What follows belongs to an exercise in optimizing a design on an open flow for a short achievable clock period and few clock cycles; a production flow would make more cautious choices.
In this exercise RTL edits were held to simulation tests only and were not proved equivalent to the original.
The series may have gaps, and a smaller design here may also do less where the tests do not look.
Power is estimated from default activity; no workload was simulated.

[flow/design.v]
module CPU(
    clk,
    rst_n,
    data_read,
    instruction,
    data_wen,
    data_addr,
    inst_addr,
    data_write
    );
	input clk;
	input rst_n;
	input [31:0] instruction;
	input [31:0] data_read;
	output data_wen;
	output [31:0] data_addr;
	output [31:0] inst_addr;
	output [31:0] data_write;
    reg [31:0] reg_file [0:31];
    reg [31:0] inst_reg, read_data_1, read_data_2, ALU_result, write_data_reg, read_data_reg, bypass_reg;
    reg [4:0] pc_temp, read_reg_1, read_reg_2, reg_rt, reg_rd, ex_mem, mem_wb, pc;
    reg [31:0] reg_funct;
    reg id_ex_MemtoReg, id_ex_RegWrite, id_ex_MemWrite, id_ex_ALUSrc, id_ex_RegDst, id_ex_MemRead, id_ex_jump;
    reg [1:0] id_ex_ALUOp;
    reg ex_mem_MemtoReg, ex_mem_RegWrite, ex_mem_MemWrite, ex_mem_MemRead, ex_mem_jump;
    reg mem_wb_MemtoReg, mem_wb_RegWrite;
    wire [5:0] opcode;
    wire [4:0] rs, rt, rd;
    wire [4:0] c;
    wire b, j;
    wire [15:0] addr;
    wire [25:0] jump_addr;
    wire [31:0] reg1, reg2, a, d, reg1_fw, reg2_fw, beq_a, beq_b;
    wire signed [31:0] alu1, alu2, alu2_0, main_alu;
    wire [1:0] fw_a, fw_b;
    wire alu_crtl, HC_mux, beq;
    wire ALUSrc, RegDst, MemtoReg, RegWrite, MemRead;
    wire [1:0] ALUOp;
    wire ex_MemRead, ex_MemtoReg, ex_MemWrite, ex_RegWrite;
    assign opcode = inst_reg[31:26];
    assign rs = inst_reg[25:21];
    assign rt = inst_reg[20:16];
    assign rd = inst_reg[15:11];
    assign addr = inst_reg[15:0];
    assign jump_addr = inst_reg[25:0];
    assign reg1 = reg_file[rs];
    assign reg2 = reg_file[rt];
    assign reg1_fw = read_data_1;
    assign reg2_fw = read_data_2;
    assign ALUSrc = id_ex_ALUSrc;
    assign ALUOp = id_ex_ALUOp;
    assign RegDst = id_ex_RegDst;
    assign data_wen = ex_mem_MemWrite;
    assign MemRead = ex_mem_MemRead;
    assign MemtoReg = mem_wb_MemtoReg;
    assign RegWrite = mem_wb_RegWrite;
    always @(posedge clk or negedge rst_n) begin     
        if(!rst_n) begin
            inst_reg <= 0;
        end else if (HC_mux == 1) begin
            inst_reg <= inst_reg;
        end else if (beq || j) begin
            inst_reg <= 0;
        end else begin
            inst_reg <= instruction;
        end
    end
    always @(posedge clk or negedge rst_n) begin     
        if(!rst_n) begin
            read_data_1 <= 0;
            read_data_2 <= 0;
        end else begin
            read_data_1 <= reg1;
            read_data_2 <= reg2;
        end
    end
    always @(posedge clk or negedge rst_n) begin  
        if(!rst_n) begin
            read_reg_1 <= 0;
            read_reg_2 <= 0;
            reg_rt <= 0;
            reg_rd <= 0;
        end else begin
            read_reg_1 <= rs;
            read_reg_2 <= rt;
            reg_rt <= rt;
            reg_rd <= rd;
        end
    end
    always @(posedge clk or negedge rst_n) begin
        if(!rst_n) begin
            reg_funct <= 0;
        end else begin
            reg_funct <= {{16{addr[15]}}, addr};
        end
    end
    assign alu1 = (fw_a == 2'b00) ? reg1_fw :                
                  (fw_a == 2'b01) ? d :
                  (fw_a == 2'b10) ? a : 
                  reg1_fw;  
    assign alu2_0 = (fw_b == 2'b00) ? reg2_fw :              
                    (fw_b == 2'b01) ? d :
                    (fw_b == 2'b10) ? a :
                    reg2_fw;  
    assign alu2 = (ALUSrc) ? reg_funct : alu2_0;     
    always @(posedge clk or negedge rst_n) begin
        if(!rst_n) begin
            ex_mem <= 0;
        end else begin
            ex_mem <= (RegDst) ? reg_rd : reg_rt;
        end
    end
    assign alu_crtl = (ALUOp == 2'b00) ? 1'b0 :
                      (ALUOp == 2'b10 && reg_funct[5:0] == 6'b101010) ? 1'b1 :
                      1'b0;  
    assign main_alu = (alu_crtl == 1'b0) ? $signed(alu1) + $signed(alu2) :     
                      ($signed(alu1) < $signed(alu2)) ? 1 : 0;                   
    always @(posedge clk or negedge rst_n) begin         
        if(!rst_n) begin
            ALU_result <= 0;
        end else begin
            ALU_result <= main_alu;
        end
    end
    always @(posedge clk or negedge rst_n) begin         
        if(!rst_n) begin
            write_data_reg <= 0;
        end else begin
            write_data_reg <= alu2_0;
        end
    end
    assign data_addr = ALU_result;
    assign data_write = write_data_reg;
    assign a = ALU_result;
    always @(posedge clk or negedge rst_n) begin         
        if(!rst_n) begin
            read_data_reg <= 0;
        end else begin
            read_data_reg <= data_read;
        end
    end
    always @(posedge clk or negedge rst_n) begin         
        if(!rst_n) begin
            bypass_reg <= 0;
        end else begin
            bypass_reg <= a;
        end
    end
    always @(posedge clk or negedge rst_n) begin
        if (!rst_n) begin
            mem_wb <= 0;
        end else begin
            mem_wb <= (!rst_n) ? 0 : ex_mem;
        end
    end
    assign d = (MemtoReg) ? read_data_reg : bypass_reg;
    integer i;
    always @(negedge clk or negedge rst_n) begin                          
        if(!rst_n) begin
            for (i = 0; i < 32; i = i + 1) begin
                reg_file[i] <= 32'd0;
            end
        end else if (RegWrite == 1 && c != 0) begin
            reg_file[c] <= d;
        end
    end
    always @(posedge clk or negedge rst_n) begin
        if (!rst_n) begin
            id_ex_MemtoReg <= 0;
            id_ex_RegWrite <= 0;
            id_ex_MemWrite <= 0;
            id_ex_ALUSrc <= 0;
            id_ex_ALUOp <= 0;
            id_ex_RegDst <= 0;
            id_ex_MemRead <= 0;
        end else if (HC_mux == 1) begin
            id_ex_MemtoReg <= 0;
            id_ex_RegWrite <= 0;
            id_ex_MemWrite <= 0;
            id_ex_ALUSrc <= 0;
            id_ex_ALUOp <= 0;
            id_ex_RegDst <= 0;
            id_ex_MemRead <= 0;
        end else begin
            case (opcode)
                6'd0: begin                      
                    id_ex_RegDst <= 1;
                    id_ex_ALUOp <= 2'b10;
                    id_ex_ALUSrc <= 0;
                    id_ex_MemWrite <= 0;
                    id_ex_RegWrite <= 1;
                    id_ex_MemtoReg <= 0;
                    id_ex_MemRead <= 0;
                    id_ex_jump <= 0;
                end
                6'd8: begin                      
                    id_ex_RegDst <= 0;
                    id_ex_ALUOp <= 2'b00;
                    id_ex_ALUSrc <= 1;
                    id_ex_MemWrite <= 0;
                    id_ex_RegWrite <= 1;
                    id_ex_MemtoReg <= 0;
                    id_ex_MemRead <= 0;
                    id_ex_jump <= 0;
                end
                6'd0: begin                      
                    id_ex_RegDst <= 1;
                    id_ex_ALUOp <= 2'b10;
                    id_ex_ALUSrc <= 0;
                    id_ex_MemWrite <= 0;
                    id_ex_RegWrite <= 1;
                    id_ex_MemtoReg <= 0;
                    id_ex_MemRead <= 0;
                    id_ex_jump <= 0;
                end
                6'd4: begin                      
                    id_ex_RegDst <= 1'b0;
                    id_ex_ALUOp <= 2'b01;
                    id_ex_ALUSrc <= 0;
                    id_ex_MemWrite <= 0;
                    id_ex_RegWrite <= 0;
                    id_ex_MemtoReg <= 1'b0;
                    id_ex_MemRead <= 0;
                    id_ex_jump <= 0;
                end
                6'd35: begin                         
                    id_ex_RegDst <= 0;
                    id_ex_ALUOp <= 2'b00;
                    id_ex_ALUSrc <= 1;
                    id_ex_MemWrite <= 0;
                    id_ex_RegWrite <= 1;
                    id_ex_MemtoReg <= 1;
                    id_ex_MemRead <= 1;
                    id_ex_jump <= 0;
                end
                6'd43: begin                         
                    id_ex_RegDst <= 1'b0;
                    id_ex_ALUOp <= 2'b00;
                    id_ex_ALUSrc <= 1;
                    id_ex_MemWrite <= 1;
                    id_ex_RegWrite <= 0;
                    id_ex_MemtoReg <= 1'b0;
                    id_ex_MemRead <= 0;
                    id_ex_jump <= 0;
                end
                6'd2: begin                          
                    id_ex_RegDst <= 1'b0;
                    id_ex_ALUOp <= 2'b00;
                    id_ex_ALUSrc <= 1'b0;
                    id_ex_MemWrite <= 0;
                    id_ex_RegWrite <= 0;
                    id_ex_MemtoReg <= 1'b0;
                    id_ex_MemRead <= 0;
                    id_ex_jump <= 1;
                end
                default: begin
                    id_ex_RegDst <= 0;
                    id_ex_ALUOp <= 0;
                    id_ex_ALUSrc <= 0;
                    id_ex_MemWrite <= 0;
                    id_ex_RegWrite <= 0;
                    id_ex_MemtoReg <= 0;
                    id_ex_MemRead <= 0;
                    id_ex_jump <= 0;
                end
            endcase
        end
    end
    always @(posedge clk or negedge rst_n) begin                                
        if (!rst_n) begin
            ex_mem_MemWrite <= 0;
        end else begin
            ex_mem_MemWrite <= id_ex_MemWrite;
        end
    end
    always @(posedge clk or negedge rst_n) begin                     
        if (!rst_n) begin
            ex_mem_MemtoReg <= 0;
        end else begin
            ex_mem_MemtoReg <= id_ex_MemtoReg;
        end
    end
    always @(posedge clk or negedge rst_n) begin                                
        if (!rst_n) begin
            ex_mem_RegWrite <= 0;
        end else begin
            ex_mem_RegWrite <= id_ex_RegWrite;
        end
    end
    always @(posedge clk or negedge rst_n) begin                                
        if (!rst_n) begin
            ex_mem_jump <= 0;
        end else begin
            ex_mem_jump <= id_ex_jump;
        end
    end
    always @(posedge clk or negedge rst_n) begin                                
        if (!rst_n) begin
            mem_wb_MemtoReg <= 0;
        end else begin
            mem_wb_MemtoReg <= ex_mem_MemtoReg;
        end
    end
    always @(posedge clk or negedge rst_n) begin                                
        if (!rst_n) begin
            mem_wb_RegWrite <= 0;
        end else begin
            mem_wb_RegWrite <= ex_mem_RegWrite;
        end
    end
    assign b = ex_mem_RegWrite;
    assign c = mem_wb;
    assign fw_a = (b && (ex_mem != 0) && (ex_mem == read_reg_1)) ? 2'b10 :
                  (mem_wb_RegWrite && (c != 0) && ~(b && (ex_mem != 0) && (ex_mem == read_reg_1)) && (c == read_reg_1)) ? 2'b01 :
                  2'b00;
    assign fw_b = (b && (ex_mem != 0) && (ex_mem == read_reg_2)) ? 2'b10 :
                  (mem_wb_RegWrite && (c != 0) && ~(b && (ex_mem != 0) && (ex_mem == read_reg_2)) && (c == read_reg_2)) ? 2'b01 :
                  2'b00;
    assign ex_MemRead = id_ex_MemRead;
    assign ex_MemtoReg = id_ex_MemtoReg;
    assign ex_MemWrite = id_ex_MemWrite;
    assign ex_RegWrite = id_ex_RegWrite;
    assign HC_mux = (id_ex_MemRead && (reg_rt == rs || reg_rt == rt)) ? 1 : 
                    (opcode == 6'd4 && id_ex_RegWrite) ? 1 :
                    (opcode == 6'd4 && ex_mem_RegWrite && ex_mem_MemtoReg && (ex_mem != 0) && (ex_mem == rs || ex_mem == rt)) ? 1 :    
                    (opcode == 6'd2 && (ex_MemRead || ex_MemtoReg || ex_MemWrite || ex_RegWrite || ALUOp[0]) == 1) ? 1 :                   
                    0;     
    always @(posedge clk or negedge rst_n) begin             
        if (!rst_n) begin                                              
            pc <= 0;
        end else begin
            if (HC_mux == 1) begin                                                       
                pc <= pc;
            end else if (beq == 1) begin                                                 
                pc <= $signed(pc) + $signed(addr);
            end else if (j == 1) begin                                                  
                pc <= $signed(jump_addr);
            end else begin
                pc <= $signed(pc_temp);
            end
        end
    end
    assign inst_addr = pc;
    always @(*) begin
        pc_temp = $signed(pc) + 1;    
    end
    assign beq_a = (b && (ex_mem != 0) && (ex_mem == rs)) ? ALU_result : reg1;      
    assign beq_b = (b && (ex_mem != 0) && (ex_mem == rt)) ? ALU_result : reg2;
    assign beq = ((HC_mux == 0) && (opcode == 6'd4) && (beq_a == beq_b)) ? 1 : 0;   
    assign j = ((opcode == 6'd2) && (HC_mux == 0)) ? 1 : 0;      
endmodule
[flow/run.sh]
#!/bin/bash
# synth_recipe.tcl (not shown) runs the flow's synth.tcl, then flattens the netlist and writes it again
# the make line also repeats each setting of config.mk as NAME=value (left out here)
make -C /OpenROAD-flow-scripts/flow DESIGN_CONFIG=/design/flow/config.mk WORK_HOME=/design/flow/orfs CLKGATE_MAP_FILE= SYNTH_SCRIPT=/design/flow/synth_recipe.tcl finish
[flow/config.mk]
export PLATFORM = sky130hd
export DESIGN_NAME = CPU
export DESIGN_NICKNAME = CPU
export VERILOG_FILES = /design/flow/design.v
export SDC_FILE = /design/flow/constraint.sdc
export NUM_CORES = 4
export LEC_CHECK = 0
export CAP_MARGIN = 20
export CORE_MARGIN = 2
export CORE_UTILIZATION = 40
export SLEW_MARGIN = 20
[flow/constraint.sdc]
create_clock -name core_clock -period 10.0 [get_ports {clk}]
set_input_delay 2.0000 -clock core_clock [delete_from_list [all_inputs] [get_ports {clk}]]
set_output_delay 2.0000 -clock core_clock [all_outputs]
set_load 0.01 [all_outputs]
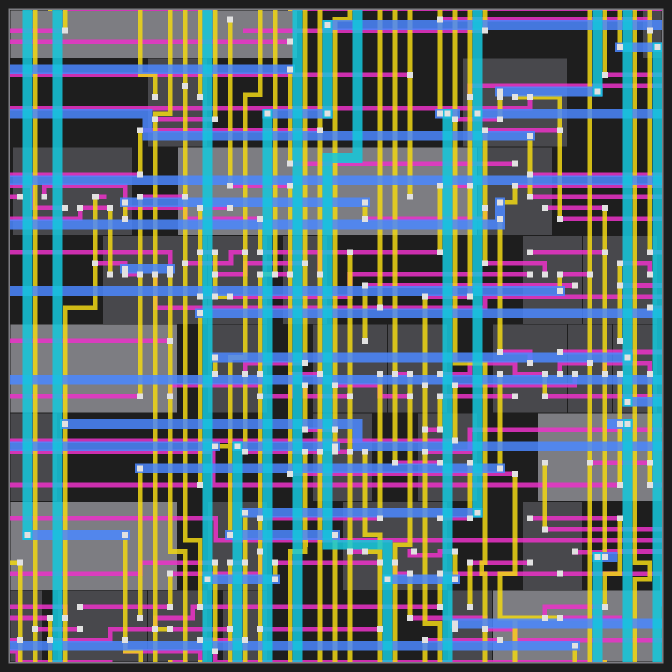
**Above:** run 1 (close-up of the layout).
Window x 298 to 318, y 93 to 113 um. Cells in grey, sequential cells in the stronger grey; small squares are vias.
- yellow: M2
- magenta: M1
- blue: M3
- cyan: M4
- most frequent: dfrtn_1 (5), nor2_1 (4), nand3_1 (4)
- netlist names of flops here include: reg_file (5)
- cells with their middle in the window: 30
- sequential cells in the window: 5

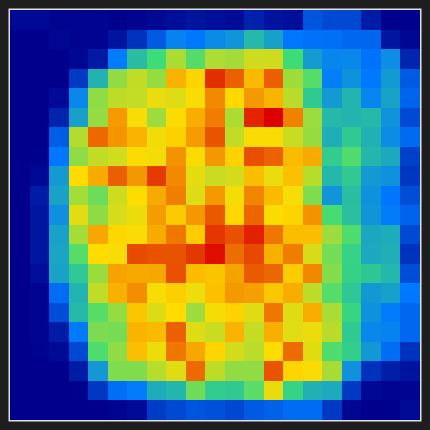
**Above:** run 1 (wiring heat map).
(1 px per um) 21 x 21 tiles, from dark blue (low) to red (high), scaled to the fullest tile. Values are wire area over tile area, all layers added.
- tiles over half the peak: 49%
- nearly empty tiles: 15%
- fullest tile: 0.89
- mean over tiles: 0.41
- densest ninth of the die: centre
vias: 67,300
total wire length: 363,000 um
WL per Instance: 37.9 um

==> results.cfg, run 1 <==
[worst_setup_path]
required_ns = 10.72
slowest_delay_ns = 0.68
crit_cells = 15
reg2reg_setup_slack_ns = 0.50
critPathSlowestCell = a22oi_1
cp.arrival_ns = 10.22
startpoint = reg_file[8][2]$_DFFE_NN0P_
crit_end = pc[3]$_DFFE_PN0P_
path_delay_family = compound AO/OA/AOI/OAI gates
r2r_cells = 15
r2r-end = pc[3]$_DFFE_PN0P_
cp_cell_sequence = or3b_2 > a211oi_1 > a2111oi_0 > nand4_1 > o32a_1 > a22o_1 > mux2i_1 > a22oi_1 > buf_4 > and4_1 > nand3_2 > buf_4 > nand2_1 > o21ai_0 > a222oi_1
worstSetupPathType = flip-flop to flip-flop
critPathMaxFanout = 7
r2r_start = reg_file[8][2]$_DFFE_NN0P_
end_kind = flip-flop
crit_buf_inv = 2
cp_common_cell = buf_4

[logic_synthesis]
yosysWarningCount = 2
synth_area_leaders = dfrtn_1 (39%), dfrtp_1 (11%), nand3_1 (5.4%)
netlist_area_mm2 = 0.0660
yosysUniqueCellTypes = 96
synth_ff_type = dfrtn_1
syn_avg_cell_area_um2 = 8.93
syn_inst = 7386
netlist.area_leader.share_pct = 38.8
async_flop_share_pct = 100

[pwr]
seq_power_share_pct = 44.1
peakVddDrop_uv = 136
powerDensity_mw_per_mm2 = 171
p_sw_mw = 3.77
p_int_mw = 9.14
finalPower_mw = 12.9
p_sw_share_pct = 29.2
combinationalPowerShare_pct = 12.1
p_clk_share_pct = 43.8

[global_route]
grt_max_degree = 121
grt-ovfl-total = 0
grt_pass1_wl_um = 500000
grt_use_total_pct = 42.2
antenna_found_initial = 40
grt_pass1_vias = 62200

[final_layout]
finalInstanceArea_mm2 = 0.0756
syn2layout_area_growth_pct = 14.6
multi_input_area_share_pct = 40.8
fin_cells = 9578
buf_share_pct = 5.42
flops_and_latches = 1301
largest_cell_class = sequential cells
final_common_cell = dfrtn_1
largest_reg_flops = 1024
seq_share_pct = 43.1
multi_input_cells = 5272
fillers = 15700
final_cell_mix = dfrtn_1 (1,024), nor2_1 (740), nand3_1 (714)
regMostFlops = reg_file
final-clk-cell-share_pct = 6.49
signal_buffers = 437
clock_buffers = 212
ff_latch_area_mm2 = 0.0326
postLayoutCoreUtil_pct = 46.0
final_nets = 7384
drive_above_1_share_pct = 10.4

[timing]
slew_headroom_pct = 11.6
slew_violations = 0
tightest_slew_ns = 1.32
setup_viol = 0
hold_violations = 0
rsz0062_at_grt = no
clock_skew_ns = 0.102
whs_ns = 0.351
fin_setup_tns_ns = 0

[clock_tree]
cts.sinks = 1301
cts.path.max_buffers = 3
cts-resized-gates = 0
post_cts_buffers = 0
clkLatencyLatePin_ns = 0.83
clk_pin_slew_worst_paths_ns = 0.06
cts_tree = built
clock-root-buffer = clkbuf_16

[floorplanning]
dieArea_mm2 = 0.168
fp-row-count = 149
start_util_pct = 40.1
coreArea_mm2 = 0.164
io_pins = 163

[drt]
drc = 0
drt-initial-drc-count = 13700
drt_first_pass_iters = 11
postRouteAntennaNets = 0
vias_per_cell = 7.03

[hold_path]
min_to = reg_file[0][21]$_DFFE_NN0P_
hp-class = flip-flop to flip-flop
hold_path.startpoint = reg_file[0][21]$_DFFE_NN0P_
hold_depth = 0

[placement]
post-dp-hpwl_um = 230000
gp_congestion = 1.04
placed_area_mm2 = 0.0704
place_ws_ns = 0.639
dp_cells = 9278

[run]
maxCapViolations = 0

[status]
status = timing/DRC/antenna clean
Testbench counts for the RTL of run 1, summed over its fixed seeds: cycles 131,170.
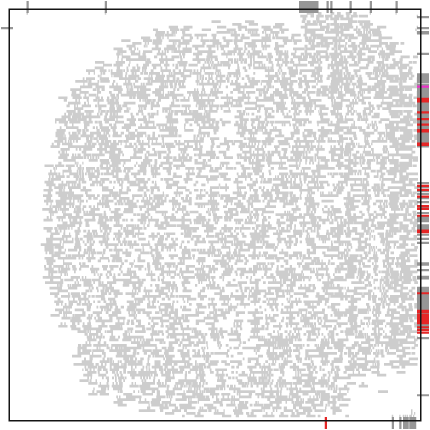
**Above:** run 1 (pin map).
(1 px per um) Pins as bars across the die edge, other pins in grey.
- red: data_read (pins 32; direction input; edge 31 east, 1 south)
- magenta: data_wen (pins 1; direction output; edge east)
- all pins by edge: 125 east, 25 north, 12 south, 1 west
Die W: 410 um
Die Height: 410 um
port bufs: 135

-- run 1: cell families after synthesis --
logic type      synth area share (%)
mux                             1.59
compound gates                  19.8
buf+inv                         5.44
other cells                  0.00569
xor+xnor                        1.33
simple gates                    21.1
flops                           49.4
fa+ha+maj                       1.35
-- run 1: synthesized netlist by cell type, drive strengths merged, types with 33 or more instances --
cell type     n
a2111oi      62
o32a         33
clkbuf      527
nor4         36
and3        199
a22oi       355
mux2i        69
xor2         42
nand4       248
dfrtn      1024
a22o        102
nand3       716
buf         225
inv          86
a21oi       685
o21ai       577
xnor2        58
dfrtp       277
nand2       597
nor2b        35
nor3         50
nor2        816
ha           68
-- run 1: routing by layer --
layer	share of wire, %	vias to the layer above	global-route usage (%)
met3	16	2079	19.0
met5	0.11	-	0.201
met2	39	6403	57.6
met4	9.7	45	31.9
met1	35	32400	51.7
li1	-	26400	-
-- run 1: power groups by stage --
stage	Combinational (mW)	Clock, mW	Sequential, mW
after floorplan	0.708	0	5.68
after global placement	1.43	0	5.77
after detailed placement	1.45	0	5.78
after CTS	1.45	5.64	5.69
after global routing	1.58	5.85	5.71
final	1.56	5.65	5.70
--- run 2 (changed files replaced; the others as in run 1) ---
removed: flow/run.sh
==> flow/design.v <==
module CPU(
    clk,
    rst_n,
    data_read,
    instruction,
    data_wen,
    data_addr,
    inst_addr,
    data_write
    );
    input clk;
    input rst_n;
    input [31:0] instruction;
    input [31:0] data_read;
    output data_wen;
    output [31:0] data_addr;
    output [31:0] inst_addr;
    output [31:0] data_write;
    integer i;
    reg  [4:0]  pc;           
    reg  [4:0]  pc_n;         
    reg  [1:0]  bht [0:31];
    reg  [4:0]  th;                  
    reg  [1:0]  tpht [0:31];         
    reg         jt_v [0:31];
    reg  [4:0]  jt_t [0:31];
    reg         fz_v [0:31];
    reg  [4:0]  fz_t [0:31];
    reg         fl_v [0:31];
    reg  [4:0]  fl_rt [0:31];
    reg         ls_v [0:31];
    reg  [4:0]  ls_d [0:31];
    reg  [4:0]  ls_o [0:31];
    reg         ls_sd [0:31];
    reg         sp_v [0:31];
    reg  [4:0]  sp_rt [0:31];
    reg  [3:0]  sp_im [0:31];
    reg         af_v [0:7];
    reg  [1:0]  af_tag [0:7];
    reg  [4:0]  af_d [0:7];
    reg  [4:0]  af_o [0:7];
    reg         af_sd [0:7];
    reg  [4:0]  af_tgt [0:7];
    reg  [4:0]  af_fl [0:7];
    reg         e_valid;
    reg         e_we, e_lw, e_s3, e_sw, e_beq, e_slt, e_radd, e_plw, e_pred, e_fz, e_fl, e_tri;
    reg         e_side;
    reg  [4:0]  e_rd, e_rd2, e_rd3, e_pc, e_pc1, e_alt, e_rs;
    reg         e_pair, e_af, e_alu1, m_af;
    reg  [4:0]  e_fall, e_ro;
    reg  [3:0]  e_im2;
    reg  [4:0]  e_r2;
    reg         m_pair;
    reg  [31:0] m_addr2, m_sd2;
    reg  [31:0] e_av, e_bv, e_tv;
    reg         e_fa_m, e_fa_w, e_fa_l, e_fa_3, e_fb_m, e_fb_w, e_fb_l, e_fb_3;
    reg         e_ft_m, e_ft_w, e_ft_l, e_ft_3;
    reg         e_ca_d, e_ct_d;
    reg         m_we, m_lw, m_s3, m_wen, m_tri, m_bv, m_btk, m_pred, m_side;
    reg  [4:0]  m_rd, m_rd2, m_rd3, m_pc, m_alt;
    reg  [31:0] m_alu, m_sd, m_addr, m_oth;
    reg         u_v, u_tk, u_t;
    reg  [4:0]  u_pc;
    reg  [4:0]  e_th, m_th;
    reg         w_we, w_lw, w_s3, w_v3;
    reg  [4:0]  w_rd, w_rd2, w_rd3;
    reg  [31:0] w_alu, w_ld;
    reg  [31:0] rf [1:31];
    wire        e_mis;
    wire        m_mis;
    wire [4:0]  f_pc   = ~pc_n;
    wire [5:0]  f_op   = instruction[31:26];
    wire [4:0]  f_rs   = instruction[25:21];
    wire [4:0]  f_rt   = instruction[20:16];
    wire [4:0]  f_rdf  = instruction[15:11];
    wire [31:0] f_imm  = {{16{instruction[15]}}, instruction[15:0]};
    wire        f_isr  = (f_op == 6'd0);
    wire        f_addi = (f_op == 6'd8);
    wire        f_lw   = (f_op == 6'd35);
    wire        f_sw   = (f_op == 6'd43);
    wire        f_beq  = (f_op == 6'd4);
    wire        f_j    = (f_op == 6'd2);
    wire        f_slt  = f_isr & (instruction[5:0] == 6'h2a);
    wire        f_add  = f_isr & ~f_slt;
    wire        f_rdz  = (f_rdf == 5'd0);
    wire        f_rtz  = (f_rt == 5'd0);
    reg         jn_v [0:31];
    reg  [4:0]  jn_t [0:31];
    reg         jn2_v [0:31];
    reg  [4:0]  jn2_t [0:31];
    reg         fzn_v [0:31];
    reg  [4:0]  fzn_t [0:31];
    always @(*) begin
        for (i = 0; i < 32; i = i + 1) begin
            jn_v[i]  = jt_v[(i + 1) % 32];
            jn_t[i]  = jt_t[(i + 1) % 32];
            jn2_v[i] = jt_v[(i + 2) % 32];
            jn2_t[i] = jt_t[(i + 2) % 32];
            fzn_v[i] = fz_v[(i + 1) % 32];
            fzn_t[i] = fz_t[(i + 1) % 32];
        end
    end
    wire        f_bp   = bht[f_pc][1];
    wire        f_tp   = tpht[th][1];
    wire        f_pred = f_beq & f_bp;
    wire [4:0]  f_pc1  = f_pc + 5'd1;
    wire [4:0]  f_pc2  = f_pc + 5'd2;
    wire [4:0]  f_pc3  = f_pc + 5'd3;
    wire [4:0]  f_tgt  = f_pc1 + instruction[4:0];
    wire [4:0]  f_fall = jt_v[f_pc] ? jt_t[f_pc] : f_pc1;
    wire [4:0]  f_fall2 = jn_v[f_pc] ? jn_t[f_pc] : f_pc2;
    wire [4:0]  f_fall3 = jn2_v[f_pc] ? jn2_t[f_pc] : f_pc3;
    wire        f_fz   = fz_v[f_pc] & f_slt & ~f_rdz;
    wire        f_fl   = fl_v[f_pc] & f_add & ~f_rdz;
    wire        f_trok = ls_v[f_pc] & fzn_v[f_pc] & e_valid & e_lw & (e_rd2 == ls_o[f_pc]) &
                         ~(e_s3 & (e_rd3 == ls_o[f_pc]));
    wire        f_tri  = f_trok & f_lw & ~f_rtz;
    wire        f_sp   = sp_v[f_pc] & f_sw;
    wire [2:0]  f_ai   = f_pc[2:0];
    wire        f_af   = af_v[f_ai] & (af_tag[f_ai] == f_pc[4:3]) & f_addi & ~f_rtz;
    wire [4:0]  f_ro   = af_o[f_ai];
    wire [4:0]  f_r2   = sp_rt[f_pc];
    wire [4:0]  f_next = f_j ? instruction[4:0] : f_pred ? f_tgt :
                         f_fz ? (f_bp ? fz_t[f_pc] : f_fall2) : (f_fl | f_sp) ? f_fall2 :
                         f_tri ? (f_tp ? fzn_t[f_pc] : f_fall3) :
                         f_af ? (f_bp ? af_tgt[f_ai] : af_fl[f_ai]) : f_fall;
    wire        f_we   = ((f_isr & ~f_rdz) | (f_addi & ~f_rtz));
    wire [4:0]  f_dst  = f_isr ? f_rdf : f_rt;
    wire        f_ld   = f_fl | (f_lw & ~f_rtz);
    wire [4:0]  f_dst2 = f_fl ? fl_rt[f_pc] : f_rt;
    wire        f_s3   = (f_tri & (ls_d[f_pc] != 5'd0)) | (f_af & (af_d[f_ai] != 5'd0));
    wire        f_fzrec = f_beq & e_valid & e_slt & e_we & ~e_fz & (e_pc1 == f_pc) &
                          (((f_rs == e_rd) & f_rtz) | ((f_rt == e_rd) & (f_rs == 5'd0)));
    wire        f_flrec = f_lw & ~f_rtz & e_valid & e_radd & ~e_fl & (e_pc1 == f_pc) &
                          (f_rs == e_rd) & (instruction[15:0] == 16'd0);
    wire        f_lsrec = f_slt & ~f_rdz & e_valid & e_plw & (e_pc1 == f_pc) &
                          ((f_rs == e_rd2) != (f_rt == e_rd2));
    wire        f_afrec = f_slt & ~f_rdz & fz_v[f_pc] & e_valid & e_alu1 & (e_fall == f_pc) &
                          ((f_rs == e_rd) != (f_rt == e_rd));
    wire        f_sprec = f_sw & e_valid & e_sw & ~e_pair & (e_pc1 == f_pc) & (f_rs == e_rs) &
                          ((instruction[15:3] == 13'd0) | (instruction[15:3] == 13'h1fff));
    wire [31:0] f_rsr  = (f_rs == 5'd0) ? 32'd0 : rf[f_rs];
    wire [31:0] f_rtr  = f_rtz ? 32'd0 : rf[f_rt];
    wire [31:0] f_rsv  = (w_s3 & (w_rd3 == f_rs)) ? {31'd0, w_v3} :
                         (w_lw & (w_rd2 == f_rs)) ? w_ld :
                         (w_we & (w_rd == f_rs)) ? w_alu : f_rsr;
    wire [31:0] f_rtv  = (w_s3 & (w_rd3 == f_rt)) ? {31'd0, w_v3} :
                         (w_lw & (w_rd2 == f_rt)) ? w_ld :
                         (w_we & (w_rd == f_rt)) ? w_alu : f_rtr;
    wire        h3_s = e_valid & e_s3 & (e_rd3 == f_rs);
    wire        hl_s = e_valid & e_lw & (e_rd2 == f_rs) & ~h3_s;
    wire        ha_s = e_valid & e_we & (e_rd == f_rs) & ~h3_s & ~hl_s;
    wire        he_s = h3_s | hl_s | ha_s;
    wire        g3_s = m_s3 & (m_rd3 == f_rs) & ~he_s;
    wire        gl_s = m_lw & (m_rd2 == f_rs) & ~he_s & ~g3_s;
    wire        ga_s = m_we & (m_rd == f_rs) & ~he_s & ~g3_s & ~gl_s;
    wire [3:0]  fe_s = {h3_s, hl_s, ha_s, he_s};
    wire [2:0]  fm_s = {g3_s, gl_s, ga_s};
    wire        h3_r = e_valid & e_s3 & (e_rd3 == f_rt);
    wire        hl_r = e_valid & e_lw & (e_rd2 == f_rt) & ~h3_r;
    wire        ha_r = e_valid & e_we & (e_rd == f_rt) & ~h3_r & ~hl_r;
    wire        he_r = h3_r | hl_r | ha_r;
    wire        g3_r = m_s3 & (m_rd3 == f_rt) & ~he_r;
    wire        gl_r = m_lw & (m_rd2 == f_rt) & ~he_r & ~g3_r;
    wire        ga_r = m_we & (m_rd == f_rt) & ~he_r & ~g3_r & ~gl_r;
    wire [3:0]  fe_r = {h3_r, hl_r, ha_r, he_r};
    wire [2:0]  fm_r = {g3_r, gl_r, ga_r};
    wire        h3_2 = e_valid & e_s3 & (e_rd3 == f_r2);
    wire [3:0]  fe_t = fe_r;        
    wire [2:0]  fm_t = fm_r;
    wire        e3_s = fe_s[3], el_s = fe_s[2], ea_s = fe_s[1];
    wire        e3_t = fe_t[3], el_t = fe_t[2], ea_t = fe_t[1];
    wire        m3_s = fm_s[2], ml_s = fm_s[1], ma_s = fm_s[0];
    wire        m3_t = fm_t[2], ml_t = fm_t[1], ma_t = fm_t[0];
    wire        f_b_reg = f_isr;                        
    wire        u_s_any = f_isr | f_addi | f_lw | f_sw | f_beq;
    wire        u_t_any = f_isr | f_sw | f_beq;
    wire        stall  = (e3_s & u_s_any) | (e3_t & u_t_any) |
                         (el_s & (f_add | f_addi | f_lw | f_sw)) | (el_t & f_add) |
                         (h3_2 & f_sp) | (e_valid & e_pair & (f_lw | f_sw | f_fl)) |
                         (f_af & e_valid & e_s3 & (e_rd3 == f_ro));
    assign inst_addr = {27'd0, pc};
    wire [31:0] w_v3w = {31'd0, w_v3};
    wire [31:0] e_a  = e_fa_m ? m_alu : e_fa_3 ? w_v3w : e_fa_l ? w_ld : e_fa_w ? w_alu : e_av;
    wire [31:0] e_b  = e_fb_m ? m_alu : e_fb_3 ? w_v3w : e_fb_l ? w_ld : e_fb_w ? w_alu : e_bv;
    wire [31:0] e_t0 = e_ft_m ? m_alu : e_ft_3 ? w_v3w : e_ft_l ? w_ld : e_ft_w ? w_alu : e_tv;
    wire [31:0] e_ct;
    wire        e_lt, e_eq, m_lt;
    wire [4:0]  pc_next;
    wire [31:0] e_sum = e_a + e_b;
    wire [31:0] e_adr2 = e_a + {{28{e_im2[3]}}, e_im2};
    wire [31:0] e_r2r = (e_r2 == 5'd0) ? 32'd0 : rf[e_r2];
    wire [31:0] e_ror = (e_ro == 5'd0) ? 32'd0 : rf[e_ro];
    wire [31:0] e_ov  = (m_lw & (m_rd2 == e_ro)) ? data_read :
                        (m_we & (m_rd == e_ro)) ? m_alu :
                        (w_s3 & (w_rd3 == e_ro)) ? w_v3w :
                        (w_lw & (w_rd2 == e_ro)) ? w_ld :
                        (w_we & (w_rd == e_ro)) ? w_alu : e_ror;
    wire [31:0] e_t2  = (m_lw & (m_rd2 == e_r2)) ? data_read :
                        (m_we & (m_rd == e_r2)) ? m_alu :
                        (w_s3 & (w_rd3 == e_r2)) ? w_v3w :
                        (w_lw & (w_rd2 == e_r2)) ? w_ld :
                        (w_we & (w_rd == e_r2)) ? w_alu : e_r2r;
    wire [31:0] e_res = e_slt ? {31'd0, e_lt} : e_sum;
    wire        e_tk  = e_fz ? ~e_lt : e_eq;
    wire        m_tk  = ~m_lt;
    CPU_redirect redirect (
        .data_read(data_read), .e_a(e_a), .e_t0(e_t0), .m_oth(m_oth),
        .e_ca_d(e_ca_d), .e_ct_d(e_ct_d | e_tri), .e_valid(e_valid), .e_fz(e_fz),
        .e_beq(e_beq), .e_pred(e_pred), .m_tri(m_tri), .m_pred(m_pred), .m_side(m_side),
        .m_af(m_af), .m_alu(m_alu),
        .m_alt(m_alt), .e_alt(e_alt), .f_next(f_next),
        .e_ct(e_ct), .e_lt(e_lt), .e_eq(e_eq), .m_lt(m_lt), .e_mis(e_mis), .m_mis(m_mis),
        .pc_next(pc_next)
    );
    assign data_wen   = m_wen;
    assign data_addr  = m_addr;
    assign data_write = m_sd;
    always @(posedge clk or negedge rst_n) begin
        if (!rst_n) begin
            pc <= 5'd0;
            pc_n <= 5'h1f;
            for (i = 0; i < 32; i = i + 1) begin
                bht[i] <= 2'b01;
                jt_v[i] <= 1'b0;
                jt_t[i] <= 5'd0;
                fz_v[i] <= 1'b0;
                fz_t[i] <= 5'd0;
                fl_v[i] <= 1'b0;
                fl_rt[i] <= 5'd0;
                ls_v[i] <= 1'b0;
                ls_d[i] <= 5'd0;
                ls_o[i] <= 5'd0;
                ls_sd[i] <= 1'b0;
                sp_v[i] <= 1'b0;
                sp_rt[i] <= 5'd0;
                sp_im[i] <= 4'd0;
            end
            for (i = 0; i < 8; i = i + 1) begin
                af_v[i] <= 1'b0;
                af_tag[i] <= 2'd0;
                af_d[i] <= 5'd0;
                af_o[i] <= 5'd0;
                af_sd[i] <= 1'b0;
                af_tgt[i] <= 5'd0;
                af_fl[i] <= 5'd0;
            end
            e_valid <= 1'b0; e_we <= 1'b0; e_lw <= 1'b0; e_s3 <= 1'b0; e_sw <= 1'b0;
            e_beq <= 1'b0; e_slt <= 1'b0; e_radd <= 1'b0; e_plw <= 1'b0; e_pred <= 1'b0;
            e_fz <= 1'b0; e_fl <= 1'b0; e_tri <= 1'b0; e_side <= 1'b0;
            e_rd <= 5'd0; e_rd2 <= 5'd0; e_rd3 <= 5'd0; e_pc <= 5'd0; e_pc1 <= 5'd0; e_alt <= 5'd0;
            e_av <= 32'd0; e_bv <= 32'd0; e_tv <= 32'd0;
            e_fa_m <= 1'b0; e_fa_w <= 1'b0; e_fa_l <= 1'b0; e_fa_3 <= 1'b0;
            e_fb_m <= 1'b0; e_fb_w <= 1'b0; e_fb_l <= 1'b0; e_fb_3 <= 1'b0;
            e_ft_m <= 1'b0; e_ft_w <= 1'b0; e_ft_l <= 1'b0; e_ft_3 <= 1'b0;
            e_ca_d <= 1'b0; e_ct_d <= 1'b0;
            e_af <= 1'b0; e_alu1 <= 1'b0; m_af <= 1'b0; e_fall <= 5'd0; e_ro <= 5'd0;
            e_rs <= 5'd0; e_pair <= 1'b0; e_im2 <= 4'd0; e_r2 <= 5'd0;
            m_pair <= 1'b0; m_addr2 <= 32'd0; m_sd2 <= 32'd0;
            m_we <= 1'b0; m_lw <= 1'b0; m_s3 <= 1'b0; m_wen <= 1'b0; m_tri <= 1'b0;
            m_bv <= 1'b0; m_btk <= 1'b0; m_pred <= 1'b0; m_side <= 1'b0;
            m_rd <= 5'd0; m_rd2 <= 5'd0; m_rd3 <= 5'd0; m_pc <= 5'd0; m_alt <= 5'd0;
            m_alu <= 32'd0; m_sd <= 32'd0; m_addr <= 32'd0; m_oth <= 32'd0;
            u_v <= 1'b0; u_tk <= 1'b0; u_pc <= 5'd0; u_t <= 1'b0;
            e_th <= 5'd0; m_th <= 5'd0; th <= 5'd0;
            for (i = 0; i < 32; i = i + 1) tpht[i] <= 2'b01;
            w_we <= 1'b0; w_lw <= 1'b0; w_s3 <= 1'b0; w_v3 <= 1'b0;
            w_rd <= 5'd0; w_rd2 <= 5'd0; w_rd3 <= 5'd0;
            w_alu <= 32'd0; w_ld <= 32'd0;
            for (i = 1; i < 32; i = i + 1) rf[i] <= 32'd0;
        end else begin
            if (m_mis | e_mis | ~stall) begin
                pc   <= pc_next;
                pc_n <= ~pc_next;
            end
            for (i = 0; i < 32; i = i + 1) begin
                if (f_pc == (i + 1) % 32) begin
                    if (f_j) begin
                        jt_v[i] <= 1'b1;
                        jt_t[i] <= instruction[4:0];
                    end
                    if (f_fzrec) begin
                        fz_v[i] <= 1'b1;
                        fz_t[i] <= f_tgt;
                    end
                    if (f_flrec) begin
                        fl_v[i] <= 1'b1;
                        fl_rt[i] <= f_rt;
                    end
                    if (f_sprec) begin
                        sp_v[i] <= 1'b1;
                        sp_rt[i] <= f_rt;
                        sp_im[i] <= instruction[3:0];
                    end
                    if (f_lsrec) begin
                        ls_v[i] <= 1'b1;
                        ls_d[i] <= f_rdf;
                        ls_o[i] <= (f_rs == e_rd2) ? f_rt : f_rs;
                        ls_sd[i] <= (f_rs == e_rd2);
                    end
                end
            end
            if (f_afrec) begin
                af_v[e_pc[2:0]] <= 1'b1;
                af_tag[e_pc[2:0]] <= e_pc[4:3];
                af_d[e_pc[2:0]] <= f_rdf;
                af_o[e_pc[2:0]] <= (f_rs == e_rd) ? f_rt : f_rs;
                af_sd[e_pc[2:0]] <= (f_rs == e_rd);
                af_tgt[e_pc[2:0]] <= fz_t[f_pc];
                af_fl[e_pc[2:0]] <= f_fall2;
            end
            u_v     <= m_bv | m_tri | m_af;
            u_t     <= m_tri;
            u_tk    <= (m_tri | m_af) ? m_tk : m_btk;
            u_pc    <= m_tri ? m_th : m_pc;
            if (m_tri) th <= {th[3:0], m_tk};
            if (u_v & u_t) begin
                if (u_tk) begin
                    if (tpht[u_pc] != 2'b11) tpht[u_pc] <= tpht[u_pc] + 2'b01;
                end else begin
                    if (tpht[u_pc] != 2'b00) tpht[u_pc] <= tpht[u_pc] - 2'b01;
                end
            end
            if (u_v & ~u_t) begin
                if (u_tk) begin
                    if (bht[u_pc] != 2'b11) bht[u_pc] <= bht[u_pc] + 2'b01;
                end else begin
                    if (bht[u_pc] != 2'b00) bht[u_pc] <= bht[u_pc] - 2'b01;
                end
            end
            e_valid <= ~m_mis & ~e_mis & ~stall & ~f_j;
            e_we    <= f_we;
            e_lw    <= f_ld;
            e_s3    <= f_s3;
            e_sw    <= f_sw;
            e_beq   <= f_beq;
            e_slt   <= f_slt;
            e_radd  <= f_add & ~f_rdz;
            e_plw   <= f_lw & ~f_rtz & ~f_tri;
            e_pred  <= f_pred | (f_fz & f_bp) | (f_tri & f_tp) | (f_af & f_bp);
            e_af    <= f_af;
            e_ro    <= f_ro;
            e_fall  <= f_fall;
            e_alu1  <= f_addi & ~f_rtz & ~f_af;
            e_th    <= th;
            e_fz    <= f_fz;
            e_fl    <= f_fl;
            e_tri   <= f_tri;
            e_side  <= f_af ? af_sd[f_ai] : ls_sd[f_pc];
            e_rd    <= f_dst;
            e_rd2   <= f_dst2;
            e_rd3   <= f_af ? af_d[f_ai] : ls_d[f_pc];
            e_pc    <= f_pc;
            e_pc1   <= f_pc1;
            e_alt   <= f_fz ? (f_bp ? f_fall2 : fz_t[f_pc]) :
                       f_tri ? (f_tp ? f_fall3 : fzn_t[f_pc]) :
                       f_af ? (f_bp ? af_fl[f_ai] : af_tgt[f_ai]) :
                       f_pred ? f_fall : f_tgt;
            e_av    <= f_rsv;
            e_bv    <= f_isr ? f_rtv : f_imm;
            e_tv    <= f_rtv;
            e_fa_m  <= ea_s;
            e_fa_3  <= m3_s;
            e_fa_l  <= ml_s;
            e_fa_w  <= ma_s;
            e_ca_d  <= el_s;
            e_fb_m  <= f_b_reg & ea_t;
            e_fb_3  <= f_b_reg & m3_t;
            e_fb_l  <= f_b_reg & ml_t;
            e_fb_w  <= f_b_reg & ma_t;
            e_ft_m  <= ea_t;
            e_ft_3  <= m3_t;
            e_ft_l  <= ml_t;
            e_ft_w  <= ma_t;
            e_ct_d  <= el_t;
            e_rs    <= f_rs;
            e_pair  <= f_sp;
            e_im2   <= sp_im[f_pc];
            e_r2    <= f_r2;
            m_we    <= e_valid & e_we & ~m_mis;
            m_lw    <= e_valid & e_lw & ~m_mis;
            m_s3    <= e_valid & e_s3 & ~m_mis;
            m_wen   <= m_pair | (e_valid & e_sw & ~m_mis);
            m_pair  <= e_valid & e_pair & ~m_mis;
            m_addr2 <= e_adr2;
            m_sd2   <= e_t2;
            m_tri   <= e_valid & e_tri & ~m_mis;
            m_af    <= e_valid & e_af & ~m_mis;
            m_th    <= e_th;
            m_bv    <= e_valid & (e_beq | e_fz) & ~m_mis;
            m_btk   <= e_tk;
            m_pred  <= e_pred;
            m_side  <= e_side;
            m_rd    <= e_rd;
            m_rd2   <= e_rd2;
            m_rd3   <= e_rd3;
            m_pc    <= e_pc;
            m_alt   <= e_alt;
            m_alu   <= e_res;
            m_addr  <= m_pair ? m_addr2 : e_sum;
            m_sd    <= m_pair ? m_sd2 : e_ct;
            m_oth   <= e_af ? e_ov : e_ct;
            if (w_we) rf[w_rd] <= w_alu;
            if (w_lw) rf[w_rd2] <= w_ld;
            if (w_s3) rf[w_rd3] <= {31'd0, w_v3};
            w_we    <= m_we;
            w_lw    <= m_lw;
            w_s3    <= m_s3;
            w_rd    <= m_rd;
            w_rd2   <= m_rd2;
            w_rd3   <= m_rd3;
            w_alu   <= m_alu;
            w_ld    <= data_read;
            w_v3    <= m_lt;
        end
    end
endmodule
module CPU_redirect(
    data_read, e_a, e_t0, m_oth,
    e_ca_d, e_ct_d, e_valid, e_fz, e_beq, e_pred, m_tri, m_pred, m_side, m_af, m_alu,
    m_alt, e_alt, f_next,
    e_ct, e_lt, e_eq, m_lt, e_mis, m_mis, pc_next
    );
    input  [31:0] data_read, e_a, e_t0, m_oth;
    input         e_ca_d, e_ct_d, e_valid, e_fz, e_beq, e_pred, m_tri, m_pred, m_side, m_af;
    input  [31:0] m_alu;
    input  [4:0]  m_alt, e_alt, f_next;
    output [31:0] e_ct;
    output        e_lt, e_eq, m_lt, e_mis, m_mis;
    output [4:0]  pc_next;
    wire [31:0] e_ca = e_ca_d ? data_read : e_a;
    assign e_ct  = e_ct_d ? data_read : e_t0;
    assign e_lt  = $signed(e_ca) < $signed(e_ct);
    assign e_eq  = (e_ca == e_ct);
    wire   m_ltd = m_side ? ($signed(data_read) < $signed(m_oth)) : ($signed(m_oth) < $signed(data_read));
    wire   m_lta = m_side ? ($signed(m_alu) < $signed(m_oth)) : ($signed(m_oth) < $signed(m_alu));
    assign m_lt  = m_af ? m_lta : m_ltd;
    assign e_mis = e_valid & ((e_fz & (e_lt == e_pred)) | (e_beq & (e_eq != e_pred)));
    assign m_mis = (m_tri | m_af) & (m_lt == m_pred);
    assign pc_next = m_mis ? m_alt : e_mis ? e_alt : f_next;
endmodule
==> flow/flow/run.sh <==
#!/bin/bash
# The standard layout (standard synthesis unchanged), with:
#  - the port buffers made of buf_4 cells instead of the library's smallest buffer.
set -euo pipefail
bash standard.sh SETUP_SLACK_MARGIN=6.5 \
  "BUFFER_PORTS_ARGS=-buffer_cell sky130_fd_sc_hd__buf_4" finish > standard_flow.log 2>&1
==> flow/standard.sh <==
#!/bin/bash
# synth_recipe.tcl (not shown) runs the flow's synth.tcl, then flattens the netlist and writes it again
# the make line also repeats each setting of config.mk as NAME=value (left out here)
make -C /OpenROAD-flow-scripts/flow DESIGN_CONFIG=/design/flow/config.mk WORK_HOME=/design/flow/orfs CLKGATE_MAP_FILE= SYNTH_SCRIPT=/design/flow/synth_recipe.tcl "${@:-finish}"
==> flow/config.mk <==
export PLATFORM = sky130hd
export DESIGN_NAME = CPU
export DESIGN_NICKNAME = CPU
export VERILOG_FILES = /design/flow/design.v
export SDC_FILE = /design/flow/constraint.sdc
export NUM_CORES = 4
export LEC_CHECK = 0
export CAP_MARGIN = 20
export CELL_PAD_IN_SITES_DETAIL_PLACEMENT = 1
export CORE_MARGIN = 2
export CORE_UTILIZATION = 35
export PLACE_DENSITY = 0.5
export SLEW_MARGIN = 20
export SYNTH_HIERARCHICAL = 1
==> results.cfg, run 2 <==
[status]
status = stopped before the end
lastStage = global routing (5_1_grt)
toolErrorMsg = [ERROR GRT-0232] Routing congestion too high. Check the congestion heatmap in the GUI.

[clock_tree]
cts_buffers = 365
cts-resized-gates = 2686
cts.sinks = 3117
cts.path.max_buffers = 4
post_cts_buffers = 1131
ctsHoldBuffers = 0
htree_levels = 5
clock-root-buffer = clkbuf_16

[logic_synthesis]
synth_area_leaders = dfrtp_1 (43%), mux2_2 (7.7%), mux2i_1 (6.9%)
synth-xor-area-share_pct = 1.23
synth_top_family_by_area = compound AO/OA/AOI/OAI gates
yosys-mux-area-fraction_pct = 14.8
synth-simple-area-share_pct = 11.0
synth_edf_count = 0
netlist_area_mm2 = 0.176
synth_compound_gate_area_share_pct = 22.9
yosysTopAreaCell = dfrtp_1
yosysWarningCount = 36
netlist.area_leader.share_pct = 43.3
synthAdderAreaFrac_pct = 1.26
syn_avg_cell_area_um2 = 9.90
async_flop_share_pct = 100
yosys.cell_count.top_type = dfrtp_1
syn_inst = 17800
synth_ff_type = dfrtp_1
yosysUniqueCellTypes = 110
ys_seq_area_share_pct = 44.3
ys_ff_latch = 3117
netlist_top_cells_count = dfrtp_1 (3,048), nor2_1 (1,669), clkbuf_1 (1,483), a22oi_1 (1,380), nand2_1 (1,302)

[placement]
post-dp-hpwl_um = 736000
dp_cells = 23500
gp_congestion = 1.11
port_buffers = 135
place_ws_ns = 2.55
placed_area_mm2 = 0.189

[floorplanning]
die_h_um = 714
start_util_pct = 35.1
io_pins = 163
die_w_um = 714
fp-row-count = 260

[global_route]
grt_max_degree = 173
grt-ovfl-total = 1
grt_use_total_pct = 53.9
Testbench counts for the RTL of run 2, summed over its fixed seeds: cycles 36,499.
==> run 2: worst max-delay path by stage <==
stage / from / cells after the start / endpoint / slack (ns)
4_1_cts: e_fa_w$_DFF_PN0_ / 20 / pc[3]$_DFFE_PN0P_ / 4.85
2_1_floorplan: instruction[17] / 18 / pc[3]$_DFFE_PN0P_ / 4.74
3_5_place_dp: data_read[31] / 14 / pc[1]$_DFFE_PN0P_ / 2.55
3_3_place_gp: data_read[29] / 14 / pc[0]$_DFFE_PN0P_ / 2.62
==> run 2: cells by family after synthesis <==
| family | count (synthesis) |
|---|---|
| flops | 3117 |
| compound gates | 5507 |
| other cells | 1 |
| fa+ha+maj | 176 |
| xor+xnor | 248 |
| simple gates | 4299 |
| mux | 2442 |
| buf+inv | 2010 |
==> run 2: layer usage <==
| layer | overflow | GRT usage (%) |
|---|---|---|
| met5 | 0 | 23.4 |
| met4 | 0 | 47.3 |
| met3 | 0 | 38.6 |
| met2 | 1 | 66.5 |
| met1 | 0 | 58.3 |
==> run 2: modules after synthesis (local to each module, per instance) <==
module,flip-flops and latches,cells
CPU,3117,17400
CPU_redirect,0,439
==> run 3: changes to the inputs <==
--- a/flow/design.v
+++ b/flow/design.v
@@ -180,6 +180,8 @@
                          (h3_2 & f_sp) | (e_valid & e_pair & (f_lw | f_sw | f_fl)) |
                          (f_af & e_valid & e_s3 & (e_rd3 == f_ro));
     assign inst_addr = {27'd0, pc};
+    wire        keep   = (f_pc == m_alt) & ~stall &
+                         ~(e_valid & (e_we | e_lw | e_s3 | e_beq | e_fz | e_tri | e_af));
     wire [31:0] w_v3w = {31'd0, w_v3};
     wire [31:0] e_a  = e_fa_m ? m_alu : e_fa_3 ? w_v3w : e_fa_l ? w_ld : e_fa_w ? w_alu : e_av;
     wire [31:0] e_b  = e_fb_m ? m_alu : e_fb_3 ? w_v3w : e_fb_l ? w_ld : e_fb_w ? w_alu : e_bv;
@@ -209,7 +211,7 @@
         .e_ca_d(e_ca_d), .e_ct_d(e_ct_d | e_tri), .e_valid(e_valid), .e_fz(e_fz),
         .e_beq(e_beq), .e_pred(e_pred), .m_tri(m_tri), .m_pred(m_pred), .m_side(m_side),
         .m_af(m_af), .m_alu(m_alu),
-        .m_alt(m_alt), .e_alt(e_alt), .f_next(f_next),
+        .m_alt(m_alt), .e_alt(e_alt), .f_next(f_next), .keep(keep),
         .e_ct(e_ct), .e_lt(e_lt), .e_eq(e_eq), .m_lt(m_lt), .e_mis(e_mis), .m_mis(m_mis),
         .pc_next(pc_next)
     );
@@ -269,7 +271,7 @@
             w_alu <= 32'd0; w_ld <= 32'd0;
             for (i = 1; i < 32; i = i + 1) rf[i] <= 32'd0;
         end else begin
-            if (m_mis | e_mis | ~stall) begin
+            if ((m_mis & ~keep) | e_mis | ~stall) begin
                 pc   <= pc_next;
                 pc_n <= ~pc_next;
             end
@@ -328,7 +330,7 @@
                     if (bht[u_pc] != 2'b00) bht[u_pc] <= bht[u_pc] - 2'b01;
                 end
             end
-            e_valid <= ~m_mis & ~e_mis & ~stall & ~f_j;
+            e_valid <= (~m_mis | keep) & ~e_mis & ~stall & ~f_j;
             e_we    <= f_we;
             e_lw    <= f_ld;
             e_s3    <= f_s3;
@@ -418,13 +420,14 @@
 module CPU_redirect(
     data_read, e_a, e_t0, m_oth,
     e_ca_d, e_ct_d, e_valid, e_fz, e_beq, e_pred, m_tri, m_pred, m_side, m_af, m_alu,
-    m_alt, e_alt, f_next,
+    m_alt, e_alt, f_next, keep,
     e_ct, e_lt, e_eq, m_lt, e_mis, m_mis, pc_next
     );
     input  [31:0] data_read, e_a, e_t0, m_oth;
     input         e_ca_d, e_ct_d, e_valid, e_fz, e_beq, e_pred, m_tri, m_pred, m_side, m_af;
     input  [31:0] m_alu;
     input  [4:0]  m_alt, e_alt, f_next;
+    input         keep;
     output [31:0] e_ct;
     output        e_lt, e_eq, m_lt, e_mis, m_mis;
     output [4:0]  pc_next;
@@ -437,5 +440,6 @@
     assign m_lt  = m_af ? m_lta : m_ltd;
     assign e_mis = e_valid & ((e_fz & (e_lt == e_pred)) | (e_beq & (e_eq != e_pred)));
     assign m_mis = (m_tri | m_af) & (m_lt == m_pred);
-    assign pc_next = m_mis ? m_alt : e_mis ? e_alt : f_next;
+    wire   [4:0]  m_next = keep ? f_next : m_alt;
+    assign pc_next = m_mis ? m_next : e_mis ? e_alt : f_next;
 endmodule
==> results.cfg, run 3 <==
[clock_tree]
cts_buffers = 368
post_cts_buffers = 1119
clock-root-buffer = clkbuf_16
cts.path.max_buffers = 4
cts-resized-gates = 2842
htree_levels = 5
ctsHoldBuffers = 0
cts.sinks = 3117

[logic_synthesis]
netlist_area_mm2 = 0.179
synth_edf_count = 0
netlist_top_cells_count = dfrtp_1 (3,048), a22oi_1 (1,583), nor2_1 (1,581), clkbuf_1 (1,447), nand2_1 (1,378)
yosysWarningCount = 36
syn_avg_cell_area_um2 = 9.84
ys_seq_area_share_pct = 43.7
netlist.area_leader.share_pct = 42.7
yosys.cell_count.top_type = dfrtp_1
synth_ff_type = dfrtp_1
yosysTopAreaCell = dfrtp_1
syn_inst = 18200
ys_ff_latch = 3117
synth_area_leaders = dfrtp_1 (43%), mux2_2 (8.2%), mux2i_1 (6.9%)
async_flop_share_pct = 100
yosysUniqueCellTypes = 113

[floorplanning]
die_w_um = 719
die_h_um = 719
io_pins = 163
fp-row-count = 262
start_util_pct = 35.1

[global_route]
grt-ovfl-total = 3
grt_use_total_pct = 56.4
grt_max_degree = 160

[status]
lastStage = global routing (5_1_grt)
toolErrorMsg = [ERROR GRT-0232] Routing congestion too high. Check the congestion heatmap in the GUI.
status = stopped before the end

[placement]
port_buffers = 135
placed_area_mm2 = 0.193
gp_congestion = 1.12
post-dp-hpwl_um = 756000
place_ws_ns = 3.48
dp_cells = 23900
Testbench counts for the RTL of run 3, summed over its fixed seeds: cycles 35,106.
==> run 3: cell types whose count changed after synthesis, sizes merged, moves of 74 or more <==
cell / delta
nand2: +77
and3: +93
a22o: -139
mux2: +135
a22oi: +202
a221oi: -188
a211oi: -78
nand3: +89
nor2: -74
==> run 3: power groups by stage <==
stage                     combinational, mW  clock, mW  sequential (mW)
after detailed placement               13.5          0             15.2
after global placement                 13.3          0             15.2
after floorplan                        6.54          0             14.4
after CTS                              17.1       14.5             14.9
==> run 3: cells by family after synthesis <==
logic type | synth area share [%]
AO/OA/AOI/OAI | 21.9
XOR/XNOR | 1.24
adder cells (fa/ha/maj) | 1.24
buffers and inverters | 4.55
flip-flops | 43.7
multiplexers | 15.5
other | 0.00210
AND/OR/NAND/NOR | 11.9
==> run 3: modules after synthesis, one instance, submodules excluded <==
module,cell area (um2),copies in the design
CPU,175000,1
CPU_redirect,3450,1
==> run 3: per-layer routing <==
layer	GRT overflow	track usage [%]
met1	0	59.5
met2	0	68.3
met3	0	43.2
met4	0	50.4
met5	3	30.2
==> run 4: changes to the inputs <==
--- a/flow/design.v
+++ b/flow/design.v
@@ -59,6 +59,8 @@
     reg         m_we, m_lw, m_s3, m_wen, m_tri, m_bv, m_btk, m_pred, m_side;
     reg  [4:0]  m_rd, m_rd2, m_rd3, m_pc, m_alt;
     reg  [31:0] m_alu, m_sd, m_addr, m_oth;
+    reg         r_j, r_fz, r_fl, r_sp, r_ls, r_af, r_lssd, r_afsd;
+    reg  [4:0]  r_idx, r_ins, r_tgt, r_rt, r_rdf, r_lso, r_afo, r_aftgt, r_affl, r_afi;
     reg         u_v, u_tk, u_t;
     reg  [4:0]  u_pc;
     reg  [4:0]  e_th, m_th;
@@ -66,7 +68,6 @@
     reg  [4:0]  w_rd, w_rd2, w_rd3;
     reg  [31:0] w_alu, w_ld;
     reg  [31:0] rf [1:31];
-    wire        e_mis;
     wire        m_mis;
     wire [4:0]  f_pc   = ~pc_n;
     wire [5:0]  f_op   = instruction[31:26];
@@ -208,11 +209,10 @@
     wire        m_tk  = ~m_lt;
     CPU_redirect redirect (
         .data_read(data_read), .e_a(e_a), .e_t0(e_t0), .m_oth(m_oth),
-        .e_ca_d(e_ca_d), .e_ct_d(e_ct_d | e_tri), .e_valid(e_valid), .e_fz(e_fz),
-        .e_beq(e_beq), .e_pred(e_pred), .m_tri(m_tri), .m_pred(m_pred), .m_side(m_side),
-        .m_af(m_af), .m_alu(m_alu),
-        .m_alt(m_alt), .e_alt(e_alt), .f_next(f_next), .keep(keep),
-        .e_ct(e_ct), .e_lt(e_lt), .e_eq(e_eq), .m_lt(m_lt), .e_mis(e_mis), .m_mis(m_mis),
+        .e_ca_d(e_ca_d), .e_ct_d(e_ct_d | e_tri), .m_tri(m_tri), .m_pred(m_pred),
+        .m_side(m_side), .m_af(m_af), .m_alu(m_alu), .m_bv(m_bv), .m_btk(m_btk),
+        .m_alt(m_alt), .f_next(stall ? f_pc : f_next), .keep(keep),
+        .e_ct(e_ct), .e_lt(e_lt), .e_eq(e_eq), .m_lt(m_lt), .m_mis(m_mis),
         .pc_next(pc_next)
     );
     assign data_wen   = m_wen;
@@ -264,6 +264,10 @@
             m_rd <= 5'd0; m_rd2 <= 5'd0; m_rd3 <= 5'd0; m_pc <= 5'd0; m_alt <= 5'd0;
             m_alu <= 32'd0; m_sd <= 32'd0; m_addr <= 32'd0; m_oth <= 32'd0;
             u_v <= 1'b0; u_tk <= 1'b0; u_pc <= 5'd0; u_t <= 1'b0;
+            r_j <= 1'b0; r_fz <= 1'b0; r_fl <= 1'b0; r_sp <= 1'b0; r_ls <= 1'b0; r_af <= 1'b0;
+            r_lssd <= 1'b0; r_afsd <= 1'b0; r_idx <= 5'd0; r_ins <= 5'd0; r_tgt <= 5'd0;
+            r_rt <= 5'd0; r_rdf <= 5'd0; r_lso <= 5'd0; r_afo <= 5'd0; r_aftgt <= 5'd0;
+            r_affl <= 5'd0; r_afi <= 5'd0;
             e_th <= 5'd0; m_th <= 5'd0; th <= 5'd0;
             for (i = 0; i < 32; i = i + 1) tpht[i] <= 2'b01;
             w_we <= 1'b0; w_lw <= 1'b0; w_s3 <= 1'b0; w_v3 <= 1'b0;
@@ -271,45 +275,61 @@
             w_alu <= 32'd0; w_ld <= 32'd0;
             for (i = 1; i < 32; i = i + 1) rf[i] <= 32'd0;
         end else begin
-            if ((m_mis & ~keep) | e_mis | ~stall) begin
-                pc   <= pc_next;
-                pc_n <= ~pc_next;
-            end
+            pc   <= pc_next;
+            pc_n <= ~pc_next;
+            r_idx   <= f_pc - 5'd1;
+            r_j     <= f_j;
+            r_fz    <= f_fzrec;
+            r_fl    <= f_flrec;
+            r_sp    <= f_sprec;
+            r_ls    <= f_lsrec;
+            r_af    <= f_afrec;
+            r_ins   <= instruction[4:0];
+            r_tgt   <= f_tgt;
+            r_rt    <= f_rt;
+            r_rdf   <= f_rdf;
+            r_lso   <= (f_rs == e_rd2) ? f_rt : f_rs;
+            r_lssd  <= (f_rs == e_rd2);
+            r_afo   <= (f_rs == e_rd) ? f_rt : f_rs;
+            r_afsd  <= (f_rs == e_rd);
+            r_aftgt <= fz_t[f_pc];
+            r_affl  <= f_fall2;
+            r_afi   <= e_pc;
             for (i = 0; i < 32; i = i + 1) begin
-                if (f_pc == (i + 1) % 32) begin
-                    if (f_j) begin
+                if (r_idx == i) begin
+                    if (r_j) begin
                         jt_v[i] <= 1'b1;
-                        jt_t[i] <= instruction[4:0];
+                        jt_t[i] <= r_ins;
                     end
-                    if (f_fzrec) begin
+                    if (r_fz) begin
                         fz_v[i] <= 1'b1;
-                        fz_t[i] <= f_tgt;
+                        fz_t[i] <= r_tgt;
                     end
-                    if (f_flrec) begin
+                    if (r_fl) begin
                         fl_v[i] <= 1'b1;
-                        fl_rt[i] <= f_rt;
+                        fl_rt[i] <= r_rt;
                     end
-                    if (f_sprec) begin
+                    if (r_sp) begin
                         sp_v[i] <= 1'b1;
-                        sp_rt[i] <= f_rt;
-                        sp_im[i] <= instruction[3:0];
+                        sp_rt[i] <= r_rt;
+                        sp_im[i] <= r_ins[3:0];
                     end
-                    if (f_lsrec) begin
+                    if (r_ls) begin
                         ls_v[i] <= 1'b1;
-                        ls_d[i] <= f_rdf;
-                        ls_o[i] <= (f_rs == e_rd2) ? f_rt : f_rs;
-                        ls_sd[i] <= (f_rs == e_rd2);
+                        ls_d[i] <= r_rdf;
+                        ls_o[i] <= r_lso;
+                        ls_sd[i] <= r_lssd;
                     end
                 end
             end
-            if (f_afrec) begin
-                af_v[e_pc[2:0]] <= 1'b1;
-                af_tag[e_pc[2:0]] <= e_pc[4:3];
-                af_d[e_pc[2:0]] <= f_rdf;
-                af_o[e_pc[2:0]] <= (f_rs == e_rd) ? f_rt : f_rs;
-                af_sd[e_pc[2:0]] <= (f_rs == e_rd);
-                af_tgt[e_pc[2:0]] <= fz_t[f_pc];
-                af_fl[e_pc[2:0]] <= f_fall2;
+            if (r_af) begin
+                af_v[r_afi[2:0]] <= 1'b1;
+                af_tag[r_afi[2:0]] <= r_afi[4:3];
+                af_d[r_afi[2:0]] <= r_rdf;
+                af_o[r_afi[2:0]] <= r_afo;
+                af_sd[r_afi[2:0]] <= r_afsd;
+                af_tgt[r_afi[2:0]] <= r_aftgt;
+                af_fl[r_afi[2:0]] <= r_affl;
             end
             u_v     <= m_bv | m_tri | m_af;
             u_t     <= m_tri;
@@ -330,7 +350,7 @@
                     if (bht[u_pc] != 2'b00) bht[u_pc] <= bht[u_pc] - 2'b01;
                 end
             end
-            e_valid <= (~m_mis | keep) & ~e_mis & ~stall & ~f_j;
+            e_valid <= (~m_mis | keep) & ~stall & ~f_j;
             e_we    <= f_we;
             e_lw    <= f_ld;
             e_s3    <= f_s3;
@@ -419,17 +439,16 @@
 endmodule
 module CPU_redirect(
     data_read, e_a, e_t0, m_oth,
-    e_ca_d, e_ct_d, e_valid, e_fz, e_beq, e_pred, m_tri, m_pred, m_side, m_af, m_alu,
-    m_alt, e_alt, f_next, keep,
-    e_ct, e_lt, e_eq, m_lt, e_mis, m_mis, pc_next
+    e_ca_d, e_ct_d, m_tri, m_pred, m_side, m_af, m_alu, m_bv, m_btk,
+    m_alt, f_next, keep,
+    e_ct, e_lt, e_eq, m_lt, m_mis, pc_next
     );
-    input  [31:0] data_read, e_a, e_t0, m_oth;
-    input         e_ca_d, e_ct_d, e_valid, e_fz, e_beq, e_pred, m_tri, m_pred, m_side, m_af;
-    input  [31:0] m_alu;
-    input  [4:0]  m_alt, e_alt, f_next;
+    input  [31:0] data_read, e_a, e_t0, m_oth, m_alu;
+    input         e_ca_d, e_ct_d, m_tri, m_pred, m_side, m_af, m_bv, m_btk;
+    input  [4:0]  m_alt, f_next;
     input         keep;
     output [31:0] e_ct;
-    output        e_lt, e_eq, m_lt, e_mis, m_mis;
+    output        e_lt, e_eq, m_lt, m_mis;
     output [4:0]  pc_next;
     wire [31:0] e_ca = e_ca_d ? data_read : e_a;
     assign e_ct  = e_ct_d ? data_read : e_t0;
@@ -438,8 +457,7 @@
     wire   m_ltd = m_side ? ($signed(data_read) < $signed(m_oth)) : ($signed(m_oth) < $signed(data_read));
     wire   m_lta = m_side ? ($signed(m_alu) < $signed(m_oth)) : ($signed(m_oth) < $signed(m_alu));
     assign m_lt  = m_af ? m_lta : m_ltd;
-    assign e_mis = e_valid & ((e_fz & (e_lt == e_pred)) | (e_beq & (e_eq != e_pred)));
-    assign m_mis = (m_tri | m_af) & (m_lt == m_pred);
+    assign m_mis = ((m_tri | m_af) & (m_lt == m_pred)) | (m_bv & (m_btk != m_pred));
     wire   [4:0]  m_next = keep ? f_next : m_alt;
-    assign pc_next = m_mis ? m_next : e_mis ? e_alt : f_next;
+    assign pc_next = m_mis ? m_next : f_next;
 endmodule
==> flow/run.sh (new file) <==
#!/bin/bash
# synth_recipe.tcl (not shown) runs the flow's synth.tcl, then flattens the netlist and writes it again
# the make line also repeats each setting of config.mk as NAME=value (left out here)
make -C /OpenROAD-flow-scripts/flow DESIGN_CONFIG=/design/flow/config.mk WORK_HOME=/design/flow/orfs CLKGATE_MAP_FILE= SYNTH_SCRIPT=/design/flow/synth_recipe.tcl finish
==> flow/config.mk (replaced) <==
export PLATFORM = sky130hd
export DESIGN_NAME = CPU
export DESIGN_NICKNAME = CPU
export VERILOG_FILES = /design/flow/design.v
export SDC_FILE = /design/flow/constraint.sdc
export NUM_CORES = 4
export LEC_CHECK = 0
export CAP_MARGIN = 20
export CELL_PAD_IN_SITES_DETAIL_PLACEMENT = 2
export CELL_PAD_IN_SITES_GLOBAL_PLACEMENT = 2
export CORE_MARGIN = 2
export CORE_UTILIZATION = 20
export PLACE_DENSITY = 0.35
export SETUP_SLACK_MARGIN = 5
export SLEW_MARGIN = 20
removed: flow/flow/run.sh
removed: flow/standard.sh
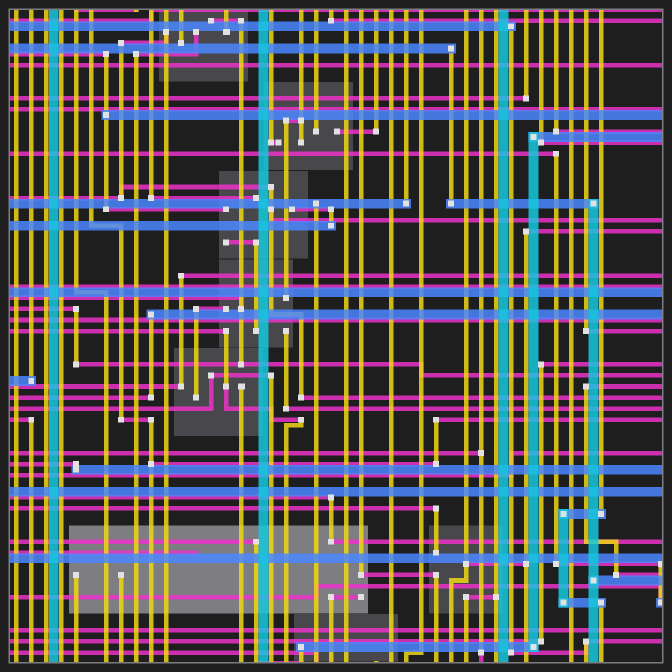
**Above:** run 4 (close-up of the layout).
Window x 702 to 722, y 227 to 247 um. Cells in grey, sequential cells in the stronger grey; small squares are vias.
- yellow: M2
- blue: M3
- magenta: M1
- cyan: M4
- netlist names of flops here include: rf (1)
- cells with their middle in the window: 8
- sequential cells in the window: 1
- most frequent: a22oi_1 (4)

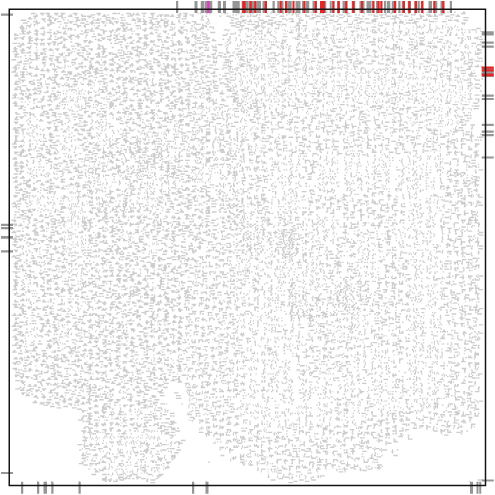
**Above:** run 4 (pin map).
(0.5 px per um) Pins as bars across the die edge, other pins in grey.
- magenta: data_wen (pins 1; direction output; edge north)
- red: data_read (pins 32; direction input; edge 28 north, 4 east)
Die Height: 949 um
Die W: 949 um

==> results.cfg, run 4 <==
[pwr]
seq_power_share_pct = 32.2
peakVddDrop_uv = 173
powerDensity_mw_per_mm2 = 213
p_clk_share_pct = 36.5
p_int_mw = 27.0
p_sw_mw = 19.8
combinationalPowerShare_pct = 31.3

[final_layout]
flops_and_latches = 3169
buf_share_pct = 5.77
final_common_cell = dfrtp_1
fin_cells = 30100
multi_input_cells = 12600
signal_buffers = 1315
fillers = 97800
ff_latch_area_mm2 = 0.0796
finalInstanceArea_mm2 = 0.219
final_nets = 17900
final_cell_mix = dfrtp_1 (3,027), nor2_1 (1,594), mux2_2 (1,523)
multi_input_area_share_pct = 43.9
largest_reg_flops = 992
final-clk-cell-share_pct = 6.83
regMostFlops = rf
largest_cell_class = multi-input gates
clock_buffers = 651

[logic_synthesis]
netlist_top_cells_count = dfrtp_1 (3,100), nor2_1 (1,778), clkbuf_1 (1,538), a22oi_1 (1,526), mux2_2 (1,523)
netlist.area_leader.share_pct = 43.4
syn_avg_cell_area_um2 = 10.1
ys_ff_latch = 3169
netlist_area_mm2 = 0.179
async_flop_share_pct = 100
synth_compound_gate_area_share_pct = 21.8
synth_edf_count = 0
synthAdderAreaFrac_pct = 1.26
synth_area_leaders = dfrtp_1 (43%), mux2_2 (9.6%), mux2i_1 (6.6%)
yosys.cell_count.top_type = dfrtp_1
synth-xor-area-share_pct = 1.22
ys_seq_area_share_pct = 44.4
synth_top_family_by_area = compound AO/OA/AOI/OAI gates
synth-simple-area-share_pct = 10.6
synth_ff_type = dfrtp_1
yosysUniqueCellTypes = 96
yosysWarningCount = 30
yosysTopAreaCell = dfrtp_1

[worst_setup_path]
crit_end = e_av[16]$_DFF_PN0_
worstSetupPathType = input port to flip-flop
r2r-end = m_oth[1]$_DFF_PN0_
cp.arrival_ns = 6.20
r2r_cells = 13
startpoint = instruction[24]
end_kind = flip-flop
required_ns = 10.95
reg2reg_setup_slack_ns = 4.83

[floorplanning]
start_util_pct = 20.0
io_pins = 163
fp-row-count = 347
dieArea_mm2 = 0.901

[global_route]
grt_pass1_vias = 182000
antenna_found_initial = 231
use_met1_pct = 42.3
grt_max_degree = 129
top_usage_layer = met2
grt_use_total_pct = 34.5
grt_pass1_wl_um = 2060000

[timing]
rsz0062_at_grt = yes
tightest_slew_ns = 1.36
slew_violations = 0
hold_violations = 0
clock_skew_ns = 0.106
whs_ns = 0.346
fin_setup_tns_ns = 0

[drt]
met3_length_um = 112000
drt_first_pass_iters = 10
drt-total-wl_um = 1610000
met2WireLength_um = 722000
top_layer_used = met5
wl_met1_um = 644000
drc = 0
vias = 182000
vias_per_cell = 6.05

[clock_tree]
clkLatencyLatePin_ns = 1.15
clk_pin_slew_worst_paths_ns = 0.06
cts_tree = built
cts.sinks = 3169
htree_levels = 5
cts_buffers = 443
cts.path.max_buffers = 4

[placement]
placed_area_mm2 = 0.198
dp_cells = 28700
port_buffers = 135
place_ws_ns = 2.39
post-dp-hpwl_um = 1050000
gp_congestion = 0.956

[hold_path]
min_to = m_th[0]$_DFF_PN0_
hold_path.startpoint = e_th[0]$_DFF_PN0_
hold_depth = 0
hp-class = flip-flop to flip-flop

[status]
status = timing/DRC/antenna clean
Testbench counts for the RTL of run 4, summed over its fixed seeds: cycles 35,193.
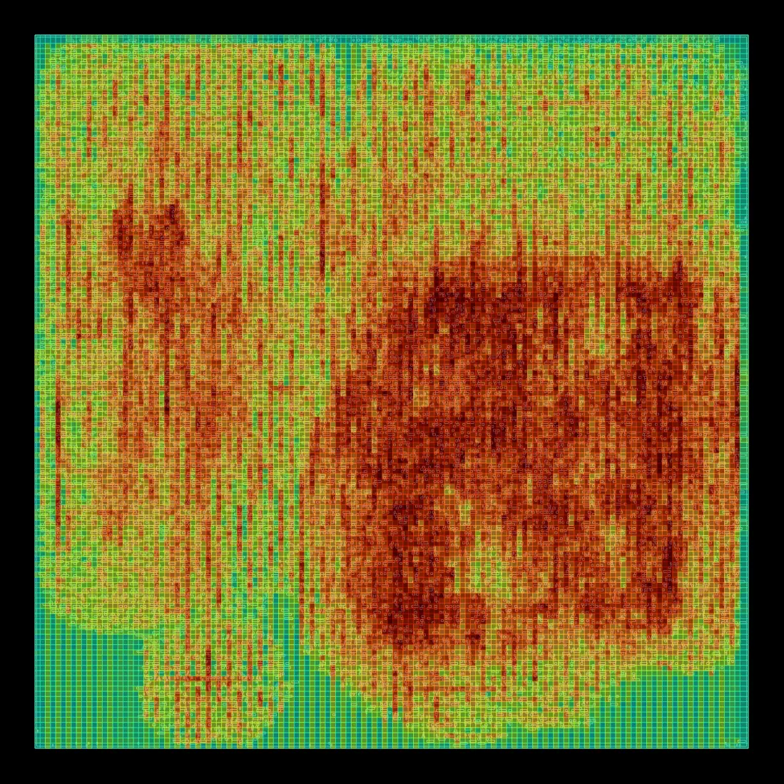
**Above:** run 4 (routing congestion).
met3 Resource Use GR: 7.65%
WL per Instance: 53.5 um
grt met2 use: 54.5%
Final Util: 24.6%

==> run 4: cell count changes after synthesis, moves of 57 or more <==
cell and delta:
o21ai_0 -386, a211oi_1 +101, buf_2 -81, mux2_2 +228, nand2_1 -405, and3_1 -81
a22o_1 +58, a22oi_1 -57, a221oi_1 +101, clkbuf_1 +91, mux2i_1 -57, nand3_1 -57
nor2_1 +197
==> run 4: critical path, cell delays in order <==
cell,delay [ns]
buf_2,0.51
nand3b_1,0.53
nor2_4,0.89
buf_4,0.64
a22o_1,0.24
a221oi_1,0.06
nand4_1,0.17
o221ai_1,0.50
a311oi_1,0.48
==> run 4: power groups by stage <==
| stage | combinational [mW] | sequential (mW) | clock (mW) |
|---|---|---|---|
| 2_1_floorplan | 5.04 | 14.2 | 0 |
| 3_3_place_gp | 12.9 | 15.4 | 0 |
| 3_5_place_dp | 12.9 | 15.3 | 0 |
| 4_1_cts | 14.0 | 15.0 | 17.5 |
| 5_1_grt | 14.7 | 15.1 | 17.9 |
| 6_report | 14.6 | 15.1 | 17.1 |
==> run 4: what timing repair did <==
item	in CTS	in global routing
gates cloned	16	3
hold buffers	0	0
gates resized for setup	475	157
setup endpoints to repair	246	113
pin swaps	119	72
setup buffers	223	54

[static timing again, ports no longer ideal]
The results above use ideal ports. As a check the final layout listed here was re-extracted and re-timed, cells and wires unchanged.
Step 1: set_driving_cell puts a clkbuf_16 on clk and a buf_2 on each other input, an assumption about the parent block.
Step 2 times the ports against the registers' clock, not the clock port: input delays grow and output delays shrink by t, the midpoint of the rising clock arrivals with the driver on.
Slacks: ideal / step 1 / step 2; pairs: ideal / step 1.
run: run 4
t, ns: 1.250
slack for setup (ns): 4.749 / 4.832 / 3.584
worst setup path at the end: input to register
worst data-port slew with drivers (ns): 0.11
cell pins on the clock port's net: 1
After both steps setup and hold are still met in run 4. The setup slack of run 4 moves by +0.083 ns with the drivers and by -1.165 ns with both steps.
